Context: an optimization exercise on an open-source flow, tuned for small area. The choices shown serve that exercise and are no tape-out recipe. RTL that was checked went through simulation tests only; none was proved equivalent to the original. Not every run is shown, and edits may drop behaviour that the tests do not exercise. Only the layout flow was run in runs 2 and 11 to 14; the RTL was not checked for function there.

Fig. 1: run 1, I/O pins on the die edge
Bar = 100 um. Pins as bars across the die edge, other pins in grey.
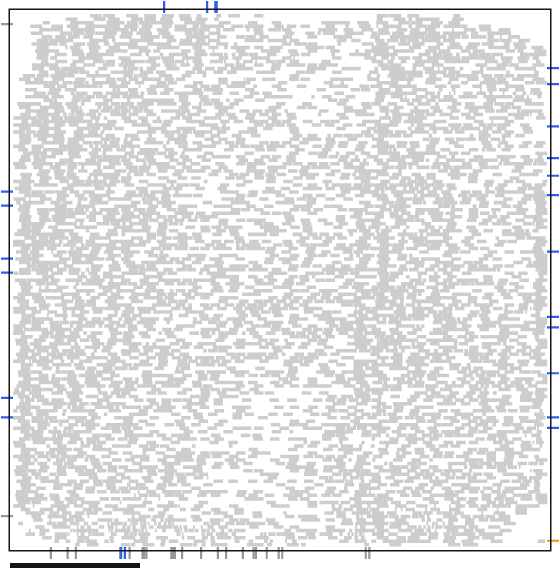
Fig. 2: run 1, supply network
Bar = 100 um. Pins as bars on the die edge.
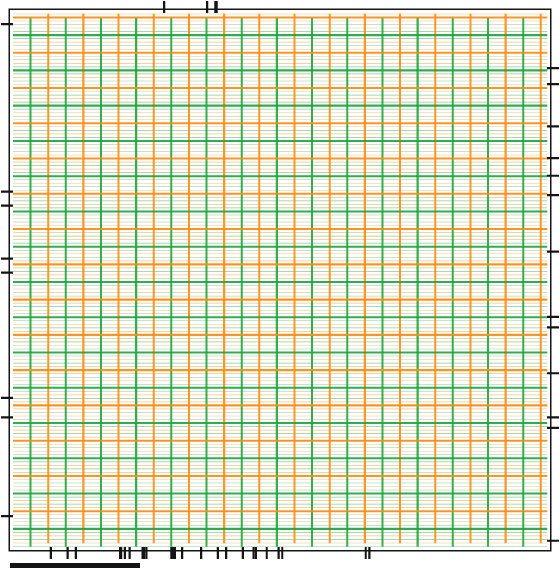
Fig. 3: run 1, routed clock nets over the placement
Bar = 100 um.
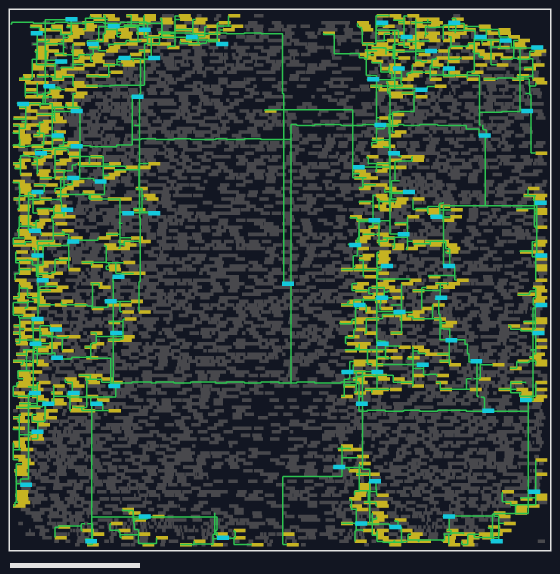
## flow/design.v in outline (module list and top-level ports)
// module fir_fa: 4 lines
// module fir_ha: 4 lines
// module FIR_pipeline: 6440 lines
module FIR_pipeline #(
   parameter N_taps = 33
)(
   input  clk,
   input  reset_n,
   input  [23:0] data_in,
   output [23:0] data_out
);
  // ...
==> flow/run.sh <==
#!/bin/bash
# synth_recipe.tcl (not shown) runs the flow's synth.tcl, then flattens the netlist and writes it again
# the make line also repeats each setting of config.mk as NAME=value (left out here)
make -C /OpenROAD-flow-scripts/flow DESIGN_CONFIG=/design/flow/config.mk WORK_HOME=/design/flow/orfs CLKGATE_MAP_FILE= SYNTH_SCRIPT=/design/flow/synth_recipe.tcl finish
==> flow/config.mk <==
export PLATFORM = sky130hd
export DESIGN_NAME = FIR_pipeline
export DESIGN_NICKNAME = FIR_pipeline
export VERILOG_FILES = /design/flow/design.v
export SDC_FILE = /design/flow/constraint.sdc
export NUM_CORES = 4
export LEC_CHECK = 0
export CAP_MARGIN = 20
export CORE_MARGIN = 2
export CORE_UTILIZATION = 50
export SLEW_MARGIN = 20
export SYNTH_HIERARCHICAL = 1
export SYNTH_MINIMUM_KEEP_SIZE = 0
==> flow/constraint.sdc <==
create_clock -name core_clock -period 13.0 [get_ports {clk}]
set_input_delay 2.6000 -clock core_clock [delete_from_list [all_inputs] [get_ports {clk}]]
set_output_delay 2.6000 -clock core_clock [all_outputs]
set_load 0.01 [all_outputs]
==> run notes, run 1 <==
* Final Setup Violations at 0
* Non-CTS inverters at 70
* Top FF cell, synth: dfrtp_1
* Seq cells post-synth at 816
* Finished Cell Area at 0.0959 mm2
* Status: finished clean
* IO Count at 50
* Slew headroom at 0.268
* Largest delay share family, worst path: adder cells
* Yosys warns at 7
* H-Tree Depth at 3
* Pins over their slew limit at 0
* Well tap count at 2218
* GRT Overall Usage at 0.398
* Met2 wire length at 159 mm
* Antenna diode count at 2
* ClkCell Share at 0.0343
* Non-CTS buffers at 547
* Vias in the first global route at 53600
* Max frequency at 78.6 MHz
* Fin util at 0.567
* Crit-path most repeated cell: fa_1
* Metal3 WL at 30.1 mm
* Starting DRC count in detailed routing at 4716
* Comb_multi_in at 3363
* CTS tree: built
* First-pass DRT Iterations at 7
* Netlist cell types at 54
* DRC at 0
* Antenna Nets Post-Route at 0
* Cell Area, Placed at 0.0923 mm2
* Grt met3 use at 0.105
* Post-DP HPWL at 296 mm
* Layout cells sized above 1 at 0.159
* Hold Slack at 0.372 ns
* Global-route wire length before repair at 444 mm
* Cell Rows at 151
* TritonCTS buffer count at 92
* CP Capture Type: flip-flop
* Initial core utilization at 0.503
* Slowest cell delay on critical path at 1.03 ns
* Non-clock buffer share of cell area at 0.0460
* Layout Area Growth over Synthesis at 12.7%
* Buf+Inv Stages, Crit Path at 2
* Crit path kind: reg2reg
* Worst-path clk slew at 0.06 ns
* Final worst path period share at 0.979
* CP Data Arrival Time at 13.34 ns
* Via/cell ratio at 6.03
* Topmost layer with routed signal wires: met5
* Final hold viol count at 0
* Synth cell count leaders: fa_1 (3127), dfrtp_1 (783), inv_1 (70)
* Sequential cells at 816
* CP Launch Type: flip-flop
* Yosys top cell area share at 0.736
* CTS Buffer Depth at 3
* Critical Path Fanout Max at 6
* Clock Tree Root: clkbuf_16
* Metal-1 WL at 122 mm
* Fraction of area in multi-input gates at 0.675
* Grt ovf at 0
* Area leader, netlist: fa_1
* Hold crit path type: reg2reg
* Total of max-cap violations at 0
* Number of flops mapped to enable cells by yosys at 0
* Tmin final at 12.73 ns
* Cells after Synth at 4224
* DR vias at 43300
* FFs w/ async S/R, synth at 1.00
* GR peak layer: met2
* Routed WL per cell at 45.3 um
* Worst Max-Slew Pin Slew at 1.10 ns
* Fillers at 13000
* Hold path depth at 0
* Grt met2 use at 0.629
* Register-to-Register Setup Slack at 0.27 ns
Back to the opening pictures, Fig. 1:
[blue] data_in | pins: 24 | direction: input | edge: 12 right, 6 left, 4 top, 2 bottom
[orange] reset_n | pins: 1 | direction: input | edge: right
all pins by edge: 25 bottom, 13 right, 8 left, 4 top
die width: 416 um
die height: 416 um
IO buf count: 49

Back to the opening pictures, Fig. 2:
[green] VSS
[orange] VDD
met4 straps: 30
met1 rails: 152
rows: 151
signal pins: 50
CORE AREA: 0.169 mm2

Back to the opening pictures, Fig. 3:
[yellow] flip-flops | count: 816
[green] clock wires | length: 12100 um
[cyan] clock drivers | count: 92
flops lie: all over the die
clock latency (worst-skew pair): 0.76 ns
Clock Skews: 0.0335 ns

run 1: cells in the final DEF (no fill, tap or decap), drive strengths merged, types with 4 or more instances in the layout:
cell type,Yosys,final
o21bai,4,4
a21o,9,9
inv,70,76
nor3,4,4
conb,1,27
nor2,14,14
clkdlybuf4s50,0,48
a31oi,4,4
dfstp,33,33
bufinv,0,11
clkinvlp,0,9
clkinv,0,15
nand2,19,19
xnor2,8,8
a21oi,19,19
nand3,9,9
buf,1,499
fa,3127,3127
dfrtp,783,783
o21ai,8,8
and3,6,6
xor2,6,6
and2,4,4
clkbuf,0,131
ha,58,58
run 1: cells by family after synthesis:
| kind of cell | synth area share |
|---|---|
| other cells | 0.0000441 |
| flops | 0.241 |
| mux | 0.000118 |
| fa+ha+maj | 0.744 |
| xor+xnor | 0.00144 |
| compound gates | 0.00628 |
| buf+inv | 0.00313 |
| simple gates | 0.00412 |
run 1: timing repair:
action / CTS / global route
hold buffers: 0 / 0
gates resized for setup: 0 / 89
buffers inserted: 0 / 2
endpoints found under the setup margin: 0 / 13
Fig. 4: run 1, cell area per tile
The die is cut into 21 by 21 equal tiles; white is low, dark blue is high, 0 to 100% covered.
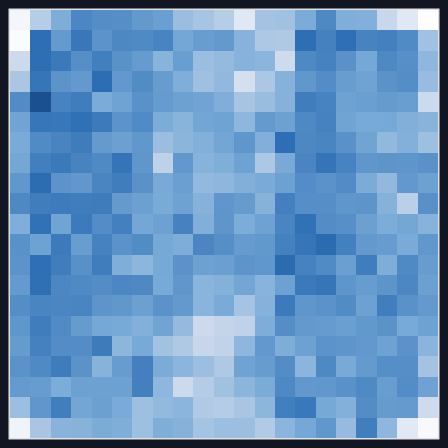

## Run 2: large edit since run 1, in outline
flow/design.v: 6448 -> 6668 lines; modules unchanged: 2
  FIR_pipeline: edited, 6440 -> 6660 lines
Fig. 5: run 2, cell area per tile
The die is cut into 21 by 21 equal tiles; white is low, dark blue is high, 0 to 100% covered.
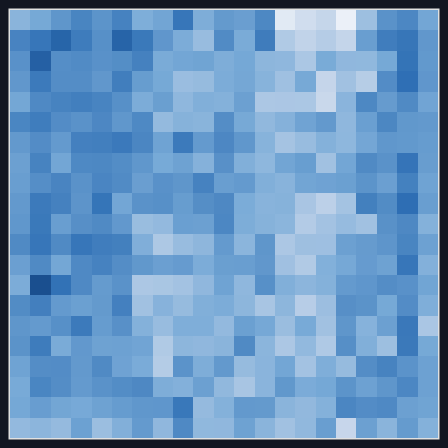
tiles over 75% full: 0.90%
mean over tiles: 53%
fullest tile: 88%
initial core utilization: 0.502
CORE AREA: 0.173 mm2
fin util: 0.560

==> run 2 against run 1 <==
Via count up 5.6%. Core utilization shrank 0.61 points. Non-clock buffer count fell by 65. Die area rose by 2.4%. Clock skew rose by 0.048 ns. Register-to-register slack worse by 0.05 ns. Still clean on timing, DRC and antenna. Sequential cell count did not move. First-iteration DRC count is 7.3% higher. Critical path type unchanged. Final cell count increased by 2.0%. Count of clock-buffer cells in the layout up 2.
==> run notes, run 2 <==
* Status: finished clean
* Worst Max-Slew Pin Slew at 1.19 ns (+0.0919 ns)
* CTS Buffer Depth at 3 (unchanged)
* Syn_area_per_cell at 20.1 um2
* H-Tree Depth at 3 (unchanged)
* Clock Tree Root: clkbuf_16
* CP Data Arrival Time at 13.44 ns (+0.10 ns)
* Number of flops mapped to enable cells by yosys at 0 (unchanged)
* # Post-CTS Setup Buffers at 0 (unchanged)
* Global-route wire length before repair at 502 mm (+13%)
* Final worst path period share at 0.983 (+0.00360)
* Antenna Nets Post-Route at 0 (unchanged)
* Post-CTS sizing at 0 (unchanged)
* Tmin final at 12.78 ns (+0.0467 ns)
* Compound-cell area share of the yosys netlist at 0.00566 (-0.000621)
* Pins over their slew limit at 0 (unchanged)
* IO Count at 50 (unchanged)
* Commonest non-fill, non-tap cell in the layout: fa_1
* CP Launch Type: flip-flop
* Slowest cell delay on critical path at 0.87 ns (-0.16 ns)
* Slew headroom at 0.204 (-0.0636)
* Yosys warns at 7 (unchanged)
* Post-synthesis mux area share at 0 (-0.000118)
* Buf+Inv Stages, Crit Path at 3 (+1)
* Crit-path most repeated cell: fa_1
* Layout Area Growth over Synthesis at 11.6%
* Clock latency (worst-skew pair) at 0.81 ns (+0.05 ns)
* CP required at 13.67 ns
* Critical Path Fanout Max at 4 (-2)
* Layout cells sized above 1 at 0.128 (-0.0309)
* Crit path kind: reg2reg
* Synth cell count leaders: fa_1 (3221), dfrtp_1 (783), inv_1 (70)
* Final hold viol count at 0 (unchanged)
* Area leader, netlist: fa_1
* Cell Rows at 153 (+1.3%)
* Hold Slack at 0.346 ns (-0.0256 ns)
* CTS tree: built
* TNS Setup at 0 ns
* DRC at 0 (unchanged)
* Via/cell ratio at 6.24 (+3.5%)
* Hold buffers post-CTS at 0 (unchanged)
* Xor/xnor share of the synthesized area at 0.00181 (+0.000368)
* TritonCTS buffer count at 93 (+1.1%)
* Routed WL per cell at 51.6 um (+14%)
* IO buf count at 49 (unchanged)
* Hold path depth at 0 (unchanged)
* Clock Skews at 0.0812 ns (+0.0477 ns)
* Vias in the first global route at 56300 (+5.0%)
* Starting DRC count in detailed routing at 5058 (+7.3%)
* Fillers at 13500 (+4.0%)
* Hold crit path type: reg2reg
* Largest delay share family, worst path: adder cells
* Register-to-Register Setup Slack at 0.22 ns (-0.05 ns)
* First-pass DRT Iterations at 5 (-2)
* DR vias at 45800 (+5.6%)
* Grt ovf at 0 (unchanged)
* Top FF cell, synth: dfrtp_1
* Worst-path clk slew at 0.06 ns (about the same)
* GRT Overall Usage at 0.448 (+0.0501)
* Max frequency at 78.3 MHz (-0.37%)
* Total of max-cap violations at 0 (unchanged)
* Post-Synth Adder-Cell Area at 0.749 (+0.00514)
* Netlist cell types at 54 (unchanged)
* Cells after Synth at 4329 (+2.5%)
* Yosys top cell area share at 0.740 (+0.00433)
* Commonest non-fill, non-tap cells in the layout: fa_1 (3220), dfrtp_1 (783), buf_4 (425)
* Combinational family with the most area after synthesis: adder cells
* FFs w/ async S/R, synth at 1.00 (unchanged)
* Final Setup Violations at 0 (unchanged)
* Seq cells post-synth at 816 (unchanged)
* Post-synthesis simple-gate area fraction at 0.00498 (+0.000866)
Fig. 6: run 2, I/O pins on the die edge
Bar = 100 um. Pins as bars across the die edge, other pins in grey.
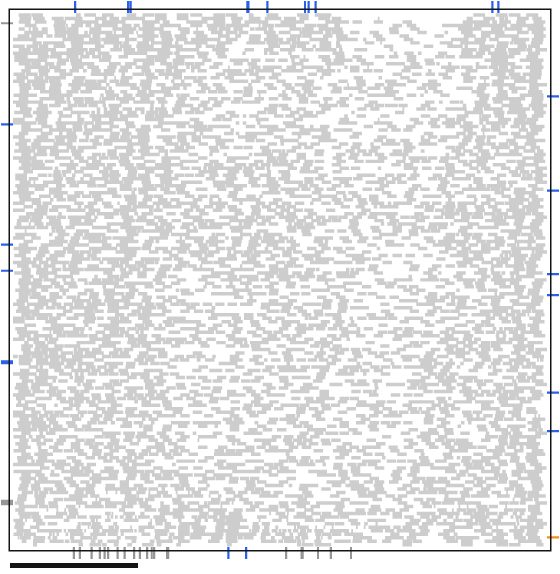
[orange] reset_n | pins: 1 | direction: input | edge: right
[blue] data_in | pins: 24 | direction: input | edge: 11 top, 6 right, 5 left, 2 bottom
die height: 421 um
die width: 421 um

-- run 2: area by class of cell --
cell class              instances  share of cell area
multi-input cells            3465               0.684
flip-flops and latches        816               0.211
repair buffers                482              0.0396
well taps                    2325              0.0299
clock buffers                 133              0.0277
clock inverters                39             0.00560
inverters                      70             0.00270
diodes                          3           0.0000772
-- run 2: metal layers --
layer,vias up,wire (um),GRT usage
met4,4,39100,0.361
met5,-,29,0
met1,27300,128000,0.544
met3,1070,28900,0.0950
li1,14500,-,-
met2,2933,182000,0.703
-- run 2: worst reg2reg max path: cells and delay by family, from the launching register on --
kind,cells,cell delay [ns]
fa+ha+maj,23,9.92
compound gates,3,0.92
simple gates,3,0.77
buf+inv,3,0.65
flops,1,0.38
-- run 2: metrics by stage --
step                instances   util  cell area [um2]
global route             7330  0.560            97200
detailed placement       7158  0.542            94000
floorplan                4353      -            87200
CTS                      7330  0.560            97200
global placement         7158  0.542            94000
finish                   7333  0.560            97200
Fig. 7: run 2, worst path highlighted
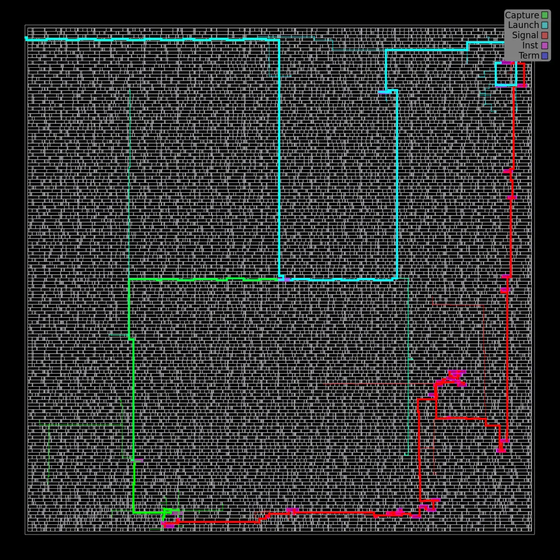

## Run 3: large edit since run 2, in outline
flow/design.v: 6668 -> 5370 lines; modules unchanged: 2
  FIR_pipeline: edited, 6660 -> 5362 lines
--- a/flow/config.mk
+++ b/flow/config.mk
@@ -8,5 +8,9 @@
 export CAP_MARGIN = 20
 export CORE_MARGIN = 2
-export CORE_UTILIZATION = 50
+export CORE_UTILIZATION = 60
+export CTS_BUF_LIST = sky130_fd_sc_hd__clkbuf_8
+export CTS_CLUSTER_DIAMETER = 60
+export CTS_CLUSTER_SIZE = 14
+export GPL_TIMING_DRIVEN = 0
 export SLEW_MARGIN = 20
 export SYNTH_HIERARCHICAL = 1
Fig. 8: run 3, worst path highlighted
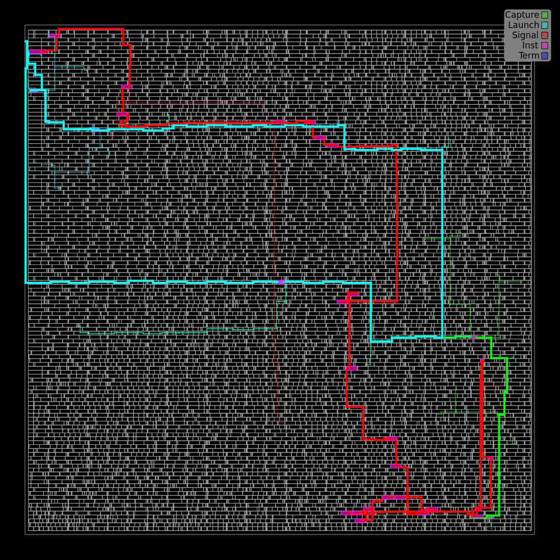
slack of the critical path: 0.503 ns
Tmin final: 12.50 ns

Fig. 9: run 3, routed clock nets over the placement
Bar = 100 um.
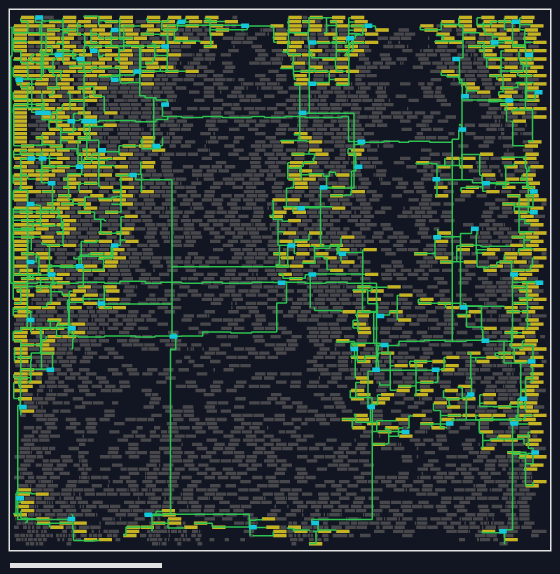
Clock Skews: 0.0804 ns
clock latency (worst-skew pair): 0.91 ns

==> run 3 against run 2 <==
Still clean on timing, DRC and antenna. Count of clock-buffer cells in the layout shrank 45. Clock skew shrank 0.00077 ns. Cell area shrank 19%. Sequential share of layout area grew 5.5 points.
==> run notes, run 3 <==
* Status: finished clean
* Cell Rows at 128 (-16%)
* Initial antenna violation count at 10
* Final hold viol count at 0 (unchanged)
* Register-to-Register Setup Slack at 0.50 ns (+0.28 ns)
* Hold path depth at 0 (unchanged)
* TritonCTS buffer count at 85 (-8.6%)
* Largest area class, layout: multi-input combinational cells
* Global-route wire length before repair at 380 mm (-24%)
* Yosys warns at 7 (unchanged)
* Slowest CP cell: fa_1
* Clock Tree Root: clkbuf_8
* Antenna Nets Post-Route at 0 (unchanged)
* CORE AREA at 0.122 mm2 (-30%)
* CTS sink count at 829
* CP required at 13.79 ns (+0.12 ns)
* Final Setup Violations at 0 (unchanged)
* Die Footprint at 0.126 mm2
* Grt ovf at 0 (unchanged)
* Non-clock buffer share of cell area at 0.00941 (-0.0302)
* GRT Overall Usage at 0.472 (+0.0236)
* Pin count of the biggest net entering global routing at 119
* Well tap count at 1625 (-30%)
* Seq/Total Area, Yosys at 0.282
* Area of the multi-input gates at 0.0522 mm2
* Area leader, netlist: fa_1
* # clk buffers at 88 (-34%)
* Levels on crit path at 27
* CP Capture Type: flip-flop
* RSZ-0062 raised after global routing: no
* Commonest non-fill, non-tap cells in the layout: fa_1 (2441), dfrtp_1 (796), inv_1 (217)
* CP Launch Type: flip-flop
* Slew headroom at 0.155 (-0.0493)
* Topmost layer with routed signal wires: met5
* R2R cell count at 27
* Metal3 WL at 32.7 mm (+13%)
* Most frequent cell after synthesis: fa_1
* Largest delay share family, worst path: adder cells
* Synth cell count leaders: fa_1 (2441), dfrtp_1 (796), inv_1 (210)
* Netlist cell types at 52 (-3.7%)
* Worst-path clk slew at 0.09 ns (+0.03 ns)
* ClkCell Share at 0.0219 (-0.0113)
* Fin cells at 5650 (-23%)
* Critical Path Fanout Max at 4 (unchanged)
* Commonest non-fill, non-tap cell in the layout: fa_1
* Syn_area_per_cell at 19.4 um2 (-3.5%)
* Layout cells sized above 1 at 0.0461 (-0.0819)
* Final worst path period share at 0.961 (-0.0215)
* Top FF cell, synth: dfrtp_1
* Hold crit path type: reg2reg
* Yosys top cell area share at 0.663 (-0.0771)
* Final GP Congestion at 1.08
* Hold buffers post-CTS at 0 (unchanged)
* Fraction of area in multi-input gates at 0.667 (-0.0173)
* Buf+Inv Stages, Crit Path at 1 (-2)
* TNS Setup at 0 ns (unchanged)
* Met2 wire length at 127 mm (-31%)
* Setup WS pre-CTS at 0.598 ns
* Final WL at 277 mm
* Number of flops mapped to enable cells by yosys at 0 (unchanged)
* Crit-path most repeated cell: fa_1
* FFs w/ async S/R, synth at 1.00 (unchanged)
* Cells after Synth at 3795 (-12%)
* Max frequency at 80.0 MHz (+2.2%)
* Starting DRC count in detailed routing at 5052 (-0.12%)
* Total of max-cap violations at 0 (unchanged)
* Fillers at 8069 (-40%)
* Reg area at 0.0208 mm2
* Synth top area cells: fa_1 (66%), dfrtp_1 (27%), ha_1 (3.2%)
* Crit path kind: reg2reg
* Worst Max-Slew Pin Slew at 1.26 ns (+0.0737 ns)
* Layout Area Growth over Synthesis at 6.25%
* Cell count after placement at 5502 (-23%)
* Metal-1 WL at 93.5 mm (-27%)
* Slowest cell delay on critical path at 1.08 ns (+0.21 ns)
* Seq cells post-synth at 829 (+1.6%)
* Seq/total area at 0.265 (+0.0549)
* IO buf count at 49 (unchanged)
* Post-DP HPWL at 249 mm
* DR vias at 37900 (-17%)
* Sequential cells at 829 (+1.6%)
* Die height at 354 um (-16%)
* CTS Buffer Depth at 3 (unchanged)
* DRC at 0 (unchanged)
* Final nets at 6618
* Vias in the first global route at 45900 (-18%)
* First-pass DRT Iterations at 5 (unchanged)
* Routed WL per cell at 49.1 um (-4.8%)
* CTS tree: built
* Via/cell ratio at 6.71 (+7.6%)
* H-Tree Depth at 3 (unchanged)
* Initial core utilization at 0.605 (+0.102)
* # Post-CTS Setup Buffers at 0 (unchanged)
* Antenna diode count at 16 (+13)
* IO Count at 50 (unchanged)
* Non-CTS buffers at 60 (-88%)
* Post-CTS sizing at 0 (unchanged)
* Die width at 354 um (-16%)
* CP Data Arrival Time at 13.29 ns (-0.15 ns)
* Pins over their slew limit at 0 (unchanged)
* Post-Syn Area at 0.0737 mm2
* Non-CTS inverters at 210 (+200%)
* Comb_multi_in at 2778 (-20%)
-- run 3: cell count changes in the layout (fill, tap and decap cells not counted), sizes merged, moves of 7 or more --
cell,delta
fa,-780
inv,+153
buf,-422
dfrtp,+13
diode,+13
ha,+122
clkbuf,-45
nand3,-7
and2,-7
-- run 3: routing by layer --
layer / vias up / global-route usage
li1: 12000 / -
met1: 21900 / 0.605
met2: 3022 / 0.695
met3: 1028 / 0.163
met4: 6 / 0.312
met5: - / 0
-- run 3: cells by family (layout without fill, tap and decap cells) --
family / count (synthesis) / after routing / synth area share
AOI/OAI and AO/OA: 50 / 50 / 0.00567
xor gates and xnor gates: 21 / 21 / 0.00250
adders and majority gates: 2628 / 2628 / 0.695
buffers and inverters: 213 / 402 / 0.0110
DFF: 829 / 829 / 0.282
other: 1 / 42 / 0.0000509
and+or+nand+nor: 53 / 53 / 0.00394
-- run 3: stage by stage --
| step | area (um2) | utilization | hold WS (ns) |
|---|---|---|---|
| floorplan | 73800 | - | 0.357 |
| global placement | 76300 | 0.626 | 0.363 |
| detailed placement | 76500 | 0.628 | 0.368 |
| CTS | 78300 | 0.642 | 0.360 |
| global route | 78300 | 0.642 | 0.358 |
| finish | 78300 | 0.643 | 0.353 |
Fig. 10: run 3, I/O pins on the die edge
Bar = 100 um. Pins as bars across the die edge, other pins in grey.
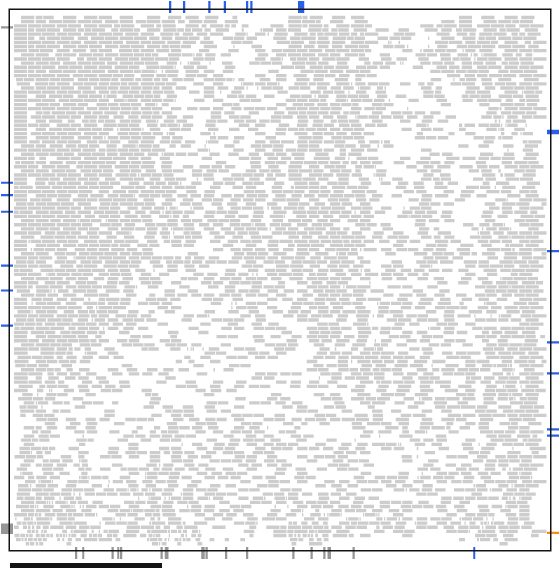

## Run 4: what changed since run 3
--- a/flow/config.mk
+++ b/flow/config.mk
@@ -8,9 +8,9 @@
 export CAP_MARGIN = 20
 export CORE_MARGIN = 2
 export CORE_UTILIZATION = 60
-export CTS_BUF_LIST = sky130_fd_sc_hd__clkbuf_8
-export CTS_CLUSTER_DIAMETER = 60
-export CTS_CLUSTER_SIZE = 14
+export CTS_BUF_LIST = sky130_fd_sc_hd__clkbuf_16
+export CTS_CLUSTER_DIAMETER = 100
+export CTS_CLUSTER_SIZE = 25
 export GPL_TIMING_DRIVEN = 0
 export SLEW_MARGIN = 20
 export SYNTH_HIERARCHICAL = 1
Fig. 11: run 4, I/O pins on the die edge
Bar = 100 um. Pins as bars across the die edge, other pins in grey.
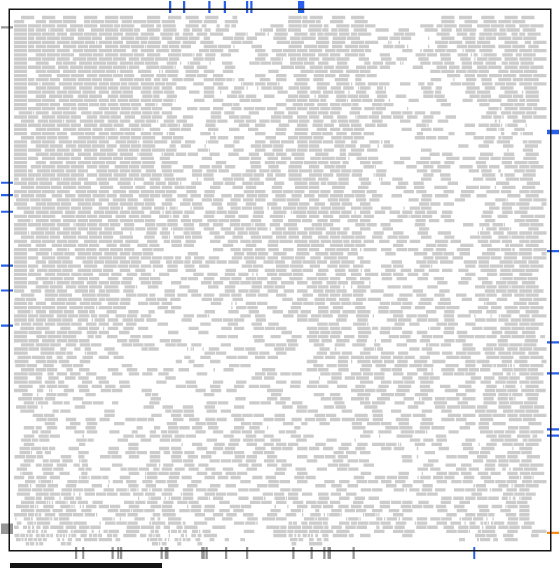
[orange] reset_n | pins: 1 | direction: input | edge: right
[blue] data_in | pins: 24 | direction: input | edge: 10 top, 7 right, 6 left, 1 bottom
die height: 354 um
die width: 354 um

==> run 4 against run 3 <==
Still clean on timing, DRC and antenna. Final cell count down 1.2%. Register-to-register slack worse by 0.06 ns. Synthesized cell count unchanged. Worst setup slack worse by 0.056 ns. Critical path depth unchanged. Critical endpoint unchanged.
==> run notes, run 4 <==
* Final nets at 6578 (-0.60%)
* IO Count at 50 (unchanged)
* Post-DP HPWL at 249 mm (unchanged)
* Slack of the critical path at 0.446 ns (-0.0565 ns)
* Synth top area cells: fa_1 (66%), dfrtp_1 (27%), ha_1 (3.2%)
* Commonest non-fill, non-tap cell in the layout: fa_1
* Fraction of area in multi-input gates at 0.669 (+0.00216)
* Vias in the first global route at 45600 (-0.59%)
* R2R cell count at 27 (unchanged)
* Post-CTS sizing at 0 (unchanged)
* Post-synthesis mux area share at 0 (unchanged)
* Xor/xnor share of the synthesized area at 0.00250 (unchanged)
* H-Tree Depth at 2 (-1)
* CP Data Arrival Time at 13.16 ns (-0.13 ns)
* TritonCTS buffer count at 45 (-47%)
* RSZ-0062 raised after global routing: no
* Fin util at 0.640 (-0.00207)
* Hold buffers post-CTS at 0 (unchanged)
* Routed WL per cell at 49.7 um (+1.2%)
* Compound-cell area share of the yosys netlist at 0.00567 (unchanged)
* Antenna diode count at 7 (-9)
* Post-Synth Adder-Cell Area at 0.695 (unchanged)
* Seq/Total Area, Yosys at 0.282 (unchanged)
* Slowest cell delay on critical path at 1.12 ns (+0.04 ns)
* Hold path depth at 0 (unchanged)
* Total of max-cap violations at 0 (unchanged)
* Netlist cell types at 52 (unchanged)
* Area leader, netlist: fa_1
* Non-CTS inverters at 210 (unchanged)
* TNS Setup at 0 ns (unchanged)
* Worst-path clk slew at 0.09 ns (about the same)
* Yosys warns at 7 (unchanged)
* Syn_area_per_cell at 19.4 um2 (unchanged)
* Comb_multi_in at 2778 (unchanged)
* Final GP Congestion at 1.08 (unchanged)
* ClkCell Share at 0.0191 (-0.00288)
* Finished Cell Area at 0.0781 mm2 (-0.32%)
* Largest area class, layout: multi-input combinational cells
* Sequential cells at 829 (unchanged)
* Final Setup Violations at 0 (unchanged)
* Via/cell ratio at 6.73 (+0.25%)
* CTS Buffer Depth at 3 (unchanged)
* Final hold viol count at 0 (unchanged)
* Critical Path Fanout Max at 3 (-1)
* Status: finished clean
* Die Footprint at 0.126 mm2 (unchanged)
* CTS tree: built
* Starting DRC count in detailed routing at 4688 (-7.2%)
* Cells after Synth at 3795 (unchanged)
* Final WL at 278 mm (about the same)
* First-pass DRT Iterations at 6 (+1)
* Seq/total area at 0.266 (+0.000860)
* Non-CTS buffers at 60 (unchanged)
* Max frequency at 79.7 MHz (-0.45%)
* CP Capture Type: flip-flop
* Pins over their slew limit at 0 (unchanged)
* DRC at 0 (unchanged)
* CTS sink count at 829 (unchanged)
* Initial core utilization at 0.605 (unchanged)
* # clk buffers at 45 (-49%)
* Slew headroom at 0.184 (+0.0291)
* Antenna Nets Post-Route at 0 (unchanged)
* Final worst path period share at 0.966 (+0.00434)
* Fillers at 8086 (+0.21%)
* Clock Tree Root: clkbuf_16
* Crit-path most repeated cell: fa_1
* DR vias at 37600 (-0.90%)
* Grt ovf at 0 (unchanged)
* CP required at 13.61 ns (-0.18 ns)
* Crit path kind: reg2reg
* Reg area at 0.0208 mm2 (unchanged)
* Well tap count at 1625 (unchanged)
* Register-to-Register Setup Slack at 0.45 ns (-0.06 ns)
* Area of the multi-input gates at 0.0522 mm2 (unchanged)
* Worst Max-Slew Pin Slew at 1.22 ns (-0.0435 ns)
* FFs w/ async S/R, synth at 1.00 (unchanged)
* Setup WS pre-CTS at 0.598 ns (unchanged)
* Commonest non-fill, non-tap cells in the layout: fa_1 (2441), dfrtp_1 (796), inv_1 (224)
* GRT Overall Usage at 0.471 (about the same)
* Post-synthesis simple-gate area fraction at 0.00394 (unchanged)
* Pin count of the biggest net entering global routing at 119 (unchanged)
* Tmin final at 12.55 ns (+0.0565 ns)
* Seq cells post-synth at 829 (unchanged)
* Post-Syn Area at 0.0737 mm2 (unchanged)
* CORE AREA at 0.122 mm2 (unchanged)
* Combinational family with the most area after synthesis: adder cells
* Layout Area Growth over Synthesis at 5.91%
* # Post-CTS Setup Buffers at 0 (unchanged)
* Most frequent cell after synthesis: fa_1
* CP Launch Type: flip-flop
* Cell Rows at 128 (unchanged)
Fig. 12: run 4, routed clock nets over the placement
Bar = 100 um.
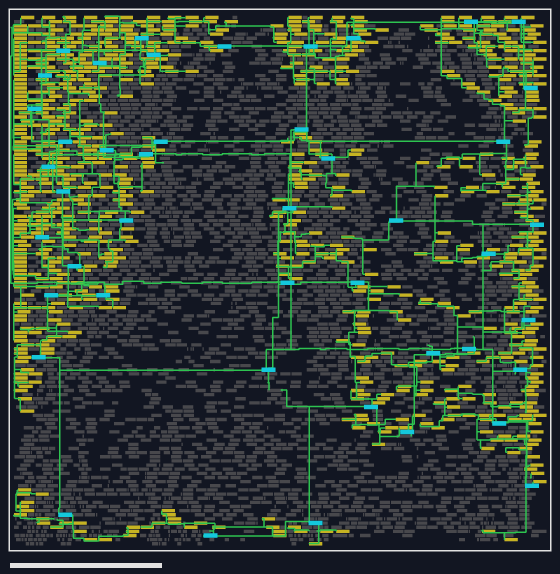
[cyan] clock drivers | count: 45
[green] clock wires | length: 9970 um
[yellow] flip-flops | count: 829
routed clock nets: 46
flops lie: all over the die
Clock Skews: 0.0536 ns
clock latency (worst-skew pair): 0.73 ns

[run 4: cell counts after synthesis]
No cell type changed its count.
[run 4: metal layers]
layer  up-vias  track usage  wire length (um)
li1      11900            -                 -
met1     21700        0.596             92100
met2      2929        0.696            127000
met3      1060        0.172             33600
met4        14        0.313             24700
met5         -      0.00642               195
[run 4: kinds of logic (layout without fill, tap and decap cells)]
family,Yosys count,in the layout
other,1,33
buffers and inverters,213,346
DFF,829,829
and+or+nand+nor,53,53
adders and majority gates,2628,2628
AOI/OAI and AO/OA,50,50
xor gates and xnor gates,21,21
[run 4: through the flow]
stage / hold slack (ns) / instances
2_1_floorplan: 0.357 / 3820
3_3_place_gp: 0.363 / 5494
3_5_place_dp: 0.368 / 5502
4_1_cts: 0.374 / 5578
5_1_grt: 0.373 / 5580
6_report: 0.369 / 5585
[run 4: critical path, delay by kind of cell, from the launching register on]
family	cells	cell delay (ns)
adders and majority gates	21	10.81
AOI/OAI and AO/OA	2	0.46
buffers and inverters	1	0.08
DFF	1	0.40
and+or+nand+nor	3	0.69
Fig. 13: run 4, worst path highlighted
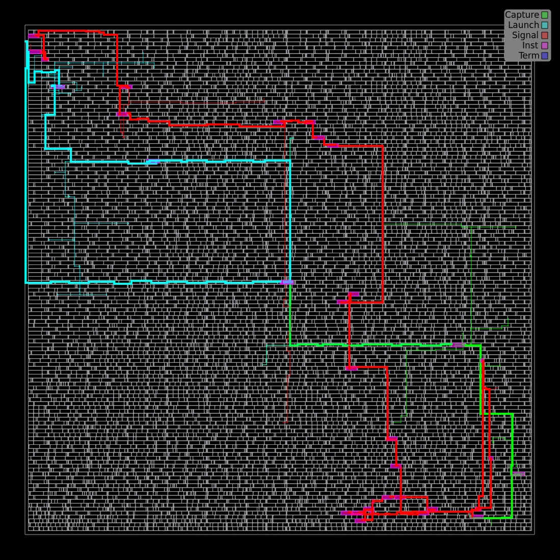

==> run 5: too many edits to list; what changed since run 4 <==
flow/design.v: 5370 -> 5126 lines; modules unchanged: 2
  FIR_pipeline: edited, 5362 -> 5118 lines
Fig. 14: run 5, worst path highlighted
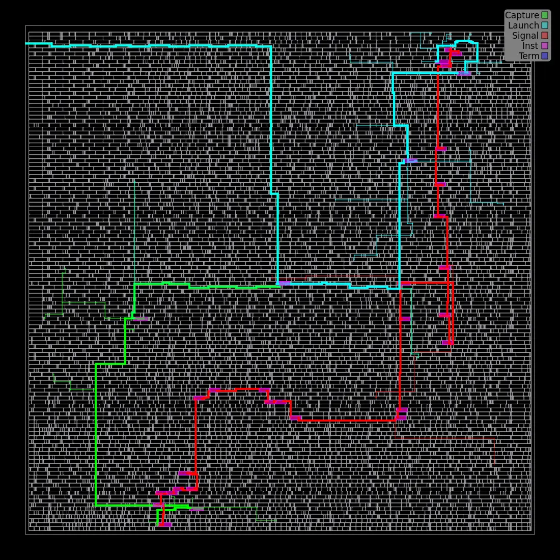
Tmin final: 12.17 ns
slack of the critical path: 0.826 ns

==> run 5 against run 4 <==
Still clean on timing, DRC and antenna. Final cell count down 1.6%. Cell area down 2.7%. Non-clock buffer count up 1. Critical path type unchanged. Critical endpoint is now out_a[8]$_DFF_PN0_. Highest routed layer unchanged.
==> run notes, run 5 <==
* FFs w/ async S/R, synth at 1.00 (unchanged)
* Fin cells at 5497 (-1.6%)
* CTS sink count at 830 (+0.12%)
* CTS Buffer Depth at 3 (unchanged)
* CP Data Arrival Time at 12.71 ns (-0.45 ns)
* GR Util met1 at 0.599 (+0.00254)
* IO Count at 50 (unchanged)
* Most frequent cell after synthesis: fa_1
* Antenna diode count at 0 (-7)
* Levels on crit path at 27 (unchanged)
* Commonest non-fill, non-tap cell in the layout: fa_1
* Antenna Nets Post-Route at 0 (unchanged)
* Max frequency at 82.1 MHz (+3.1%)
* DRC at 0 (unchanged)
* Pin count of the biggest net entering global routing at 111 (-6.7%)
* Reg area at 0.0208 mm2 (+0.12%)
* Worst-path clk slew at 0.10 ns (about the same)
* Fillers at 7931 (-1.9%)
* CP Launch Type: flip-flop
* Post-Syn Area at 0.0718 mm2 (-2.5%)
* GR peak layer: met2
* Cells after Synth at 3772 (-0.61%)
* TNS Setup at 0 ns (unchanged)
* GRT Overall Usage at 0.441 (-0.0304)
* Total of max-cap violations at 0 (unchanged)
* Final hold viol count at 0 (unchanged)
* Final GP Congestion at 1.04 (-3.3%)
* H-Tree Depth at 2 (unchanged)
* # Post-CTS Setup Buffers at 0 (unchanged)
* Crit path kind: reg2reg
* Finished Cell Area at 0.0760 mm2 (-2.7%)
* Clock Skews at 0.0344 ns (-0.0193 ns)
* Area leader, netlist: fa_1
* Grt ovf at 0 (unchanged)
* Slew headroom at 0.239 (+0.0555)
* Routed WL per cell at 45.5 um (-8.5%)
* Netlist cell types at 50 (-3.8%)
* Hold path depth at 0 (unchanged)
* Worst Max-Slew Pin Slew at 1.14 ns (-0.0810 ns)
* Post-DP HPWL at 223 mm (-11%)
* Clock Tree Root: clkbuf_16
* Vias in the first global route at 44000 (-3.6%)
* Buf+Inv Stages, Crit Path at 2 (+1)
* Post-CTS sizing at 0 (unchanged)
* Die Footprint at 0.123 mm2 (-2.5%)
* Final Setup Violations at 0 (unchanged)
* RSZ-0062 raised after global routing: no
* Clock latency (worst-skew pair) at 0.69 ns (-0.04 ns)
* Final nets at 6413 (-2.5%)
* Critical Path Fanout Max at 4 (+1)
* Seq cells post-synth at 830 (+0.12%)
* Pins over their slew limit at 0 (unchanged)
* Grt met2 use at 0.659 (-0.0372)
* Status: finished clean
* Metal3 WL at 28.9 mm (-14%)
* Area of the multi-input gates at 0.0499 mm2 (-4.4%)
* Largest delay share family, worst path: adder cells
Fig. 15: run 5, cell area per tile
The die is cut into 35 by 35 equal tiles; white is low, dark blue is high, 0 to 100% covered.
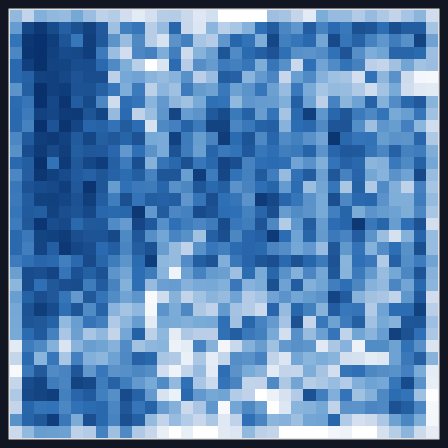
CORE AREA: 0.118 mm2
fin util: 0.642
initial core utilization: 0.607

[run 5: cell count changes after synthesis, sizes merged, moves of 4 or more]
| cell | change |
|---|---|
| nand2 | +6 |
| o21a | -4 |
| nand4 | -6 |
| fa | -95 |
| o21ai | +10 |
| ha | -24 |
| inv | +86 |
[run 5: logic make-up after synthesis]
group | share of synthesized area
other | 0.0000522
AO/OA/AOI/OAI | 0.00566
buffers and inverters | 0.0157
adder cells (fa/ha/maj) | 0.683
XOR/XNOR | 0.00232
flip-flops | 0.290
AND/OR/NAND/NOR | 0.00401
[run 5: cell type report]
cell class,count,share of cell area
Sequential cell,830,0.274
Clock buffer,45,0.0148
Inverter,296,0.0146
Timing Repair Buffer,59,0.00998
Buffer,2,0.000247
Tap cell,1600,0.0263
Multi-Input combinational cell,2644,0.657
Clock inverter,21,0.00343
[run 5: through the flow]
| stage | hold slack, ns | utilization |
|---|---|---|
| global placement | 0.364 | 0.628 |
| finish | 0.378 | 0.642 |
| global route | 0.386 | 0.642 |
| CTS | 0.386 | 0.642 |
| floorplan | 0.357 | - |
| detailed placement | 0.364 | 0.630 |
Fig. 16: run 5, I/O pins on the die edge
Bar = 100 um. Pins as bars across the die edge, other pins in grey.
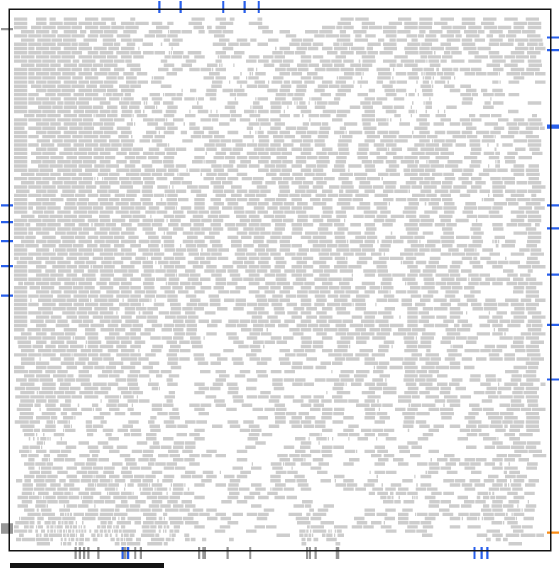

--- run 6: outline of the changes from run 5 ---
flow/design.v: 5126 -> 5028 lines; modules unchanged: 2
  FIR_pipeline: edited, 5118 -> 5020 lines
Fig. 17: run 6, I/O pins on the die edge
Bar = 100 um. Pins as bars across the die edge, other pins in grey.
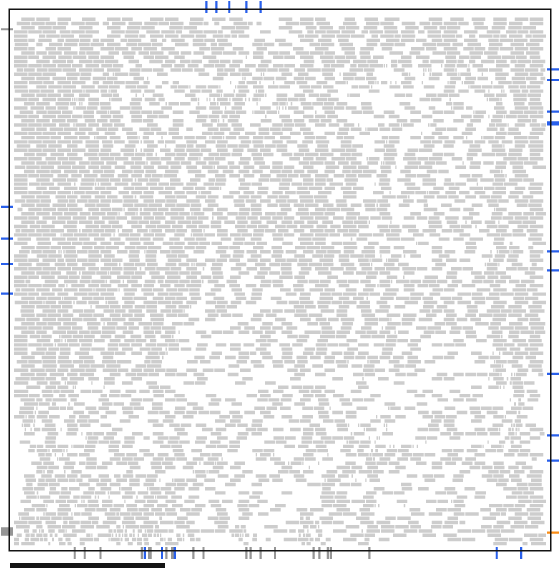
[orange] reset_n | pins: 1 | direction: input | edge: right
[blue] data_in | pins: 24 | direction: input | edge: 10 right, 5 bottom, 5 top, 4 left
die width: 347 um
die height: 347 um

==> run 6 against run 5 <==
Still clean on timing, DRC and antenna. Core utilization fell by 0.050 points. Worst hold slack got worse by 0.013 ns. Clock skew rose by 0.0070 ns. Sequential share of layout area rose by 0.40 points. First-iteration DRC count fell by 5.6%. Sequential cell count fell by 2. Die area fell by 1.5%. Synthesized cell count fell by 1.9%. Via count fell by 3.9%. Non-clock buffer count fell by 4. Routed wire length fell by 4.4%.
==> run notes, run 6 <==
* Status: finished clean
* Critical Path Fanout Max at 7 (+3)
* Finished Cell Area at 0.0747 mm2 (-1.7%)
* ClkCell Share at 0.0185 (+0.000275)
* Largest area class, layout: multi-input combinational cells
* Netlist cell types at 40 (-20%)
* Final nets at 6291 (-1.9%)
* Routed WL per cell at 44.7 um (-1.8%)
* RSZ-0062 raised after global routing: no
* CP Data Arrival Time at 13.01 ns (+0.30 ns)
* Pins over their slew limit at 0 (unchanged)
* Fin cells at 5348 (-2.7%)
* Commonest non-fill, non-tap cell in the layout: fa_1
* GRT Overall Usage at 0.427 (-0.0141)
* Comb_multi_in at 2558 (-3.3%)
* Final hold viol count at 0 (unchanged)
* Initial core utilization at 0.607 (about the same)
* Well tap count at 1524 (-4.8%)
* TNS Setup at 0 ns (unchanged)
* Slew headroom at 0.210 (-0.0293)
* Clock Tree Root: clkbuf_16
* Non-CTS inverters at 316 (+6.8%)
* Max frequency at 80.1 MHz (-2.5%)
* Hold path depth at 0 (unchanged)
* Antenna Nets Post-Route at 0 (unchanged)
* Seq/total area at 0.278 (+0.00396)
* Layout cells sized above 1 at 0.0296
* CTS sink count at 828 (-0.24%)
* Most frequent cell after synthesis: fa_1
* Cells after Synth at 3702 (-1.9%)
* Total of max-cap violations at 0 (unchanged)
* CP Launch Type: flip-flop
* # Post-CTS Setup Buffers at 0 (unchanged)
* Slack of the critical path at 0.519 ns (-0.307 ns)
* Hold Slack at 0.365 ns (-0.0130 ns)
* Fillers at 7883 (-0.61%)
* Non-clock buffer share of cell area at 0.00958 (-0.000648)
* DRC at 0 (unchanged)
* # clk buffers at 45 (unchanged)
* Post-DP HPWL at 216 mm (-3.0%)
* Post-CTS sizing at 0 (unchanged)
* Post-Syn Area at 0.0707 mm2 (-1.6%)
* Clock Skews at 0.0413 ns (+0.00697 ns)
* IO Count at 50 (unchanged)
* Final Setup Violations at 0 (unchanged)
* Tmin final at 12.48 ns (+0.307 ns)
* Crit path kind: reg2reg
* Area leader, netlist: fa_1
* Reg area at 0.0208 mm2 (-0.24%)
* Fraction of area in multi-input gates at 0.653 (-0.00402)
* Seq cells post-synth at 828 (-0.24%)
* Worst-path clk slew at 0.11 ns (about the same)
* Die Footprint at 0.121 mm2 (-1.5%)
* Sequential cells at 828 (-0.24%)
* Antenna diode count at 0 (unchanged)
* Grt ovf at 0 (unchanged)
* Final GP Congestion at 1.04 (-0.48%)
* CTS Buffer Depth at 3 (unchanged)
Fig. 18: run 6, supply network
Bar = 100 um. Pins as bars on the die edge.
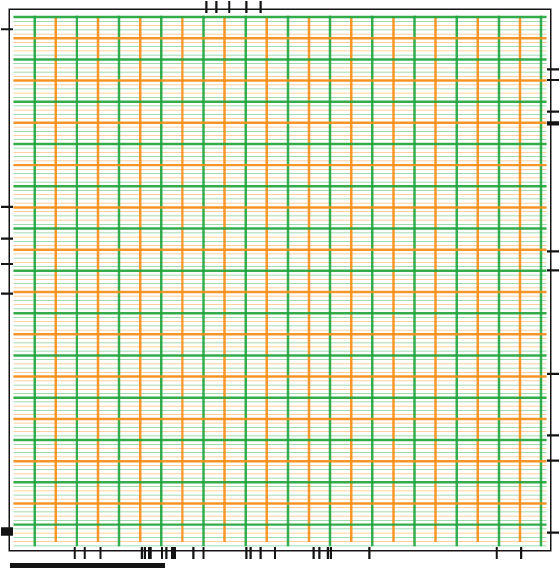
CORE AREA: 0.117 mm2

-- run 6: kinds of logic (layout without fill, tap and decap cells) --
logic type | after synthesis | count (layout) | synth area share
adder cells (fa/ha/maj) | 2461 | 2461 | 0.680
flip-flops | 828 | 828 | 0.294
AO/OA/AOI/OAI | 34 | 34 | 0.00386
AND/OR/NAND/NOR | 40 | 40 | 0.00296
XOR/XNOR | 22 | 22 | 0.00273
buffers and inverters | 316 | 438 | 0.0168
other | 1 | 1 | 0.0000530
-- run 6: metal layers --
metal	track usage	up-vias	part of all wire
met2	0.647	2160	0.47
met5	0	-	0.000067
met1	0.587	20100	0.36
met4	0.215	2	0.066
met3	0.112	569	0.098
li1	-	11400	-
-- run 6: worst max-delay path: cells and delay by family, from the launching register on --
kind | cells | cell delay (ns)
adders and majority gates | 25 | 11.15
DFF | 1 | 1.03
buffers and inverters | 2 | 0.16
Fig. 19: run 6, routed clock nets over the placement
Bar = 100 um.
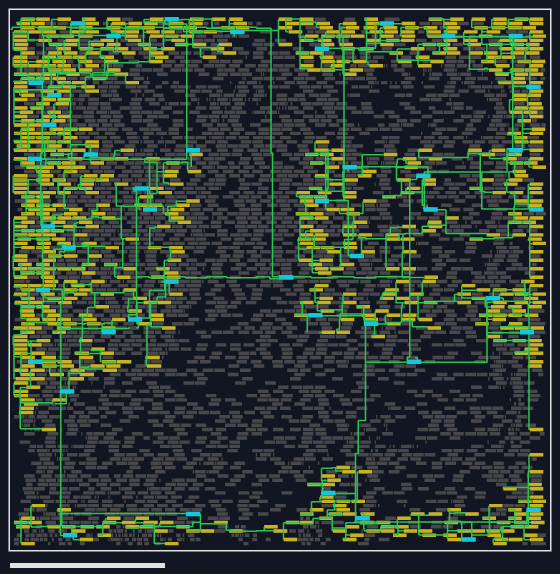

## Run 7: what changed since run 6
==> flow/flow/run.sh (new file) <==
#!/bin/bash
set -euo pipefail
cat >> config.mk <<'EOT'
export CTS_ARGS = -sink_clustering_enable -repair_clock_nets -dont_use_dummy_load -sink_clustering_size 25 -sink_clustering_max_diameter 100 -buf_list sky130_fd_sc_hd__clkbuf_16
EOT
bash standard.sh > standard.log 2>&1
==> flow/standard.sh (new file) <==
#!/bin/bash
# synth_recipe.tcl (not shown) runs the flow's synth.tcl, then flattens the netlist and writes it again
# the make line also repeats each setting of config.mk as NAME=value (left out here)
make -C /OpenROAD-flow-scripts/flow DESIGN_CONFIG=/design/flow/config.mk WORK_HOME=/design/flow/orfs CLKGATE_MAP_FILE= SYNTH_SCRIPT=/design/flow/synth_recipe.tcl "${@:-finish}"
--- a/flow/config.mk
+++ b/flow/config.mk
@@ -15,3 +15,4 @@
 export SLEW_MARGIN = 20
 export SYNTH_HIERARCHICAL = 1
 export SYNTH_MINIMUM_KEEP_SIZE = 0
+export CTS_ARGS = -sink_clustering_enable -repair_clock_nets -dont_use_dummy_load -sink_clustering_size 25 -sink_clustering_max_diameter 100 -buf_list sky130_fd_sc_hd__clkbuf_16
removed: flow/run.sh
Fig. 20: run 7, routed clock nets over the placement
Bar = 100 um.
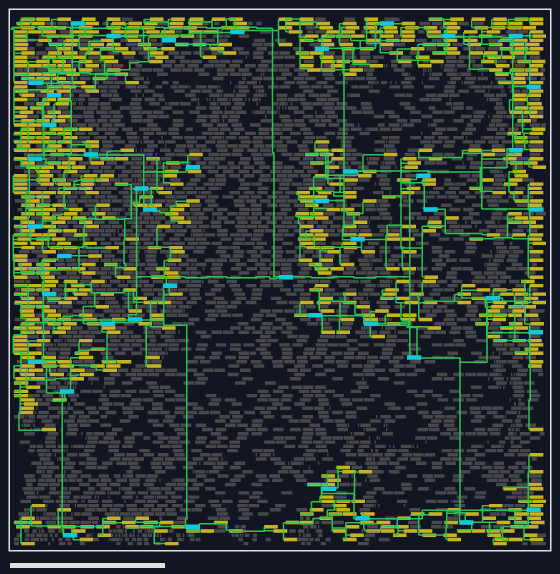
clock latency (worst-skew pair): 0.67 ns
Clock Skews: 0.0733 ns

Fig. 21: run 7, I/O pins on the die edge
Bar = 100 um. Pins as bars across the die edge, other pins in grey.
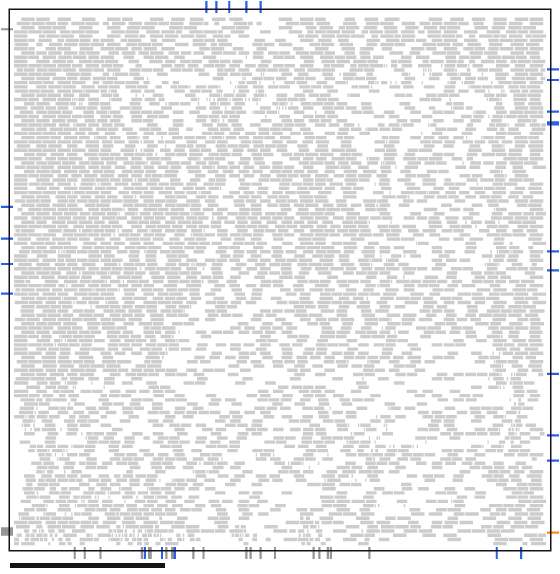

==> run 7 against run 6 <==
Still clean. Area after synthesis unchanged. Count of clock-buffer cells in the layout down 1. Global-route usage about the same. Cell area down 0.38%. Worst setup slack improved by 0.024 ns. Critical path type unchanged.
==> run notes, run 7 <==
* Status: finished clean
* Finished Cell Area at 0.0744 mm2 (-0.38%)
* # Post-CTS Setup Buffers at 0 (unchanged)
* Vias in the first global route at 42500
* Synth top area cells: fa_1 (65%), dfrtp_1 (28%), ha_1 (2.8%)
* Clock Tree Root: clkbuf_16
* Hold Slack at 0.338 ns (-0.0266 ns)
* CP required at 13.49 ns
* Global-route wire length before repair at 335 mm
* Layout cells sized above 1 at 0.0252 (-0.00431)
* Slew headroom at 0.190 (-0.0203)
* H-Tree Depth at 2
* Register-to-Register Setup Slack at 0.54 ns
* Worst-path clk slew at 0.10 ns (about the same)
* Grt ovf at 0 (unchanged)
* CTS tree: built
* Post-CTS sizing at 0 (unchanged)
* Final Setup Violations at 0 (unchanged)
* Post-Syn Area at 0.0707 mm2 (unchanged)
* Initial core utilization at 0.607 (unchanged)
* Final nets at 6291 (unchanged)
* Pin count of the biggest net entering global routing at 111
* Commonest non-fill, non-tap cell in the layout: fa_1
* Final WL at 239 mm
* RSZ-0062 raised after global routing: no
* Area leader, netlist: fa_1
* First-pass DRT Iterations at 5
* Largest delay share family, worst path: adder cells
* Levels on crit path at 27 (unchanged)
* Most frequent cell after synthesis: fa_1
* Synth cell count leaders: fa_1 (2303), dfrtp_1 (795), inv_1 (316)
* Fin util at 0.639
* R2R cell count at 27
* Worst Max-Slew Pin Slew at 1.21 ns
* Yosys warns at 7
* Via/cell ratio at 6.44
* Cell Rows at 125
* Seq/Total Area, Yosys at 0.294
* DRC at 0 (unchanged)
* Total of max-cap violations at 0 (unchanged)
* Layout Area Growth over Synthesis at 5.27%
* Hold crit path type: reg2reg
* Netlist cell types at 40 (unchanged)
* GRT Overall Usage at 0.427 (about the same)
* IO buf count at 49
* Setup WS pre-CTS at 0.563 ns
* Seq cells post-synth at 828 (unchanged)
* Yosys top cell area share at 0.652
* Die height at 347 um (unchanged)
* Top FF cell, synth: dfrtp_1
* Pins over their slew limit at 0 (unchanged)
* Final hold viol count at 0 (unchanged)
* TritonCTS buffer count at 44
* Starting DRC count in detailed routing at 3723
* FFs w/ async S/R, synth at 1.00
* CTS Buffer Depth at 3 (unchanged)
* Max frequency at 80.3 MHz (+0.19%)
* Post-DP HPWL at 216 mm (unchanged)
* Cells after Synth at 3702 (unchanged)
* Final GP Congestion at 1.04 (unchanged)
* Cell count after placement at 5283
* Slowest cell delay on critical path at 1.02 ns
* Buf+Inv Stages, Crit Path at 2 (unchanged)
* Final worst path period share at 0.958
* CORE AREA at 0.117 mm2 (unchanged)
* Syn_area_per_cell at 19.1 um2
* Die Footprint at 0.121 mm2 (unchanged)
* Fin cells at 5327 (-0.39%)
* Critical Path Fanout Max at 7 (unchanged)
* Hold buffers post-CTS at 0
* CTS sink count at 828 (unchanged)
* Tmin final at 12.46 ns (-0.0241 ns)
* Number of flops mapped to enable cells by yosys at 0
* IO Count at 50 (unchanged)
* CP Data Arrival Time at 12.95 ns (-0.06 ns)
* DR vias at 34300
* Slack of the critical path at 0.543 ns (+0.0241 ns)
* Initial antenna violation count at 1
* Hold path depth at 0 (unchanged)
* Commonest non-fill, non-tap cells in the layout: fa_1 (2302), dfrtp_1 (795), inv_1 (316)
* CP Launch Type: flip-flop
* Antenna Nets Post-Route at 0 (unchanged)
* Antenna diode count at 0 (unchanged)
* Crit path kind: reg2reg
* Cell Area, Placed at 0.0733 mm2
* CP Capture Type: flip-flop
* Die width at 347 um (unchanged)
* TNS Setup at 0 ns (unchanged)
* Crit-path most repeated cell: fa_1
* Slowest CP cell: dfrtp_1
* Routed WL per cell at 44.9 um (+0.48%)
==> run 7: cell counts after synthesis <==
Identical to the previous run, type by type.
==> run 7: cells by family (layout without fill, tap and decap cells) <==
group,count (synthesis),after routing,synth area share
simple gates,40,40,0.00296
buf+inv,316,417,0.0168
flops,828,828,0.294
other cells,1,1,0.0000530
compound gates,34,34,0.00386
xor+xnor,22,22,0.00273
fa+ha+maj,2461,2461,0.680
==> run 7: final cells by class <==
| cell class | instances | area (um2) |
|---|---|---|
| repair buffers | 57 | 716 |
| inverters | 316 | 1190 |
| clock buffers | 44 | 1100 |
| fillers | 7912 | 42100 |
| flip-flops and latches | 828 | 20800 |
| well taps | 1524 | 1910 |
| multi-input cells | 2558 | 48800 |
==> run 7: per-layer routing <==
metal  global-route usage  vias to the layer above  routed length, um
met5                    0                        -                 17
met4                0.210                        2              16000
met3                0.111                      625              23200
met2                0.652                     2176             113000
met1                0.587                    20200              87000
li1                     -                    11300                  -
Fig. 22: run 7, worst path highlighted
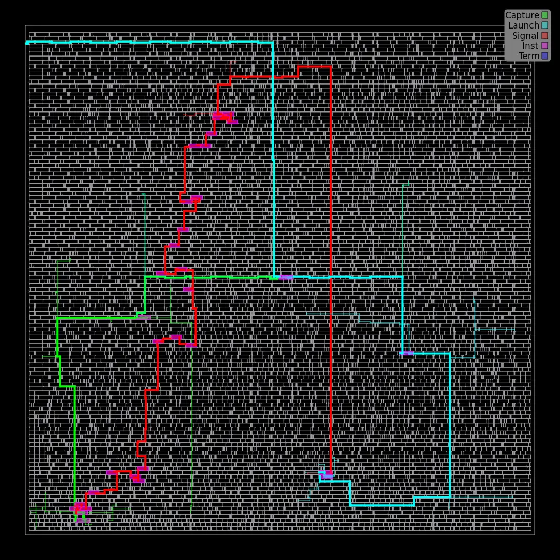

## Run 8: what changed since run 7
==> flow/flow/run.sh (replaced) <==
#!/bin/bash
set -euo pipefail
cat >> config.mk <<'EOT'
export BUFFER_PORTS_ARGS = -buffer_cell sky130_fd_sc_hd__buf_1
export CTS_ARGS = -sink_clustering_enable -repair_clock_nets -dont_use_dummy_load -sink_clustering_size 25 -sink_clustering_max_diameter 100 -buf_list sky130_fd_sc_hd__clkbuf_16
EOT
bash standard.sh > standard.log 2>&1
--- a/flow/config.mk
+++ b/flow/config.mk
@@ -15,4 +15,5 @@
 export SLEW_MARGIN = 20
 export SYNTH_HIERARCHICAL = 1
 export SYNTH_MINIMUM_KEEP_SIZE = 0
+export BUFFER_PORTS_ARGS = -buffer_cell sky130_fd_sc_hd__buf_1
 export CTS_ARGS = -sink_clustering_enable -repair_clock_nets -dont_use_dummy_load -sink_clustering_size 25 -sink_clustering_max_diameter 100 -buf_list sky130_fd_sc_hd__clkbuf_16
Fig. 23: run 8, worst path highlighted
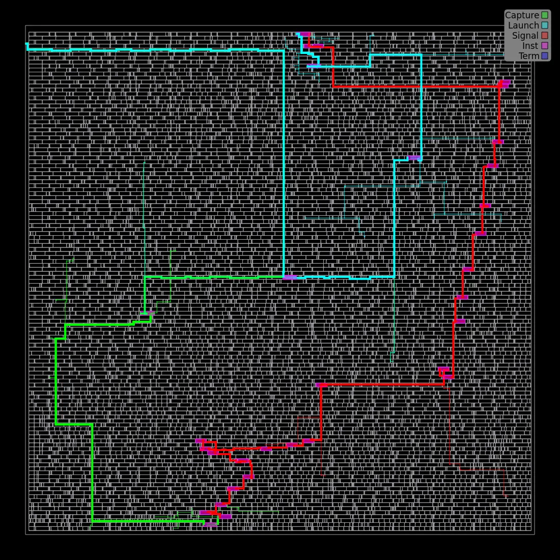
fin cells: 5348
slack of the critical path: 0.516 ns
TNS Setup: 0 ns
fin util: 0.639

Fig. 24: run 8, cell area per tile
The die is cut into 35 by 35 equal tiles; white is low, dark blue is high, 0 to 100% covered.
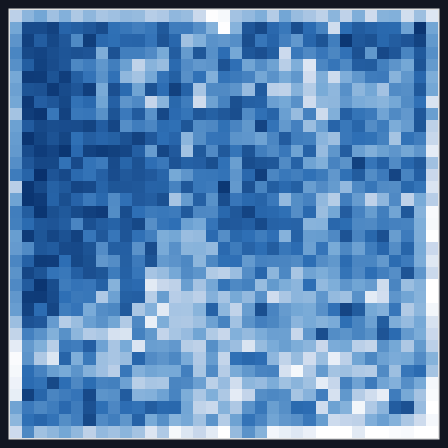
fullest tile: 99%
mean over tiles: 60%
nearly empty tiles: 1.1%
tiles over 75% full: 29%
initial core utilization: 0.607

==> run 8 against run 7 <==
Still clean on timing, DRC and antenna. Cell area up 0.10%. Worst setup slack worse by 0.027 ns. Count of clock-buffer cells in the layout rose by 2. First-iteration DRC count rose by 11%. Global-route usage up 0.24 points. Core utilization is 0.067 points higher. Worst hold slack improved by 0.0076 ns. Routed wire length increased by 0.52%. Area after synthesis unchanged. Largest cell class unchanged.
==> run notes, run 8 <==
* Status: finished clean
* GR peak layer: met2
* Crit path kind: reg2reg
* Commonest non-fill, non-tap cell in the layout: fa_1
* Slew headroom at 0.284 (+0.0946)
* Clock Skews at 0.0809 ns (+0.00761 ns)
* Largest delay share family, worst path: adder cells
* Seq cells post-synth at 828 (unchanged)
* Yosys warns at 7 (unchanged)
* Clock Tree Root: clkbuf_16
* Die height at 347 um (unchanged)
* Grt met2 use at 0.655 (+0.00327)
* Pin count of the biggest net entering global routing at 39 (-65%)
* GR Util met1 at 0.585 (-0.00184)
* Layout cells sized above 1 at 0.0309 (+0.00561)
* IO buf count at 49 (unchanged)
* Die width at 347 um (unchanged)
* GRT Overall Usage at 0.430 (+0.00237)
* Post-synthesis mux area share at 0 (unchanged)
* Syn_area_per_cell at 19.1 um2 (unchanged)
* Combinational family with the most area after synthesis: adder cells
* CTS Buffer Depth at 3 (unchanged)
* Hold crit path type: reg2reg
* Netlist cell types at 40 (unchanged)
* Commonest non-fill, non-tap cells in the layout: fa_1 (2301), dfrtp_1 (795), inv_1 (316)
* Global-route wire length before repair at 337 mm (+0.70%)
* Topmost layer with routed signal wires: met5
* CP Launch Type: flip-flop
* Starting DRC count in detailed routing at 4140 (+11%)
* Xor/xnor share of the synthesized area at 0.00273 (unchanged)
* Grt met3 use at 0.125 (+0.0138)
* Slowest cell delay on critical path at 1.05 ns (+0.03 ns)
* Routed WL per cell at 45.0 um (+0.13%)
* CP required at 13.49 ns (about the same)
* Cell Rows at 125 (unchanged)
* Tmin final at 12.48 ns (+0.0265 ns)
* Top FF cell, synth: dfrtp_1
* H-Tree Depth at 2 (unchanged)
* Worst Max-Slew Pin Slew at 1.07 ns (-0.139 ns)
* DRC at 0 (unchanged)
* DR vias at 34400 (+0.28%)
* Yosys top cell area share at 0.652 (unchanged)
* Cells after Synth at 3702 (unchanged)
* Post-DP HPWL at 219 mm (+1.2%)
* Hold buffers post-CTS at 0 (unchanged)
* Initial antenna violation count at 1 (unchanged)
* # Post-CTS Setup Buffers at 0 (unchanged)
* Area leader, netlist: fa_1
* Post-CTS sizing at 0 (unchanged)
* Finished Cell Area at 0.0745 mm2 (+0.10%)
* Critical Path Fanout Max at 4 (-3)
* Seq/Total Area, Yosys at 0.294 (unchanged)
* Max frequency at 80.1 MHz (-0.21%)
* Antenna Nets Post-Route at 0 (unchanged)
* Layout Area Growth over Synthesis at 5.38%
* Final WL at 240 mm (+0.52%)
* Crit-path most repeated cell: fa_1
* Grt ovf at 0 (unchanged)
* Cell Area, Placed at 0.0734 mm2 (about the same)
* Buf+Inv Stages, Crit Path at 1 (-1)
* TritonCTS buffer count at 46 (+4.5%)
* FFs w/ async S/R, synth at 1.00 (unchanged)
* CTS tree: built
* IO Count at 50 (unchanged)
* CTS sink count at 828 (unchanged)
* Register-to-Register Setup Slack at 0.52 ns (-0.03 ns)
* Synth top area cells: fa_1 (65%), dfrtp_1 (28%), ha_1 (2.8%)
* Hold path depth at 0 (unchanged)
* Worst-path clk slew at 0.09 ns (about the same)
* Clock latency (worst-skew pair) at 0.70 ns (+0.03 ns)
* Final worst path period share at 0.960 (+0.00204)
* RSZ-0062 raised after global routing: no
* Hold Slack at 0.346 ns (+0.00761 ns)
* Vias in the first global route at 43000 (+1.2%)
* Metal-1 WL at 84.3 mm (-3.1%)
* Slowest CP cell: fa_1
* Setup WS pre-CTS at 0.580 ns (+0.0171 ns)
* Metal3 WL at 27.1 mm (+17%)
* Pins over their slew limit at 0 (unchanged)
* R2R cell count at 26 (-3.7%)
* Final hold viol count at 0 (unchanged)
* Synth cell count leaders: fa_1 (2303), dfrtp_1 (795), inv_1 (316)
* Levels on crit path at 26 (-3.7%)
* Post-Synth Adder-Cell Area at 0.680 (unchanged)
* CP Data Arrival Time at 12.97 ns (+0.02 ns)
* Most frequent cell after synthesis: fa_1
* Compound-cell area share of the yosys netlist at 0.00386 (unchanged)
* Final GP Congestion at 1.04 (about the same)
* Post-synthesis simple-gate area fraction at 0.00296 (unchanged)
* CORE AREA at 0.117 mm2 (unchanged)
* Number of flops mapped to enable cells by yosys at 0 (unchanged)
* Total of max-cap violations at 0 (unchanged)
* Fillers at 7887 (-0.32%)
* First-pass DRT Iterations at 5 (unchanged)
* Via/cell ratio at 6.43 (-0.11%)
* CP Capture Type: flip-flop
* Final nets at 6312 (+0.33%)
* Cell count after placement at 5302 (+0.36%)
* Die Footprint at 0.121 mm2 (unchanged)
* Post-Syn Area at 0.0707 mm2 (unchanged)
* Met2 wire length at 114 mm (+0.88%)
* Antenna diode count at 0 (unchanged)
* Final Setup Violations at 0 (unchanged)
-- run 8: cell counts after synthesis --
Identical to the previous run, type by type.
-- run 8: cell type report --
cell class	count	area (um2)	area share
Clock buffer	46	1150	0.0154
Inverter	316	1190	0.0159
Multi-Input combinational cell	2558	48800	0.654
Sequential cell	828	20800	0.279
Tap cell	1524	1910	0.0256
Timing Repair Buffer	76	741	0.00994
-- run 8: worst register-to-register path: stages, from the launching register on --
cell	delay, ns
dfrtp_1	0.39
ha_1	0.21
fa_1	0.60
fa_1	0.48
fa_1	0.48
fa_1	0.41
fa_1	0.43
fa_1	0.42
fa_1	0.42
fa_1	0.43
fa_1	0.48
fa_1	0.50
fa_1	0.47
fa_1	1.05
fa_1	0.65
fa_1	0.43
fa_1	0.40
fa_1	0.44
fa_1	0.43
fa_1	0.47
fa_1	0.51
inv_1	0.06
fa_1	0.46
fa_1	0.41
fa_1	0.43
fa_1	0.39
fa_1	0.44
Fig. 25: run 8, I/O pins on the die edge
Bar = 100 um. Pins as bars across the die edge, other pins in grey.
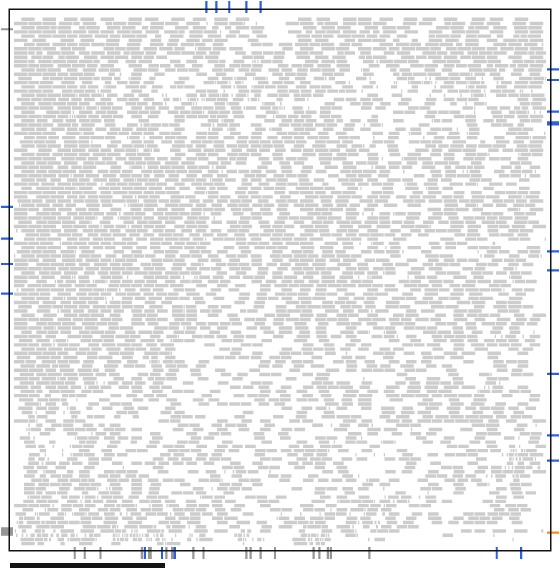

## Run 9: what changed since run 8
==> flow/flow/run.sh (replaced) <==
#!/bin/bash
set -euo pipefail
cat >> config.mk <<'EOT'
export BUFFER_PORTS_ARGS = -buffer_cell sky130_fd_sc_hd__buf_2
export CTS_ARGS = -sink_clustering_enable -repair_clock_nets -dont_use_dummy_load -sink_clustering_size 25 -sink_clustering_max_diameter 100 -buf_list sky130_fd_sc_hd__clkbuf_16
EOT
bash standard.sh > standard.log 2>&1
--- a/flow/config.mk
+++ b/flow/config.mk
@@ -7,7 +7,7 @@
 export LEC_CHECK = 0
 export CAP_MARGIN = 20
 export CORE_MARGIN = 2
-export CORE_UTILIZATION = 60
+export CORE_UTILIZATION = 70
 export CTS_BUF_LIST = sky130_fd_sc_hd__clkbuf_16
 export CTS_CLUSTER_DIAMETER = 100
 export CTS_CLUSTER_SIZE = 25
@@ -15,5 +15,5 @@
 export SLEW_MARGIN = 20
 export SYNTH_HIERARCHICAL = 1
 export SYNTH_MINIMUM_KEEP_SIZE = 0
-export BUFFER_PORTS_ARGS = -buffer_cell sky130_fd_sc_hd__buf_1
+export BUFFER_PORTS_ARGS = -buffer_cell sky130_fd_sc_hd__buf_2
 export CTS_ARGS = -sink_clustering_enable -repair_clock_nets -dont_use_dummy_load -sink_clustering_size 25 -sink_clustering_max_diameter 100 -buf_list sky130_fd_sc_hd__clkbuf_16
Fig. 26: run 9, I/O pins on the die edge
Bar = 100 um. Pins as bars across the die edge, other pins in grey.
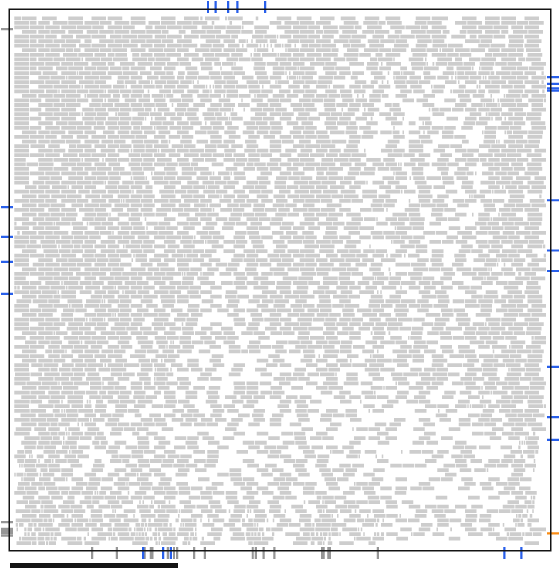
[orange] reset_n | pins: 1 | direction: input | edge: right
[blue] data_in | pins: 24 | direction: input | edge: 10 right, 5 bottom, 5 top, 4 left
all pins by edge: 24 bottom, 11 right, 10 left, 5 top
die height: 322 um
die width: 322 um

Fig. 27: run 9, worst path highlighted
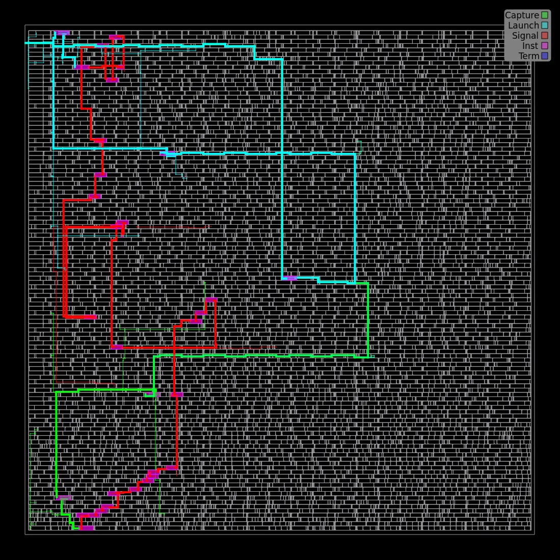
fin cells: 5101
Tmin final: 12.55 ns
fin util: 0.738
slack of the critical path: 0.452 ns

==> run 9 against run 8 <==
Still clean on timing, DRC and antenna. Via count is 3.9% higher. Non-clock buffer count down 19. Synthesized cell count stayed put. Routed wire length is 1.7% lower. Critical path type unchanged.
==> run notes, run 9 <==
* Metal3 WL at 31.8 mm (+17%)
* CP Data Arrival Time at 13.03 ns (+0.06 ns)
* Via/cell ratio at 7.00 (+8.9%)
* # Post-CTS Setup Buffers at 0 (unchanged)
* Yosys top cell area share at 0.652 (unchanged)
* Post-synthesis mux area share at 0 (unchanged)
* Slew headroom at 0.236 (-0.0478)
* Topmost layer with routed signal wires: met5
* Crit-path most repeated cell: fa_1
* IO buf count at 49 (unchanged)
* Post-DP HPWL at 209 mm (-4.5%)
* Area leader, netlist: fa_1
* Final hold viol count at 0 (unchanged)
* Final WL at 236 mm (-1.7%)
* Yosys warns at 7 (unchanged)
* CP Launch Type: flip-flop
* Antenna diode count at 0 (unchanged)
* Grt ovf at 0 (unchanged)
* TritonCTS buffer count at 44 (-4.3%)
* Commonest non-fill, non-tap cells in the layout: fa_1 (2302), dfrtp_1 (795), inv_1 (316)
* Synth top area cells: fa_1 (65%), dfrtp_1 (28%), ha_1 (2.8%)
* Die Footprint at 0.104 mm2 (-14%)
* Routed WL per cell at 46.3 um (+3.1%)
* Initial antenna violation count at 1 (unchanged)
* Clock Tree Root: clkbuf_16
* Post-CTS sizing at 0 (unchanged)
* Levels on crit path at 26 (unchanged)
* CP Capture Type: flip-flop
* Slowest CP cell: fa_1
* Compound-cell area share of the yosys netlist at 0.00386 (unchanged)
* Cell Rows at 116 (-7.2%)
* CORE AREA at 0.100 mm2 (-14%)
* Clock latency (worst-skew pair) at 0.71 ns (about the same)
* Commonest non-fill, non-tap cell in the layout: fa_1
* Hold buffers post-CTS at 0 (unchanged)
* Antenna Nets Post-Route at 0 (unchanged)
* TNS Setup at 0 ns (unchanged)
* First-pass DRT Iterations at 6 (+1)
* Max frequency at 79.7 MHz (-0.51%)
* Combinational family with the most area after synthesis: adder cells
* DR vias at 35700 (+3.9%)
* Synth cell count leaders: fa_1 (2303), dfrtp_1 (795), inv_1 (316)
* Syn_area_per_cell at 19.1 um2 (unchanged)
* Hold crit path type: reg2reg
* Number of flops mapped to enable cells by yosys at 0 (unchanged)
* H-Tree Depth at 2 (unchanged)
* Reg area at 0.0208 mm2 (unchanged)
* Status: finished clean
* Final nets at 6291 (-0.33%)
* GR Util met1 at 0.637 (+0.0520)
* CTS Buffer Depth at 3 (unchanged)
* Worst Max-Slew Pin Slew at 1.14 ns (+0.0696 ns)
* Cell count after placement at 5057 (-4.6%)
* RSZ-0062 raised after global routing: no
* Layout cells sized above 1 at 0.0379 (+0.00701)
* GRT Overall Usage at 0.499 (+0.0695)
* Clock Skews at 0.0916 ns (+0.0107 ns)
* Metal-1 WL at 74.6 mm (-11%)
* Total of max-cap violations at 0 (unchanged)
* DRC at 0 (unchanged)
* Vias in the first global route at 43800 (+1.9%)
* Seq cells post-synth at 828 (unchanged)
* Layout Area Growth over Synthesis at 4.53%
* Critical Path Fanout Max at 3 (-1)
* Post-Synth Adder-Cell Area at 0.680 (unchanged)
* Final worst path period share at 0.965 (+0.00493)
* Post-synthesis simple-gate area fraction at 0.00296 (unchanged)
* Post-Syn Area at 0.0707 mm2 (unchanged)
* Largest delay share family, worst path: adder cells
* Area of the multi-input gates at 0.0488 mm2 (about the same)
* Crit path kind: reg2reg
* Final GP Congestion at 1.13 (+8.8%)
* Met2 wire length at 108 mm (-5.2%)
* Initial core utilization at 0.706 (+0.0992)
* Grt met2 use at 0.730 (+0.0745)
* R2R cell count at 26 (unchanged)
* Register-to-Register Setup Slack at 0.45 ns (-0.06 ns)
* Global-route wire length before repair at 333 mm (-1.2%)
* Starting DRC count in detailed routing at 4889 (+18%)
* Most frequent cell after synthesis: fa_1
* Worst-path clk slew at 0.09 ns (about the same)
* CP required at 13.49 ns (about the same)
* CTS sink count at 828 (unchanged)
* Seq/Total Area, Yosys at 0.294 (unchanged)
* Grt met3 use at 0.190 (+0.0647)
* IO Count at 50 (unchanged)
* Cells after Synth at 3702 (unchanged)
* Buf+Inv Stages, Crit Path at 1 (unchanged)
* GR peak layer: met2
* Xor/xnor share of the synthesized area at 0.00273 (unchanged)
run 9: kinds of logic (layout without fill, tap and decap cells):
family                     after synthesis  count (layout)
adders and majority gates             2461            2461
buffers and inverters                  316             417
xor gates and xnor gates                22              22
other                                    1               1
and+or+nand+nor                         40              40
DFF                                    828             828
AOI/OAI and AO/OA                       34              34
run 9: area by class of cell:
cell class                 instances  share of cell area
tap                             1298              0.0220
multi-input combinational       2558               0.660
sequential                       828               0.281
timing repair buffer              57             0.00643
inverter                         316              0.0160
clock buffer                      44              0.0149
run 9: per-stage QoR:
stage	area [um2]	utilization	worst slack, ns
5_1_grt	73900	0.738	0.252
3_3_place_gp	72600	0.725	-6.82
4_1_cts	73900	0.738	0.614
6_report	73900	0.738	0.452
2_1_floorplan	70700	-	1.77
3_5_place_dp	72800	0.727	0.692
Fig. 28: run 9, cell area per tile
The die is cut into 32 by 32 equal tiles; white is low, dark blue is high, 0 to 100% covered.
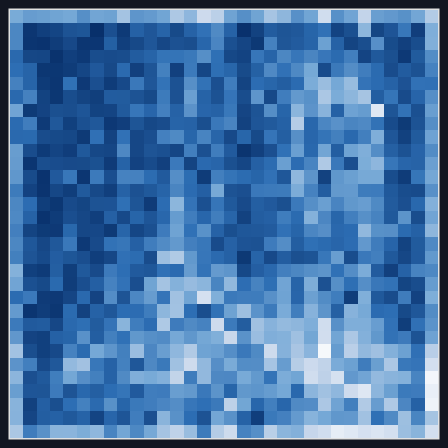

## Run 10: what changed since run 9
--- a/flow/config.mk
+++ b/flow/config.mk
@@ -7,7 +7,7 @@
 export LEC_CHECK = 0
 export CAP_MARGIN = 20
 export CORE_MARGIN = 2
-export CORE_UTILIZATION = 70
+export CORE_UTILIZATION = 60
 export CTS_BUF_LIST = sky130_fd_sc_hd__clkbuf_16
 export CTS_CLUSTER_DIAMETER = 100
 export CTS_CLUSTER_SIZE = 25
Fig. 29: run 10, cell area per tile
The die is cut into 35 by 35 equal tiles; white is low, dark blue is high, 0 to 100% covered.
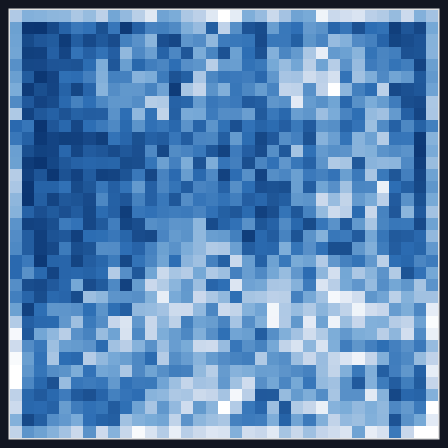
nearly empty tiles: 0.70%
mean over tiles: 60%
tiles over 75% full: 29%
fullest tile: 98%
fin util: 0.637

==> run 10 against run 9 <==
Die area up 16%. Worst hold slack worse by 0.0094 ns. Critical path type unchanged. Fmax up 0.68%. First-iteration DRC count down 22%.
==> run notes, run 10 <==
* Final hold viol count at 0 (unchanged)
* Yosys top cell area share at 0.652 (unchanged)
* Total of max-cap violations at 0 (unchanged)
* H-Tree Depth at 2 (unchanged)
* CTS sink count at 828 (unchanged)
* Slowest cell delay on critical path at 0.93 ns
* # Post-CTS Setup Buffers at 0 (unchanged)
* Commonest non-fill, non-tap cells in the layout: fa_1 (2301), dfrtp_1 (795), inv_1 (316)
* RSZ-0062 raised after global routing: no
* Cells after Synth at 3702 (unchanged)
* Crit path kind: reg2reg
* Yosys warns at 7 (unchanged)
* CORE AREA at 0.117 mm2 (+16%)
* GRT Overall Usage at 0.426 (-0.0737)
* Synth top area cells: fa_1 (65%), dfrtp_1 (28%), ha_1 (2.8%)
* Buf+Inv Stages, Crit Path at 2 (+1)
* Seq cells post-synth at 828 (unchanged)
* Vias in the first global route at 42000 (-4.2%)
* ClkCell Share at 0.0152 (+0.000274)
* Final WL at 239 mm (+0.96%)
* Reg area at 0.0208 mm2 (unchanged)
* Die width at 347 um (+7.9%)
* Synth cell count leaders: fa_1 (2303), dfrtp_1 (795), inv_1 (316)
* CP required at 13.48 ns (about the same)
* Largest area class, layout: multi-input combinational cells
* Antenna diode count at 1 (+1)
* Non-clock buffer share of cell area at 0.00641 (-0.0000271)
* Largest delay share family, worst path: adder cells
* Grt met2 use at 0.653 (-0.0760)
* Die Footprint at 0.121 mm2 (+16%)
* GR Util met1 at 0.586 (-0.0512)
* Worst Max-Slew Pin Slew at 1.15 ns (+0.0121 ns)
* Number of flops mapped to enable cells by yosys at 0 (unchanged)
* Hold Slack at 0.342 ns
* Cell Rows at 125 (+7.8%)
* # clk buffers at 45 (+2.3%)
* IO Count at 50 (unchanged)
* CP Capture Type: flip-flop
* First-pass DRT Iterations at 5 (-1)
* Final worst path period share at 0.959 (-0.00654)
* Slew headroom at 0.228 (-0.00810)
* Non-CTS inverters at 316 (unchanged)
* Routed WL per cell at 44.8 um (-3.4%)
* CTS Buffer Depth at 3 (unchanged)
* Area leader, netlist: fa_1
* Via/cell ratio at 6.42 (-8.4%)
* TritonCTS buffer count at 45 (+2.3%)
* Area of the multi-input gates at 0.0488 mm2 (about the same)
* Layout Area Growth over Synthesis at 4.97%
* Clock latency (worst-skew pair) at 0.68 ns (-0.03 ns)
* Die height at 347 um (+7.9%)
* Sequential cells at 828 (unchanged)
* Clock Skews at 0.0832 ns (-0.00835 ns)
* Comb_multi_in at 2558 (unchanged)
* GR peak layer: met2
* IO buf count at 49 (unchanged)
* DRC at 0 (unchanged)
* DR vias at 34200 (-4.3%)
* CP Launch Type: flip-flop
* Levels on crit path at 27 (+3.8%)
* Well tap count at 1524 (+17%)
* Syn_area_per_cell at 19.1 um2 (unchanged)
* Clock Tree Root: clkbuf_16
* Slowest CP cell: dfrtp_1
* Register-to-Register Setup Slack at 0.54 ns (+0.09 ns)
* Final nets at 6292 (+0.016%)
* Grt met3 use at 0.107 (-0.0827)
* Non-CTS buffers at 57 (unchanged)
* Global-route wire length before repair at 333 mm (about the same)
* Seq/Total Area, Yosys at 0.294 (unchanged)
* Hold buffers post-CTS at 0 (unchanged)
* Starting DRC count in detailed routing at 3799 (-22%)
* Grt ovf at 0 (unchanged)
* Post-CTS sizing at 0 (unchanged)
* Crit-path most repeated cell: fa_1
* Max frequency at 80.2 MHz (+0.68%)
* CP Data Arrival Time at 12.94 ns (-0.09 ns)
* Initial antenna violation count at 3 (+2)
* Final GP Congestion at 1.03 (-8.8%)
* Hold crit path type: reg2reg
* Commonest non-fill, non-tap cell in the layout: fa_1
* Pin count of the biggest net entering global routing at 118
* Layout cells sized above 1 at 0.0384 (+0.000516)
* Worst-path clk slew at 0.11 ns (+0.02 ns)
* Antenna Nets Post-Route at 0 (unchanged)
* Status: finished clean
* Seq/total area at 0.280 (-0.00118)
* Initial core utilization at 0.607 (-0.0992)
* Critical Path Fanout Max at 7 (+4)
* Post-Syn Area at 0.0707 mm2 (unchanged)
Fig. 30: run 10, worst path highlighted
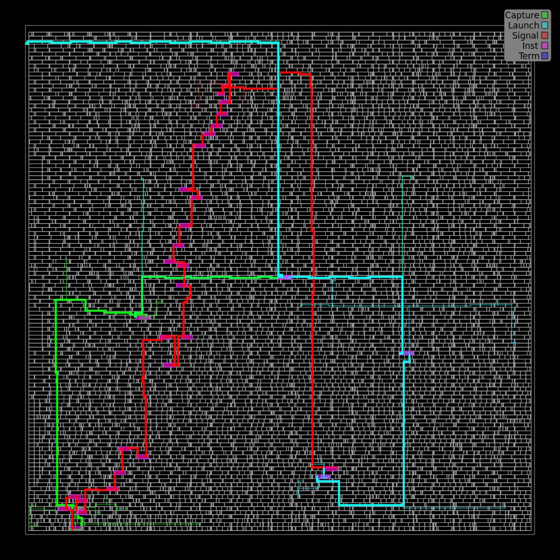
Tmin final: 12.46 ns
slack of the critical path: 0.537 ns
fin cells: 5329

[run 10: per-stage QoR]
| step | area [um2] | std cells | setup TNS, ns | setup slack [ns] |
|---|---|---|---|---|
| after detailed placement | 73100 | 5283 | 0 | 0.488 |
| after CTS | 74200 | 5328 | 0 | 0.479 |
| after global placement | 72900 | 5275 | -5246.23 | -6.75 |
| after floorplan | 70700 | 3702 | 0 | 1.77 |
| after global routing | 74200 | 5328 | 0 | 0.364 |
| final | 74200 | 5329 | 0 | 0.537 |
[run 10: kinds of logic (layout without fill, tap and decap cells)]
| group | Yosys count | after routing | synth area share |
|---|---|---|---|
| DFF | 828 | 828 | 0.294 |
| AOI/OAI and AO/OA | 34 | 34 | 0.00386 |
| adders and majority gates | 2461 | 2461 | 0.680 |
| xor gates and xnor gates | 22 | 22 | 0.00273 |
| and+or+nand+nor | 40 | 40 | 0.00296 |
| buffers and inverters | 316 | 418 | 0.0168 |
| other | 1 | 2 | 0.0000530 |
[run 10: per-layer routing]
layer  part of all wire  up-vias
li1                   -    11300
met1               0.36    20100
met2               0.48     2141
met3              0.097      595
met4              0.063        4
met5            0.00012        -
Fig. 31: run 10, I/O pins on the die edge
Bar = 100 um. Pins as bars across the die edge, other pins in grey.
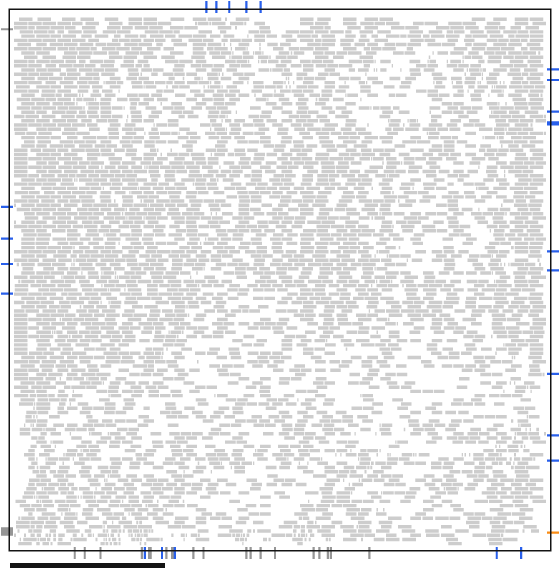

## Run 11: large edit since run 10, in outline
flow/design.v: 5028 -> 5862 lines; modules unchanged: 2
  FIR_pipeline: edited, 5020 -> 5854 lines
==> flow/run.sh (new file) <==
#!/bin/bash
# synth_recipe.tcl (not shown) runs the flow's synth.tcl, then flattens the netlist and writes it again
# the make line also repeats each setting of config.mk as NAME=value (left out here)
make -C /OpenROAD-flow-scripts/flow DESIGN_CONFIG=/design/flow/config.mk WORK_HOME=/design/flow/orfs CLKGATE_MAP_FILE= SYNTH_SCRIPT=/design/flow/synth_recipe.tcl finish
==> flow/config.mk (replaced) <==
export PLATFORM = sky130hd
export DESIGN_NAME = FIR_pipeline
export DESIGN_NICKNAME = FIR_pipeline
export VERILOG_FILES = /design/flow/design.v
export SDC_FILE = /design/flow/constraint.sdc
export NUM_CORES = 4
export LEC_CHECK = 0
export CAP_MARGIN = 20
export CORE_MARGIN = 2
export CORE_UTILIZATION = 50
export SLEW_MARGIN = 20
export SYNTH_HIERARCHICAL = 1
export SYNTH_MINIMUM_KEEP_SIZE = 0
removed: flow/flow/run.sh
removed: flow/standard.sh
Fig. 32: run 11, I/O pins on the die edge
Bar = 100 um. Pins as bars across the die edge, other pins in grey.
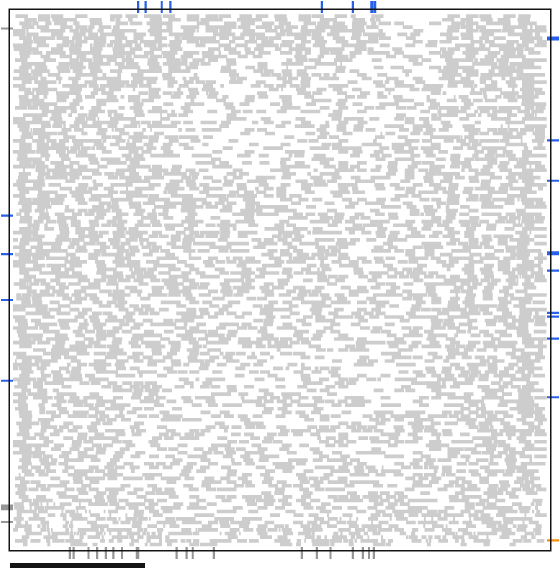
die width: 400 um
die height: 400 um

Fig. 33: run 11, worst path highlighted
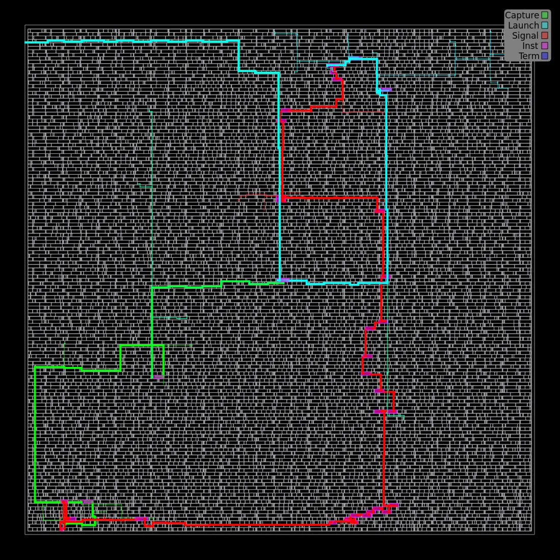
fin cells: 6376
fin util: 0.553

==> run 11 against run 10 <==
Still clean on timing, DRC and antenna. Cell area increased by 16%. Non-clock buffer count rose by 149. Fmax about the same. Die area up 33%. Core utilization fell by 8.4 points.
==> run notes, run 11 <==
* Hold buffers post-CTS at 0 (unchanged)
* Layout Area Growth over Synthesis at 9.82%
* ClkCell Share at 0.0386 (+0.0234)
* CTS sink count at 816 (-1.4%)
* Final WL at 342 mm (+43%)
* CTS Buffer Depth at 3 (unchanged)
* CP Data Arrival Time at 13.10 ns (+0.16 ns)
* Tmin final at 12.47 ns (+0.00384 ns)
* Commonest non-fill, non-tap cells in the layout: fa_1 (2760), dfrtp_1 (783), buf_4 (152)
* CP Launch Type: flip-flop
* Slack of the critical path at 0.533 ns (-0.00384 ns)
* Clock latency (worst-skew pair) at 0.77 ns (+0.09 ns)
* Most frequent cell after synthesis: fa_1
* Post-Synth Adder-Cell Area at 0.724 (+0.0440)
* Vias in the first global route at 49300 (+17%)
* Post-Syn Area at 0.0785 mm2 (+11%)
* H-Tree Depth at 3 (+1)
* GRT Overall Usage at 0.448 (+0.0228)
* Post-synthesis simple-gate area fraction at 0.00387 (+0.000917)
* Worst Max-Slew Pin Slew at 1.22 ns (+0.0688 ns)
* Yosys warns at 7 (unchanged)
* Crit-path most repeated cell: fa_1
* Worst-path clk slew at 0.07 ns (-0.04 ns)
* Slew headroom at 0.182 (-0.0460)
* Initial core utilization at 0.503 (-0.104)
* Final GP Congestion at 1.08 (+5.3%)
* Well tap count at 2058 (+35%)
* Xor/xnor share of the synthesized area at 0.00223 (-0.000494)
* Register-to-Register Setup Slack at 0.53 ns (about the same)
* # Post-CTS Setup Buffers at 0 (unchanged)
* Reg area at 0.0205 mm2 (-1.4%)
* Final nets at 7150 (+14%)
* # clk buffers at 123 (+170%)
* Combinational family with the most area after synthesis: adder cells
* Hold path depth at 0
* Commonest non-fill, non-tap cell in the layout: fa_1
* IO Count at 50 (unchanged)
* Cells after Synth at 3916 (+5.8%)
* Largest area class, layout: multi-input combinational cells
* Starting DRC count in detailed routing at 4811 (+27%)
* Final worst path period share at 0.959 (about the same)
* Comb_multi_in at 3043 (+19%)
* Hold crit path type: reg2reg
* Synth cell count leaders: fa_1 (2761), dfrtp_1 (783), ha_1 (126)
* Die Footprint at 0.160 mm2 (+33%)
* Compound-cell area share of the yosys netlist at 0.00545 (+0.00159)
* Final hold viol count at 0 (unchanged)
* DRC at 0 (unchanged)
* First-pass DRT Iterations at 7 (+2)
* Routed WL per cell at 53.6 um (+20%)
* Sequential cells at 816 (-1.4%)
* RSZ-0062 raised after global routing: no
* Seq cells post-synth at 816 (-1.4%)
* Seq/Total Area, Yosys at 0.261 (-0.0331)
* Clock Tree Root: clkbuf_16
* Synth top area cells: fa_1 (70%), dfrtp_1 (25%), ha_1 (2.0%)
* CORE AREA at 0.156 mm2 (+34%)
* Non-CTS buffers at 206 (+260%)
* CP Capture Type: flip-flop
* CP required at 13.64 ns (+0.16 ns)
* Syn_area_per_cell at 20.1 um2 (+5.0%)
* Max frequency at 80.2 MHz (about the same)
* Area leader, netlist: fa_1
* Status: finished clean
* Post-CTS sizing at 0 (unchanged)
* Setup WS pre-CTS at 0.590 ns (+0.102 ns)
* Antenna Nets Post-Route at 0 (unchanged)
* Hold Slack at 0.368 ns (+0.0258 ns)
* Non-CTS inverters at 76 (-76%)
* Non-clock buffer share of cell area at 0.0200 (+0.0136)
* Area of the multi-input gates at 0.0578 mm2 (+19%)
* IO buf count at 49 (unchanged)
* Pin count of the biggest net entering global routing at 183 (+55%)
* Yosys top cell area share at 0.704 (+0.0518)
* TritonCTS buffer count at 94 (+110%)
* Layout cells sized above 1 at 0.0841 (+0.0457)
* Via/cell ratio at 6.32 (-1.6%)
* Slowest CP cell: fa_1
* Critical Path Fanout Max at 10 (+3)
* Initial antenna violation count at 5 (+2)
* Clock Skews at 0.0721 ns (-0.0111 ns)
* Number of flops mapped to enable cells by yosys at 0 (unchanged)
* Antenna diode count at 2 (+1)
* TNS Setup at 0 ns (unchanged)
* Seq/total area at 0.237 (-0.0424)
* Slowest cell delay on critical path at 0.69 ns (-0.24 ns)
* Grt ovf at 0 (unchanged)
* Netlist cell types at 48
* Cell Rows at 145 (+16%)
* Post-synthesis mux area share at 0 (unchanged)
* DR vias at 40300 (+18%)
* Crit path kind: reg2reg
* Total of max-cap violations at 0 (unchanged)
[run 11: changes by cell type after synthesis, sizes merged, moves of 4 or more]
cell and change:
xor2 +4, nand2 +5, xnor2 -6, nor3 +4, fa +458, nand3 +7, ha -31, nor2 -4
a21o +4, and3 +5, inv -240, dfrtp -12
[run 11: worst max-delay path: cells and delay by family (launching register included)]
| family | cells | cell delay [ns] |
|---|---|---|
| adder cells (fa/ha/maj) | 22 | 10.20 |
| buffers and inverters | 1 | 0.07 |
| flip-flops | 1 | 0.38 |
| AND/OR/NAND/NOR | 3 | 0.59 |
| AO/OA/AOI/OAI | 4 | 1.10 |
[run 11: through the flow]
stage / util / instances / area [um2]
2_1_floorplan: - / 3939 / 78600
3_3_place_gp: 0.531 / 6199 / 82900
3_5_place_dp: 0.531 / 6199 / 82900
4_1_cts: 0.553 / 6374 / 86200
5_1_grt: 0.553 / 6374 / 86200
6_report: 0.553 / 6376 / 86200
[run 11: per-layer routing]
layer / vias up / GRT usage / wire (um)
li1: 12700 / - / -
met1: 23800 / 0.542 / 114000
met2: 2694 / 0.687 / 161000
met3: 1037 / 0.113 / 30200
met4: 6 / 0.372 / 36600
met5: - / 0 / 36
Fig. 34: run 11, cell area per tile
The die is cut into 20 by 20 equal tiles; white is low, dark blue is high, 0 to 100% covered.
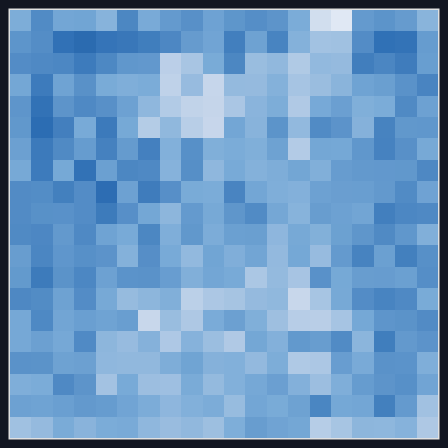

## Run 12: what changed since run 11
--- a/flow/config.mk
+++ b/flow/config.mk
@@ -7,7 +7,9 @@
 export LEC_CHECK = 0
 export CAP_MARGIN = 20
 export CORE_MARGIN = 2
-export CORE_UTILIZATION = 50
+export CORE_UTILIZATION = 60
+export CTS_BUF_LIST = sky130_fd_sc_hd__clkbuf_4 sky130_fd_sc_hd__clkbuf_8
+export GPL_TIMING_DRIVEN = 0
 export SLEW_MARGIN = 20
 export SYNTH_HIERARCHICAL = 1
 export SYNTH_MINIMUM_KEEP_SIZE = 0
Fig. 35: run 12, cell area per tile
The die is cut into 37 by 37 equal tiles; white is low, dark blue is high, 0 to 100% covered.
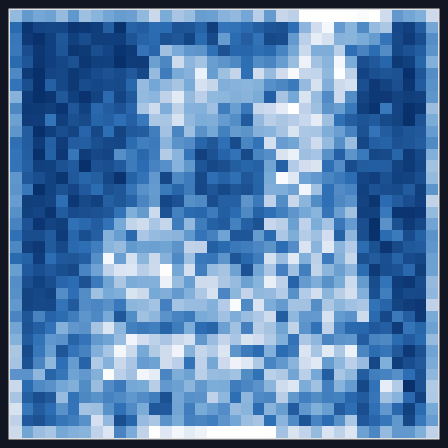
fullest tile: 100%
densest ninth of the die: top left
emptiest ninth of the die: bottom middle
nearly empty tiles: 1.2%
mean over tiles: 62%
tiles over 75% full: 37%
CORE AREA: 0.130 mm2
initial core utilization: 0.606
fin util: 0.652

Fig. 36: run 12, worst path highlighted
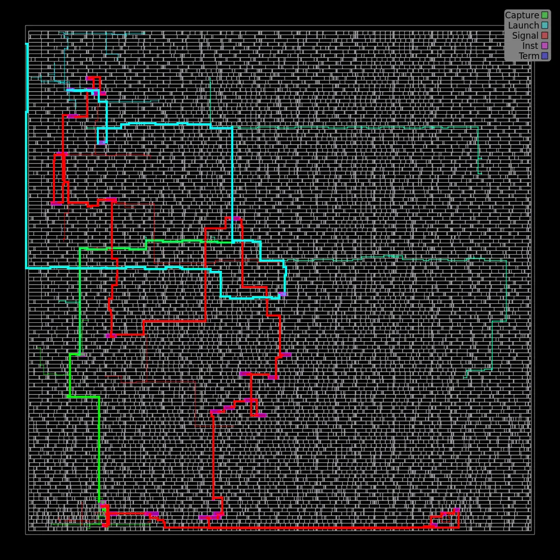
fin cells: 5978
slack of the critical path: 0.119 ns

==> run 12 against run 11 <==
Register-to-register slack got worse by 0.41 ns. Area after synthesis unchanged. Synthesized cell count unchanged. Critical path type unchanged.
==> run notes, run 12 <==
* Syn_area_per_cell at 20.1 um2 (unchanged)
* Global-route wire length before repair at 451 mm
* Grt met2 use at 0.766 (+0.0783)
* Cell Rows at 132 (-9.0%)
* FFs w/ async S/R, synth at 1.00
* Metal3 WL at 42.8 mm (+42%)
* Largest delay share family, worst path: adder cells
* Number of flops mapped to enable cells by yosys at 0 (unchanged)
* Die width at 366 um (-8.6%)
* Met2 wire length at 149 mm (-7.3%)
* CTS tree: built
* Antenna Nets Post-Route at 0 (unchanged)
* Hold Slack at 0.351 ns (-0.0171 ns)
* Seq/Total Area, Yosys at 0.261 (unchanged)
* GRT Overall Usage at 0.535 (+0.0860)
* Critical Path Fanout Max at 10 (unchanged)
* IO Count at 50 (unchanged)
* Pins over their slew limit at 0
* Post-CTS sizing at 1 (+1)
* Post-Syn Area at 0.0785 mm2 (unchanged)
* CTS Buffer Depth at 3 (unchanged)
* Tmin final at 12.88 ns (+0.414 ns)
* CP Capture Type: flip-flop
* Starting DRC count in detailed routing at 5756 (+20%)
* Initial antenna violation count at 13 (+8)
* Area leader, netlist: fa_1
* Slowest CP cell: fa_1
* Grt met3 use at 0.220 (+0.108)
* Total of max-cap violations at 0 (unchanged)
* RSZ-0062 raised after global routing: no
* Worst-path clk slew at 0.07 ns (about the same)
* Final WL at 336 mm (-1.6%)
* Topmost layer with routed signal wires: met5
* CP Data Arrival Time at 13.71 ns (+0.61 ns)
* Pin count of the biggest net entering global routing at 115 (-37%)
* Vias in the first global route at 52300 (+6.2%)
* Clock Tree Root: clkbuf_8
* Grt ovf at 0 (unchanged)
* Final Setup Violations at 0
* Seq cells post-synth at 816 (unchanged)
* Via/cell ratio at 7.12 (+13%)
* Most frequent cell after synthesis: fa_1
* Worst Max-Slew Pin Slew at 1.27 ns (+0.0511 ns)
* Crit path kind: reg2reg
* Netlist cell types at 48 (unchanged)
* H-Tree Depth at 4 (+1)
* Crit-path most repeated cell: fa_1
* Yosys top cell area share at 0.704 (unchanged)
* Die height at 366 um (-8.6%)
* Hold buffers post-CTS at 0 (unchanged)
* DRC at 0 (unchanged)
* TritonCTS buffer count at 139 (+48%)
* Hold path depth at 0 (unchanged)
* Top FF cell, synth: dfrtp_1
* Die Footprint at 0.134 mm2 (-17%)
* Commonest non-fill, non-tap cells in the layout: fa_1 (2745), dfrtp_1 (782), clkbuf_8 (159)
* Synth top area cells: fa_1 (70%), dfrtp_1 (25%), ha_1 (2.0%)
* Layout cells sized above 1 at 0.0723 (-0.0118)
* Final GP Congestion at 1.07 (-1.1%)
* Finished Cell Area at 0.0846 mm2 (-1.9%)
* CP required at 13.83 ns (+0.19 ns)
* Max frequency at 77.6 MHz (-3.2%)
* First-pass DRT Iterations at 7 (unchanged)
* Synth cell count leaders: fa_1 (2761), dfrtp_1 (783), ha_1 (126)
* # Post-CTS Setup Buffers at 0 (unchanged)
* IO buf count at 49 (unchanged)
* Levels on crit path at 25 (-17%)
* GR Util met1 at 0.602 (+0.0603)
* CTS sink count at 816 (unchanged)
* Setup WS pre-CTS at 0.0168 ns (-0.573 ns)
* Slew headroom at 0.150 (-0.0326)
* Cell count after placement at 5739 (-7.4%)
* Final nets at 7051 (-1.4%)
* Final worst path period share at 0.991 (+0.0319)
* Cells after Synth at 3916 (unchanged)
* Clock Skews at 0.0638 ns (-0.00829 ns)
* Layout Area Growth over Synthesis at 7.73%
* DR vias at 42600 (+5.7%)
* Slowest cell delay on critical path at 1.18 ns (+0.49 ns)
* Status: finished clean
* Final hold viol count at 0 (unchanged)
* TNS Setup at 0 ns (unchanged)
* R2R cell count at 25
* Metal-1 WL at 99.1 mm (-13%)
* Commonest non-fill, non-tap cell in the layout: fa_1
* GR peak layer: met2
* Post-DP HPWL at 286 mm
* Routed WL per cell at 56.2 um (+5.0%)
* Cell Area, Placed at 0.0815 mm2 (-1.6%)
* CP Launch Type: flip-flop
* Buf+Inv Stages, Crit Path at 1 (unchanged)
* Clock latency (worst-skew pair) at 0.98 ns (+0.21 ns)
* Register-to-Register Setup Slack at 0.12 ns (-0.41 ns)
* Hold crit path type: reg2reg
* Yosys warns at 7 (unchanged)
-- run 12: cell counts after synthesis --
Identical to the previous run, type by type.
-- run 12: cell type report --
class	instances	area (um2)
Tap cell	1742	2180
Timing Repair Buffer	58	736
Buffer	4	15.0
Clock buffer	202	2510
Sequential cell	816	20500
Multi-Input combinational cell	3043	57900
Inverter	76	285
Antenna cell	5	12.5
Clock inverter	32	502
Fill cell	8317	45100
-- run 12: logic make-up (layout without fill, tap and decap cells) --
family / Yosys count / after routing / synth area share
fa+ha+maj: 2887 / 2887 / 0.724
flops: 816 / 816 / 0.261
buf+inv: 80 / 372 / 0.00382
simple gates: 58 / 58 / 0.00387
compound gates: 54 / 54 / 0.00545
xor+xnor: 20 / 20 / 0.00223
other cells: 1 / 29 / 0.0000478
Fig. 37: run 12, I/O pins on the die edge
Bar = 100 um. Pins as bars across the die edge, other pins in grey.
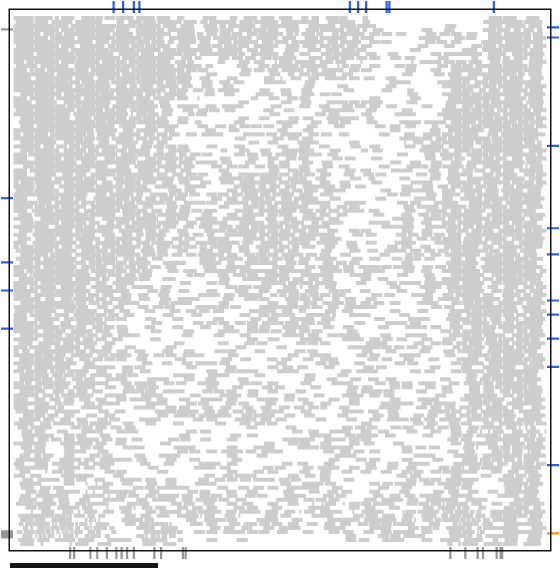

## Run 13: large edit since run 12, in outline
flow/design.v: 5862 -> 5198 lines; modules unchanged: 2
  FIR_pipeline: edited, 5854 -> 5190 lines
--- a/flow/config.mk
+++ b/flow/config.mk
@@ -9,5 +9,7 @@
 export CORE_MARGIN = 2
 export CORE_UTILIZATION = 60
-export CTS_BUF_LIST = sky130_fd_sc_hd__clkbuf_4 sky130_fd_sc_hd__clkbuf_8
+export CTS_BUF_LIST = sky130_fd_sc_hd__clkbuf_16
+export CTS_CLUSTER_DIAMETER = 100
+export CTS_CLUSTER_SIZE = 25
 export GPL_TIMING_DRIVEN = 0
 export SLEW_MARGIN = 20
Fig. 38: run 13, I/O pins on the die edge
Bar = 100 um. Pins as bars across the die edge, other pins in grey.
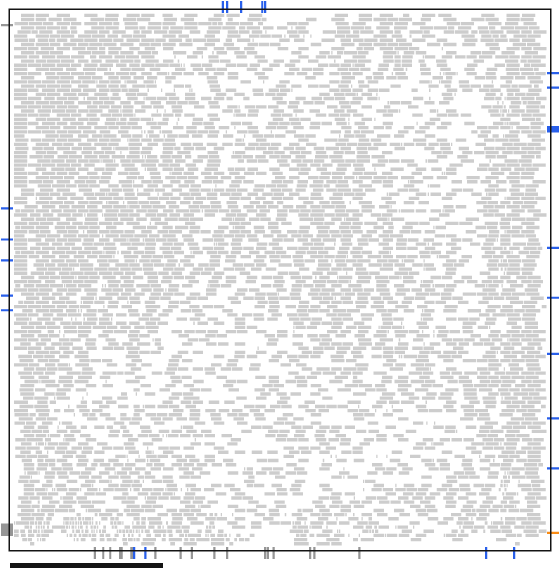
[orange] reset_n | pins: 1 | direction: input | edge: right
[blue] data_in | pins: 24 | direction: input | edge: 10 right, 5 top, 5 left, 4 bottom
die width: 353 um
die height: 353 um

Fig. 39: run 13, worst path highlighted
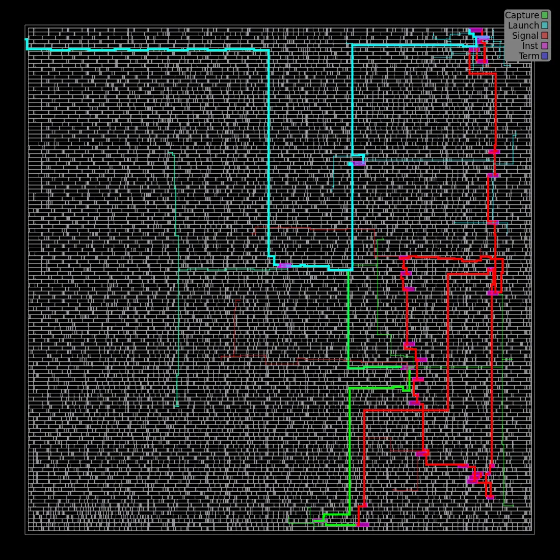
fin cells: 5608
Tmin final: 12.68 ns

==> run 13 against run 12 <==
Still clean on timing, DRC and antenna. Worst hold slack gained 0.022 ns. Area after synthesis shrank 6.9%. Count of clock-buffer cells in the layout shrank 156. Synthesized cell count shrank 2.1%. Largest cell class unchanged.
==> run notes, run 13 <==
* Global-route wire length before repair at 356 mm (-21%)
* Area of the multi-input gates at 0.0512 mm2 (-12%)
* Starting DRC count in detailed routing at 4148 (-28%)
* Comb_multi_in at 2736 (-10%)
* CTS tree: built
* Cell count after placement at 5541 (-3.5%)
* Vias in the first global route at 44600 (-15%)
* Cell Rows at 128 (-3.0%)
* Seq/Total Area, Yosys at 0.286 (+0.0252)
* Fin util at 0.637 (-0.0151)
* Combinational family with the most area after synthesis: adder cells
* Layout cells sized above 1 at 0.0309 (-0.0414)
* Initial core utilization at 0.602 (-0.00363)
* Pin count of the biggest net entering global routing at 111 (-3.5%)
* Fraction of area in multi-input gates at 0.661 (-0.0229)
* Post-Syn Area at 0.0731 mm2 (-6.9%)
* Final GP Congestion at 1.04 (-3.0%)
* Fillers at 8368 (+0.61%)
* Slowest cell delay on critical path at 0.86 ns (-0.32 ns)
* Hold path depth at 0 (unchanged)
* Critical Path Fanout Max at 3 (-7)
* Sequential cells at 833 (+2.1%)
* Netlist cell types at 50 (+4.2%)
* DR vias at 36200 (-15%)
* CP required at 13.55 ns (-0.28 ns)
* Antenna Nets Post-Route at 0 (unchanged)
* Largest delay share family, worst path: adder cells
* Syn_area_per_cell at 19.1 um2 (-4.9%)
* First-pass DRT Iterations at 5 (-2)
* Post-DP HPWL at 231 mm (-19%)
* # clk buffers at 46 (-77%)
* Synth cell count leaders: fa_1 (2415), dfrtp_1 (800), inv_1 (286)
* Die Footprint at 0.125 mm2 (-6.9%)
* Commonest non-fill, non-tap cells in the layout: fa_1 (2415), dfrtp_1 (800), inv_1 (290)
* CTS Buffer Depth at 3 (unchanged)
* H-Tree Depth at 2 (-2)
* Yosys top cell area share at 0.662 (-0.0424)
* CP Data Arrival Time at 13.23 ns (-0.48 ns)
* Total of max-cap violations at 0 (unchanged)
* Seq cells post-synth at 833 (+2.1%)
* Register-to-Register Setup Slack at 0.32 ns (+0.20 ns)
* Grt ovf at 0 (unchanged)
* Met2 wire length at 121 mm (-19%)
* CTS sink count at 833 (+2.1%)
* Initial antenna violation count at 2 (-11)
* Slew headroom at 0.186 (+0.0361)
* Status: finished clean
* GRT Overall Usage at 0.439 (-0.0954)
* TNS Setup at 0 ns (unchanged)
* Worst-path clk slew at 0.09 ns (+0.02 ns)
* Post-CTS sizing at 0 (-1)
* Final Setup Violations at 0 (unchanged)
* Final hold viol count at 0 (unchanged)
* IO Count at 50 (unchanged)
* Top FF cell, synth: dfrtp_1
* TritonCTS buffer count at 46 (-67%)
* Largest area class, layout: multi-input combinational cells
* Crit-path most repeated cell: fa_1
* Via/cell ratio at 6.46 (-9.3%)
* Routed WL per cell at 45.6 um (-19%)
* Clock Tree Root: clkbuf_16
* Commonest non-fill, non-tap cell in the layout: fa_1
* Crit path kind: reg2reg
* Non-CTS inverters at 286 (+280%)
* Seq/total area at 0.270 (+0.0280)
* Post-synthesis mux area share at 0 (unchanged)
* Post-Synth Adder-Cell Area at 0.685 (-0.0394)
* Final nets at 6540 (-7.2%)
* CP Launch Type: flip-flop
* RSZ-0062 raised after global routing: no
* Reg area at 0.0209 mm2 (+2.1%)
* Buf+Inv Stages, Crit Path at 2 (+1)
* Xor/xnor share of the synthesized area at 0.00240 (+0.000166)
* ClkCell Share at 0.0188 (-0.0168)
* Well tap count at 1625 (-6.7%)
* # Post-CTS Setup Buffers at 0 (unchanged)
* Worst Max-Slew Pin Slew at 1.22 ns (-0.0564 ns)
* Number of flops mapped to enable cells by yosys at 0 (unchanged)
* Hold buffers post-CTS at 0 (unchanged)
* Metal-1 WL at 89.9 mm (-9.2%)
* R2R cell count at 27 (+8.0%)
* Max frequency at 78.9 MHz (+1.6%)
* Final worst path period share at 0.975 (-0.0157)
* DRC at 0 (unchanged)
* Clock latency (worst-skew pair) at 0.73 ns (-0.25 ns)
* Area leader, netlist: fa_1
* CP Capture Type: flip-flop
* IO buf count at 49 (unchanged)
* Synth top area cells: fa_1 (66%), dfrtp_1 (27%), ha_1 (2.3%)
* Compound-cell area share of the yosys netlist at 0.00632 (+0.000868)
* Cells after Synth at 3834 (-2.1%)
* Pins over their slew limit at 0 (unchanged)
* FFs w/ async S/R, synth at 1.00 (unchanged)
* Most frequent cell after synthesis: fa_1
* Clock Skews at 0.0739 ns (+0.0101 ns)
* Post-synthesis simple-gate area fraction at 0.00568 (+0.00181)
* Antenna diode count at 1 (-4)
* Non-CTS buffers at 61 (-1.6%)
* Metal3 WL at 26.6 mm (-38%)
* Layout Area Growth over Synthesis at 5.88%
* Non-clock buffer share of cell area at 0.00965 (+0.000779)
* Yosys warns at 7 (unchanged)
run 13: cell types whose count changed in the layout (fill, tap and decap cells not counted), moves of 6 or more:
| cell | before | now |
|---|---|---|
| a21oi_1 | 8 | 14 |
| clkbuf_16 | 0 | 46 |
| clkbuf_4 | 43 | 0 |
| clkbuf_8 | 159 | 0 |
| clkinv_2 | 7 | 1 |
| dfrtp_1 | 782 | 800 |
| fa_1 | 2745 | 2415 |
| fa_2 | 16 | 0 |
| ha_1 | 126 | 135 |
| inv_1 | 76 | 290 |
| nor2_1 | 5 | 14 |
| o21ai_0 | 6 | 17 |
run 13: per-layer routing:
| layer | GRT usage | vias to the layer above |
|---|---|---|
| met5 | 0 | - |
| met4 | 0.241 | 4 |
| met3 | 0.122 | 682 |
| met2 | 0.665 | 2395 |
| met1 | 0.592 | 21300 |
| li1 | - | 11900 |
run 13: metrics by stage:
stage / instance area [um2] / hold WS, ns / setup slack, ns
floorplan: 73200 / 0.357 / 1.75
global placement: 75700 / 0.364 / -25.12
detailed placement: 75900 / 0.370 / 0.472
CTS: 77400 / 0.375 / 0.396
global route: 77400 / 0.369 / 0.0828
finish: 77400 / 0.372 / 0.323
Fig. 40: run 13, routed clock nets over the placement
Bar = 100 um.
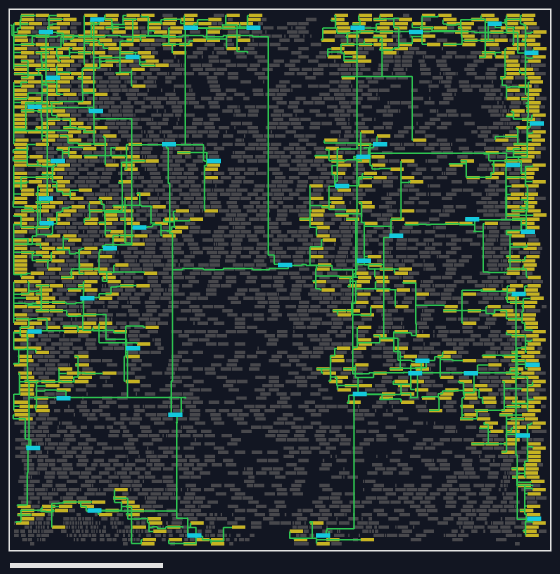

## Run 14: what changed since run 13
==> flow/flow/run.sh (new file) <==
#!/bin/bash
set -euo pipefail
cat >> config.mk <<'EOT'
export BUFFER_PORTS_ARGS = -buffer_cell sky130_fd_sc_hd__buf_1
export CTS_ARGS = -sink_clustering_enable -repair_clock_nets -dont_use_dummy_load -sink_clustering_size 25 -sink_clustering_max_diameter 100 -buf_list sky130_fd_sc_hd__clkbuf_16
EOT
bash standard.sh > standard.log 2>&1
==> flow/standard.sh (new file) <==
#!/bin/bash
# synth_recipe.tcl (not shown) runs the flow's synth.tcl, then flattens the netlist and writes it again
# the make line also repeats each setting of config.mk as NAME=value (left out here)
make -C /OpenROAD-flow-scripts/flow DESIGN_CONFIG=/design/flow/config.mk WORK_HOME=/design/flow/orfs CLKGATE_MAP_FILE= SYNTH_SCRIPT=/design/flow/synth_recipe.tcl "${@:-finish}"
--- a/flow/config.mk
+++ b/flow/config.mk
@@ -15,3 +15,5 @@
 export SLEW_MARGIN = 20
 export SYNTH_HIERARCHICAL = 1
 export SYNTH_MINIMUM_KEEP_SIZE = 0
+export BUFFER_PORTS_ARGS = -buffer_cell sky130_fd_sc_hd__buf_1
+export CTS_ARGS = -sink_clustering_enable -repair_clock_nets -dont_use_dummy_load -sink_clustering_size 25 -sink_clustering_max_diameter 100 -buf_list sky130_fd_sc_hd__clkbuf_16
removed: flow/run.sh
Fig. 41: run 14, routed clock nets over the placement
Bar = 100 um.
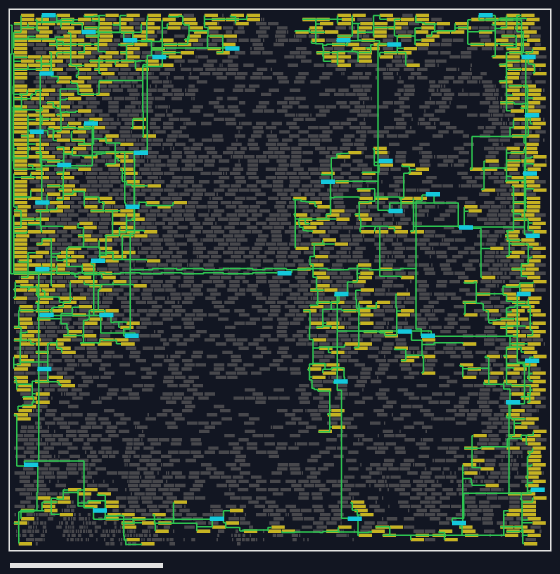
[cyan] clock drivers | count: 44
[green] clock wires | length: 9490 um
[yellow] flip-flops | count: 833
routed clock nets: 45
flops lie: all over the die
Clock Skews: 0.0832 ns

Fig. 42: run 14, cell area per tile
The die is cut into 35 by 35 equal tiles; white is low, dark blue is high, 0 to 100% covered.
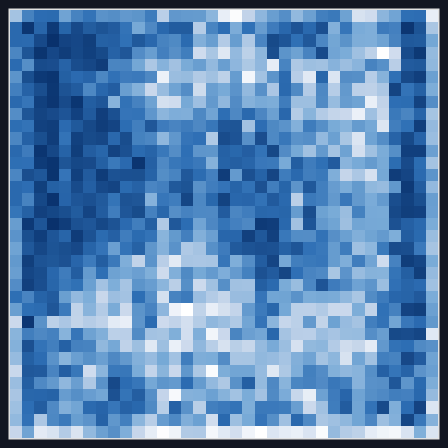
fin util: 0.635
initial core utilization: 0.602
CORE AREA: 0.121 mm2

==> run 14 against run 13 <==
Still clean. Non-clock buffer count rose by 19. Routed wire length up 2.1%. Global-route usage up 0.93 points. Worst hold slack worse by 0.044 ns. Fmax hardly changed. Core utilization fell by 0.25 points. Area after synthesis is the same. Final cell count about the same. Sequential cell count is the same. Worst setup slack worse by 0.0032 ns. Clock skew up 0.0093 ns. Highest routed layer unchanged.
==> run notes, run 14 <==
* Metal3 WL at 28.2 mm (+6.1%)
* Reg area at 0.0209 mm2 (unchanged)
* Slew headroom at 0.224 (+0.0381)
* Post-CTS sizing at 0 (unchanged)
* Syn_area_per_cell at 19.1 um2 (unchanged)
* Hold path depth at 0 (unchanged)
* Post-synthesis simple-gate area fraction at 0.00568 (unchanged)
* Post-Syn Area at 0.0731 mm2 (unchanged)
* Worst Max-Slew Pin Slew at 1.16 ns (-0.0570 ns)
* Layout cells sized above 1 at 0.0314 (+0.000526)
* Pin count of the biggest net entering global routing at 39 (-65%)
* Worst-path clk slew at 0.10 ns (about the same)
* Top FF cell, synth: dfrtp_1
* Cell Area, Placed at 0.0760 mm2 (about the same)
* CTS Buffer Depth at 3 (unchanged)
* Post-Synth Adder-Cell Area at 0.685 (unchanged)
* Crit path kind: reg2reg
* First-pass DRT Iterations at 8 (+3)
* Hold Slack at 0.328 ns (-0.0440 ns)
* Met2 wire length at 123 mm (+2.1%)
* Largest delay share family, worst path: adder cells
* Fillers at 8393 (+0.30%)
* Buf+Inv Stages, Crit Path at 1 (-1)
* Clock latency (worst-skew pair) at 0.67 ns (-0.06 ns)
* Critical Path Fanout Max at 3 (unchanged)
* Max frequency at 78.9 MHz (about the same)
* Area leader, netlist: fa_1
* Post-DP HPWL at 235 mm (+1.8%)
* Initial antenna violation count at 5 (+3)
* Compound-cell area share of the yosys netlist at 0.00632 (unchanged)
* Final Setup Violations at 0 (unchanged)
* Cell Rows at 128 (unchanged)
* CP required at 13.46 ns (-0.09 ns)
* Setup WS pre-CTS at 0.443 ns (-0.0293 ns)
* IO buf count at 49 (unchanged)
* Final WL at 261 mm
* Xor/xnor share of the synthesized area at 0.00240 (unchanged)
* Final GP Congestion at 1.05 (+0.48%)
* CTS tree: built
* Final nets at 6557 (+0.26%)
* Slack of the critical path at 0.320 ns (-0.00320 ns)
* IO Count at 50 (unchanged)
* Final hold viol count at 0 (unchanged)
* Commonest non-fill, non-tap cell in the layout: fa_1
* R2R cell count at 26 (-3.7%)
* Layout Area Growth over Synthesis at 5.47%
* Clock Tree Root: clkbuf_16
* TritonCTS buffer count at 44 (-4.3%)
* CP Capture Type: flip-flop
* Post-synthesis mux area share at 0 (unchanged)
* Via/cell ratio at 6.53 (+1.1%)
* TNS Setup at 0 ns (unchanged)
* Antenna Nets Post-Route at 0 (unchanged)
* FFs w/ async S/R, synth at 1.00 (unchanged)
* # Post-CTS Setup Buffers at 0 (unchanged)
* Crit-path most repeated cell: fa_1
* Vias in the first global route at 45400 (+1.6%)
* Synth cell count leaders: fa_1 (2415), dfrtp_1 (800), inv_1 (286)
* CP Data Arrival Time at 13.14 ns (-0.09 ns)
* Tmin final at 12.68 ns (+0.00320 ns)
* Metal-1 WL at 90.3 mm (+0.39%)
* Cell count after placement at 5560 (+0.34%)
* CTS sink count at 833 (unchanged)
* DRC at 0 (unchanged)
* Number of flops mapped to enable cells by yosys at 0 (unchanged)
* Total of max-cap violations at 0 (unchanged)
* Die height at 353 um (unchanged)
* Yosys top cell area share at 0.662 (unchanged)
* Pins over their slew limit at 0 (unchanged)
* RSZ-0062 raised after global routing: no
* Die Footprint at 0.125 mm2 (unchanged)
* Hold buffers post-CTS at 0 (unchanged)
* Area of the multi-input gates at 0.0512 mm2 (about the same)
* Yosys warns at 7 (unchanged)
* Grt ovf at 0 (unchanged)
* Seq cells post-synth at 833 (unchanged)
* CP Launch Type: flip-flop
* Slowest cell delay on critical path at 0.96 ns (+0.10 ns)
* DR vias at 36600 (+1.0%)
* Global-route wire length before repair at 364 mm (+2.3%)
* Synth top area cells: fa_1 (66%), dfrtp_1 (27%), ha_1 (2.3%)
* Seq/Total Area, Yosys at 0.286 (unchanged)
* Most frequent cell after synthesis: fa_1
* Fin cells at 5605 (-0.053%)
* Routed WL per cell at 46.5 um (+2.1%)
* Finished Cell Area at 0.0771 mm2 (-0.39%)
* Final worst path period share at 0.975 (about the same)
* Cells after Synth at 3834 (unchanged)
* Register-to-Register Setup Slack at 0.32 ns (about the same)
* Status: finished clean
* Starting DRC count in detailed routing at 4415 (+6.4%)
* Combinational family with the most area after synthesis: adder cells
* H-Tree Depth at 2 (unchanged)
* Commonest non-fill, non-tap cells in the layout: fa_1 (2414), dfrtp_1 (800), inv_1 (286)
* Die width at 353 um (unchanged)
==> run 14: cell count changes in the layout (fill, tap and decap cells not counted), sizes merged <==
cell,before,now
clkbuf,47,45
inv,302,286
clkinv,4,0
buf,12,79
clkdlybuf4s50,48,0
==> run 14: layout make-up <==
type | count | share of cell area
Antenna cell | 1 | 0.0000325
Clock buffer | 44 | 0.0143
Multi-Input combinational cell | 2736 | 0.664
Buffer | 4 | 0.000406
Inverter | 286 | 0.0139
Tap cell | 1625 | 0.0264
Timing Repair Buffer | 76 | 0.00990
Sequential cell | 833 | 0.271
==> run 14: layer usage <==
metal / vias up / track usage
met5: - / 0
met4: 6 / 0.245
met3: 773 / 0.131
met2: 2542 / 0.683
met1: 21400 / 0.595
li1: 11900 / -
==> run 14: worst register-to-register path, delay by kind of cell (launching register included) <==
family                   cells  cell delay (ns)
AND/OR/NAND/NOR              1             0.31
buffers and inverters        1             0.10
AO/OA/AOI/OAI                4             1.76
adder cells (fa/ha/maj)     20             9.89
flip-flops                   1             0.40

==> static timing again, ports no longer ideal <==
Ports are ideal in the flow. The routed layouts listed here were re-timed in OpenROAD.
Step 1 (the two cells are an assumption about what drives the block):
set clk [get_ports {clk}]
set_driving_cell -lib_cell sky130_fd_sc_hd__clkbuf_16 $clk
set_driving_cell -lib_cell sky130_fd_sc_hd__buf_2 [delete_from_list [all_inputs] $clk]
Step 2 also shifts input and output timing later by t, the mid clock arrival at the registers, as if the neighbouring blocks saw the same clock.
Three values: ideal, step 1, step 2; two values: the first two.
run	t, ns	slack for setup (ns)	clock arrival spread, ns
run 1	0.848	0.270 / 0.270 / 0.270	0.040 / 0.040
run 2	0.872	0.223 / 0.223 / 0.223	0.081 / 0.082
run 3	0.943	0.503 / 0.503 / 0.503	0.086 / 0.085
run 4	0.782	0.446 / 0.446 / 0.446	0.060 / 0.061
run 5	0.756	0.826 / 0.826 / 0.826	0.043 / 0.043
run 6	0.746	0.519 / 0.519 / 0.519	0.047 / 0.047
run 7	0.713	0.543 / 0.543 / 0.543	0.095 / 0.095
run 8	0.738	0.516 / 0.516 / 0.516	0.082 / 0.083
run 9	0.739	0.452 / 0.452 / 0.452	0.091 / 0.092
run 10	0.720	0.537 / 0.537 / 0.537	0.093 / 0.093
run 11	0.825	0.533 / 0.533 / 0.533	0.072 / 0.072
run 12	1.028	0.119 / 0.119 / 0.119	0.085 / 0.085
run 13	0.781	0.323 / 0.323 / 0.323	0.076 / 0.077
run 14	0.707	0.320 / 0.320 / 0.320	0.083 / 0.083
After both steps setup and hold are still met in every run listed.
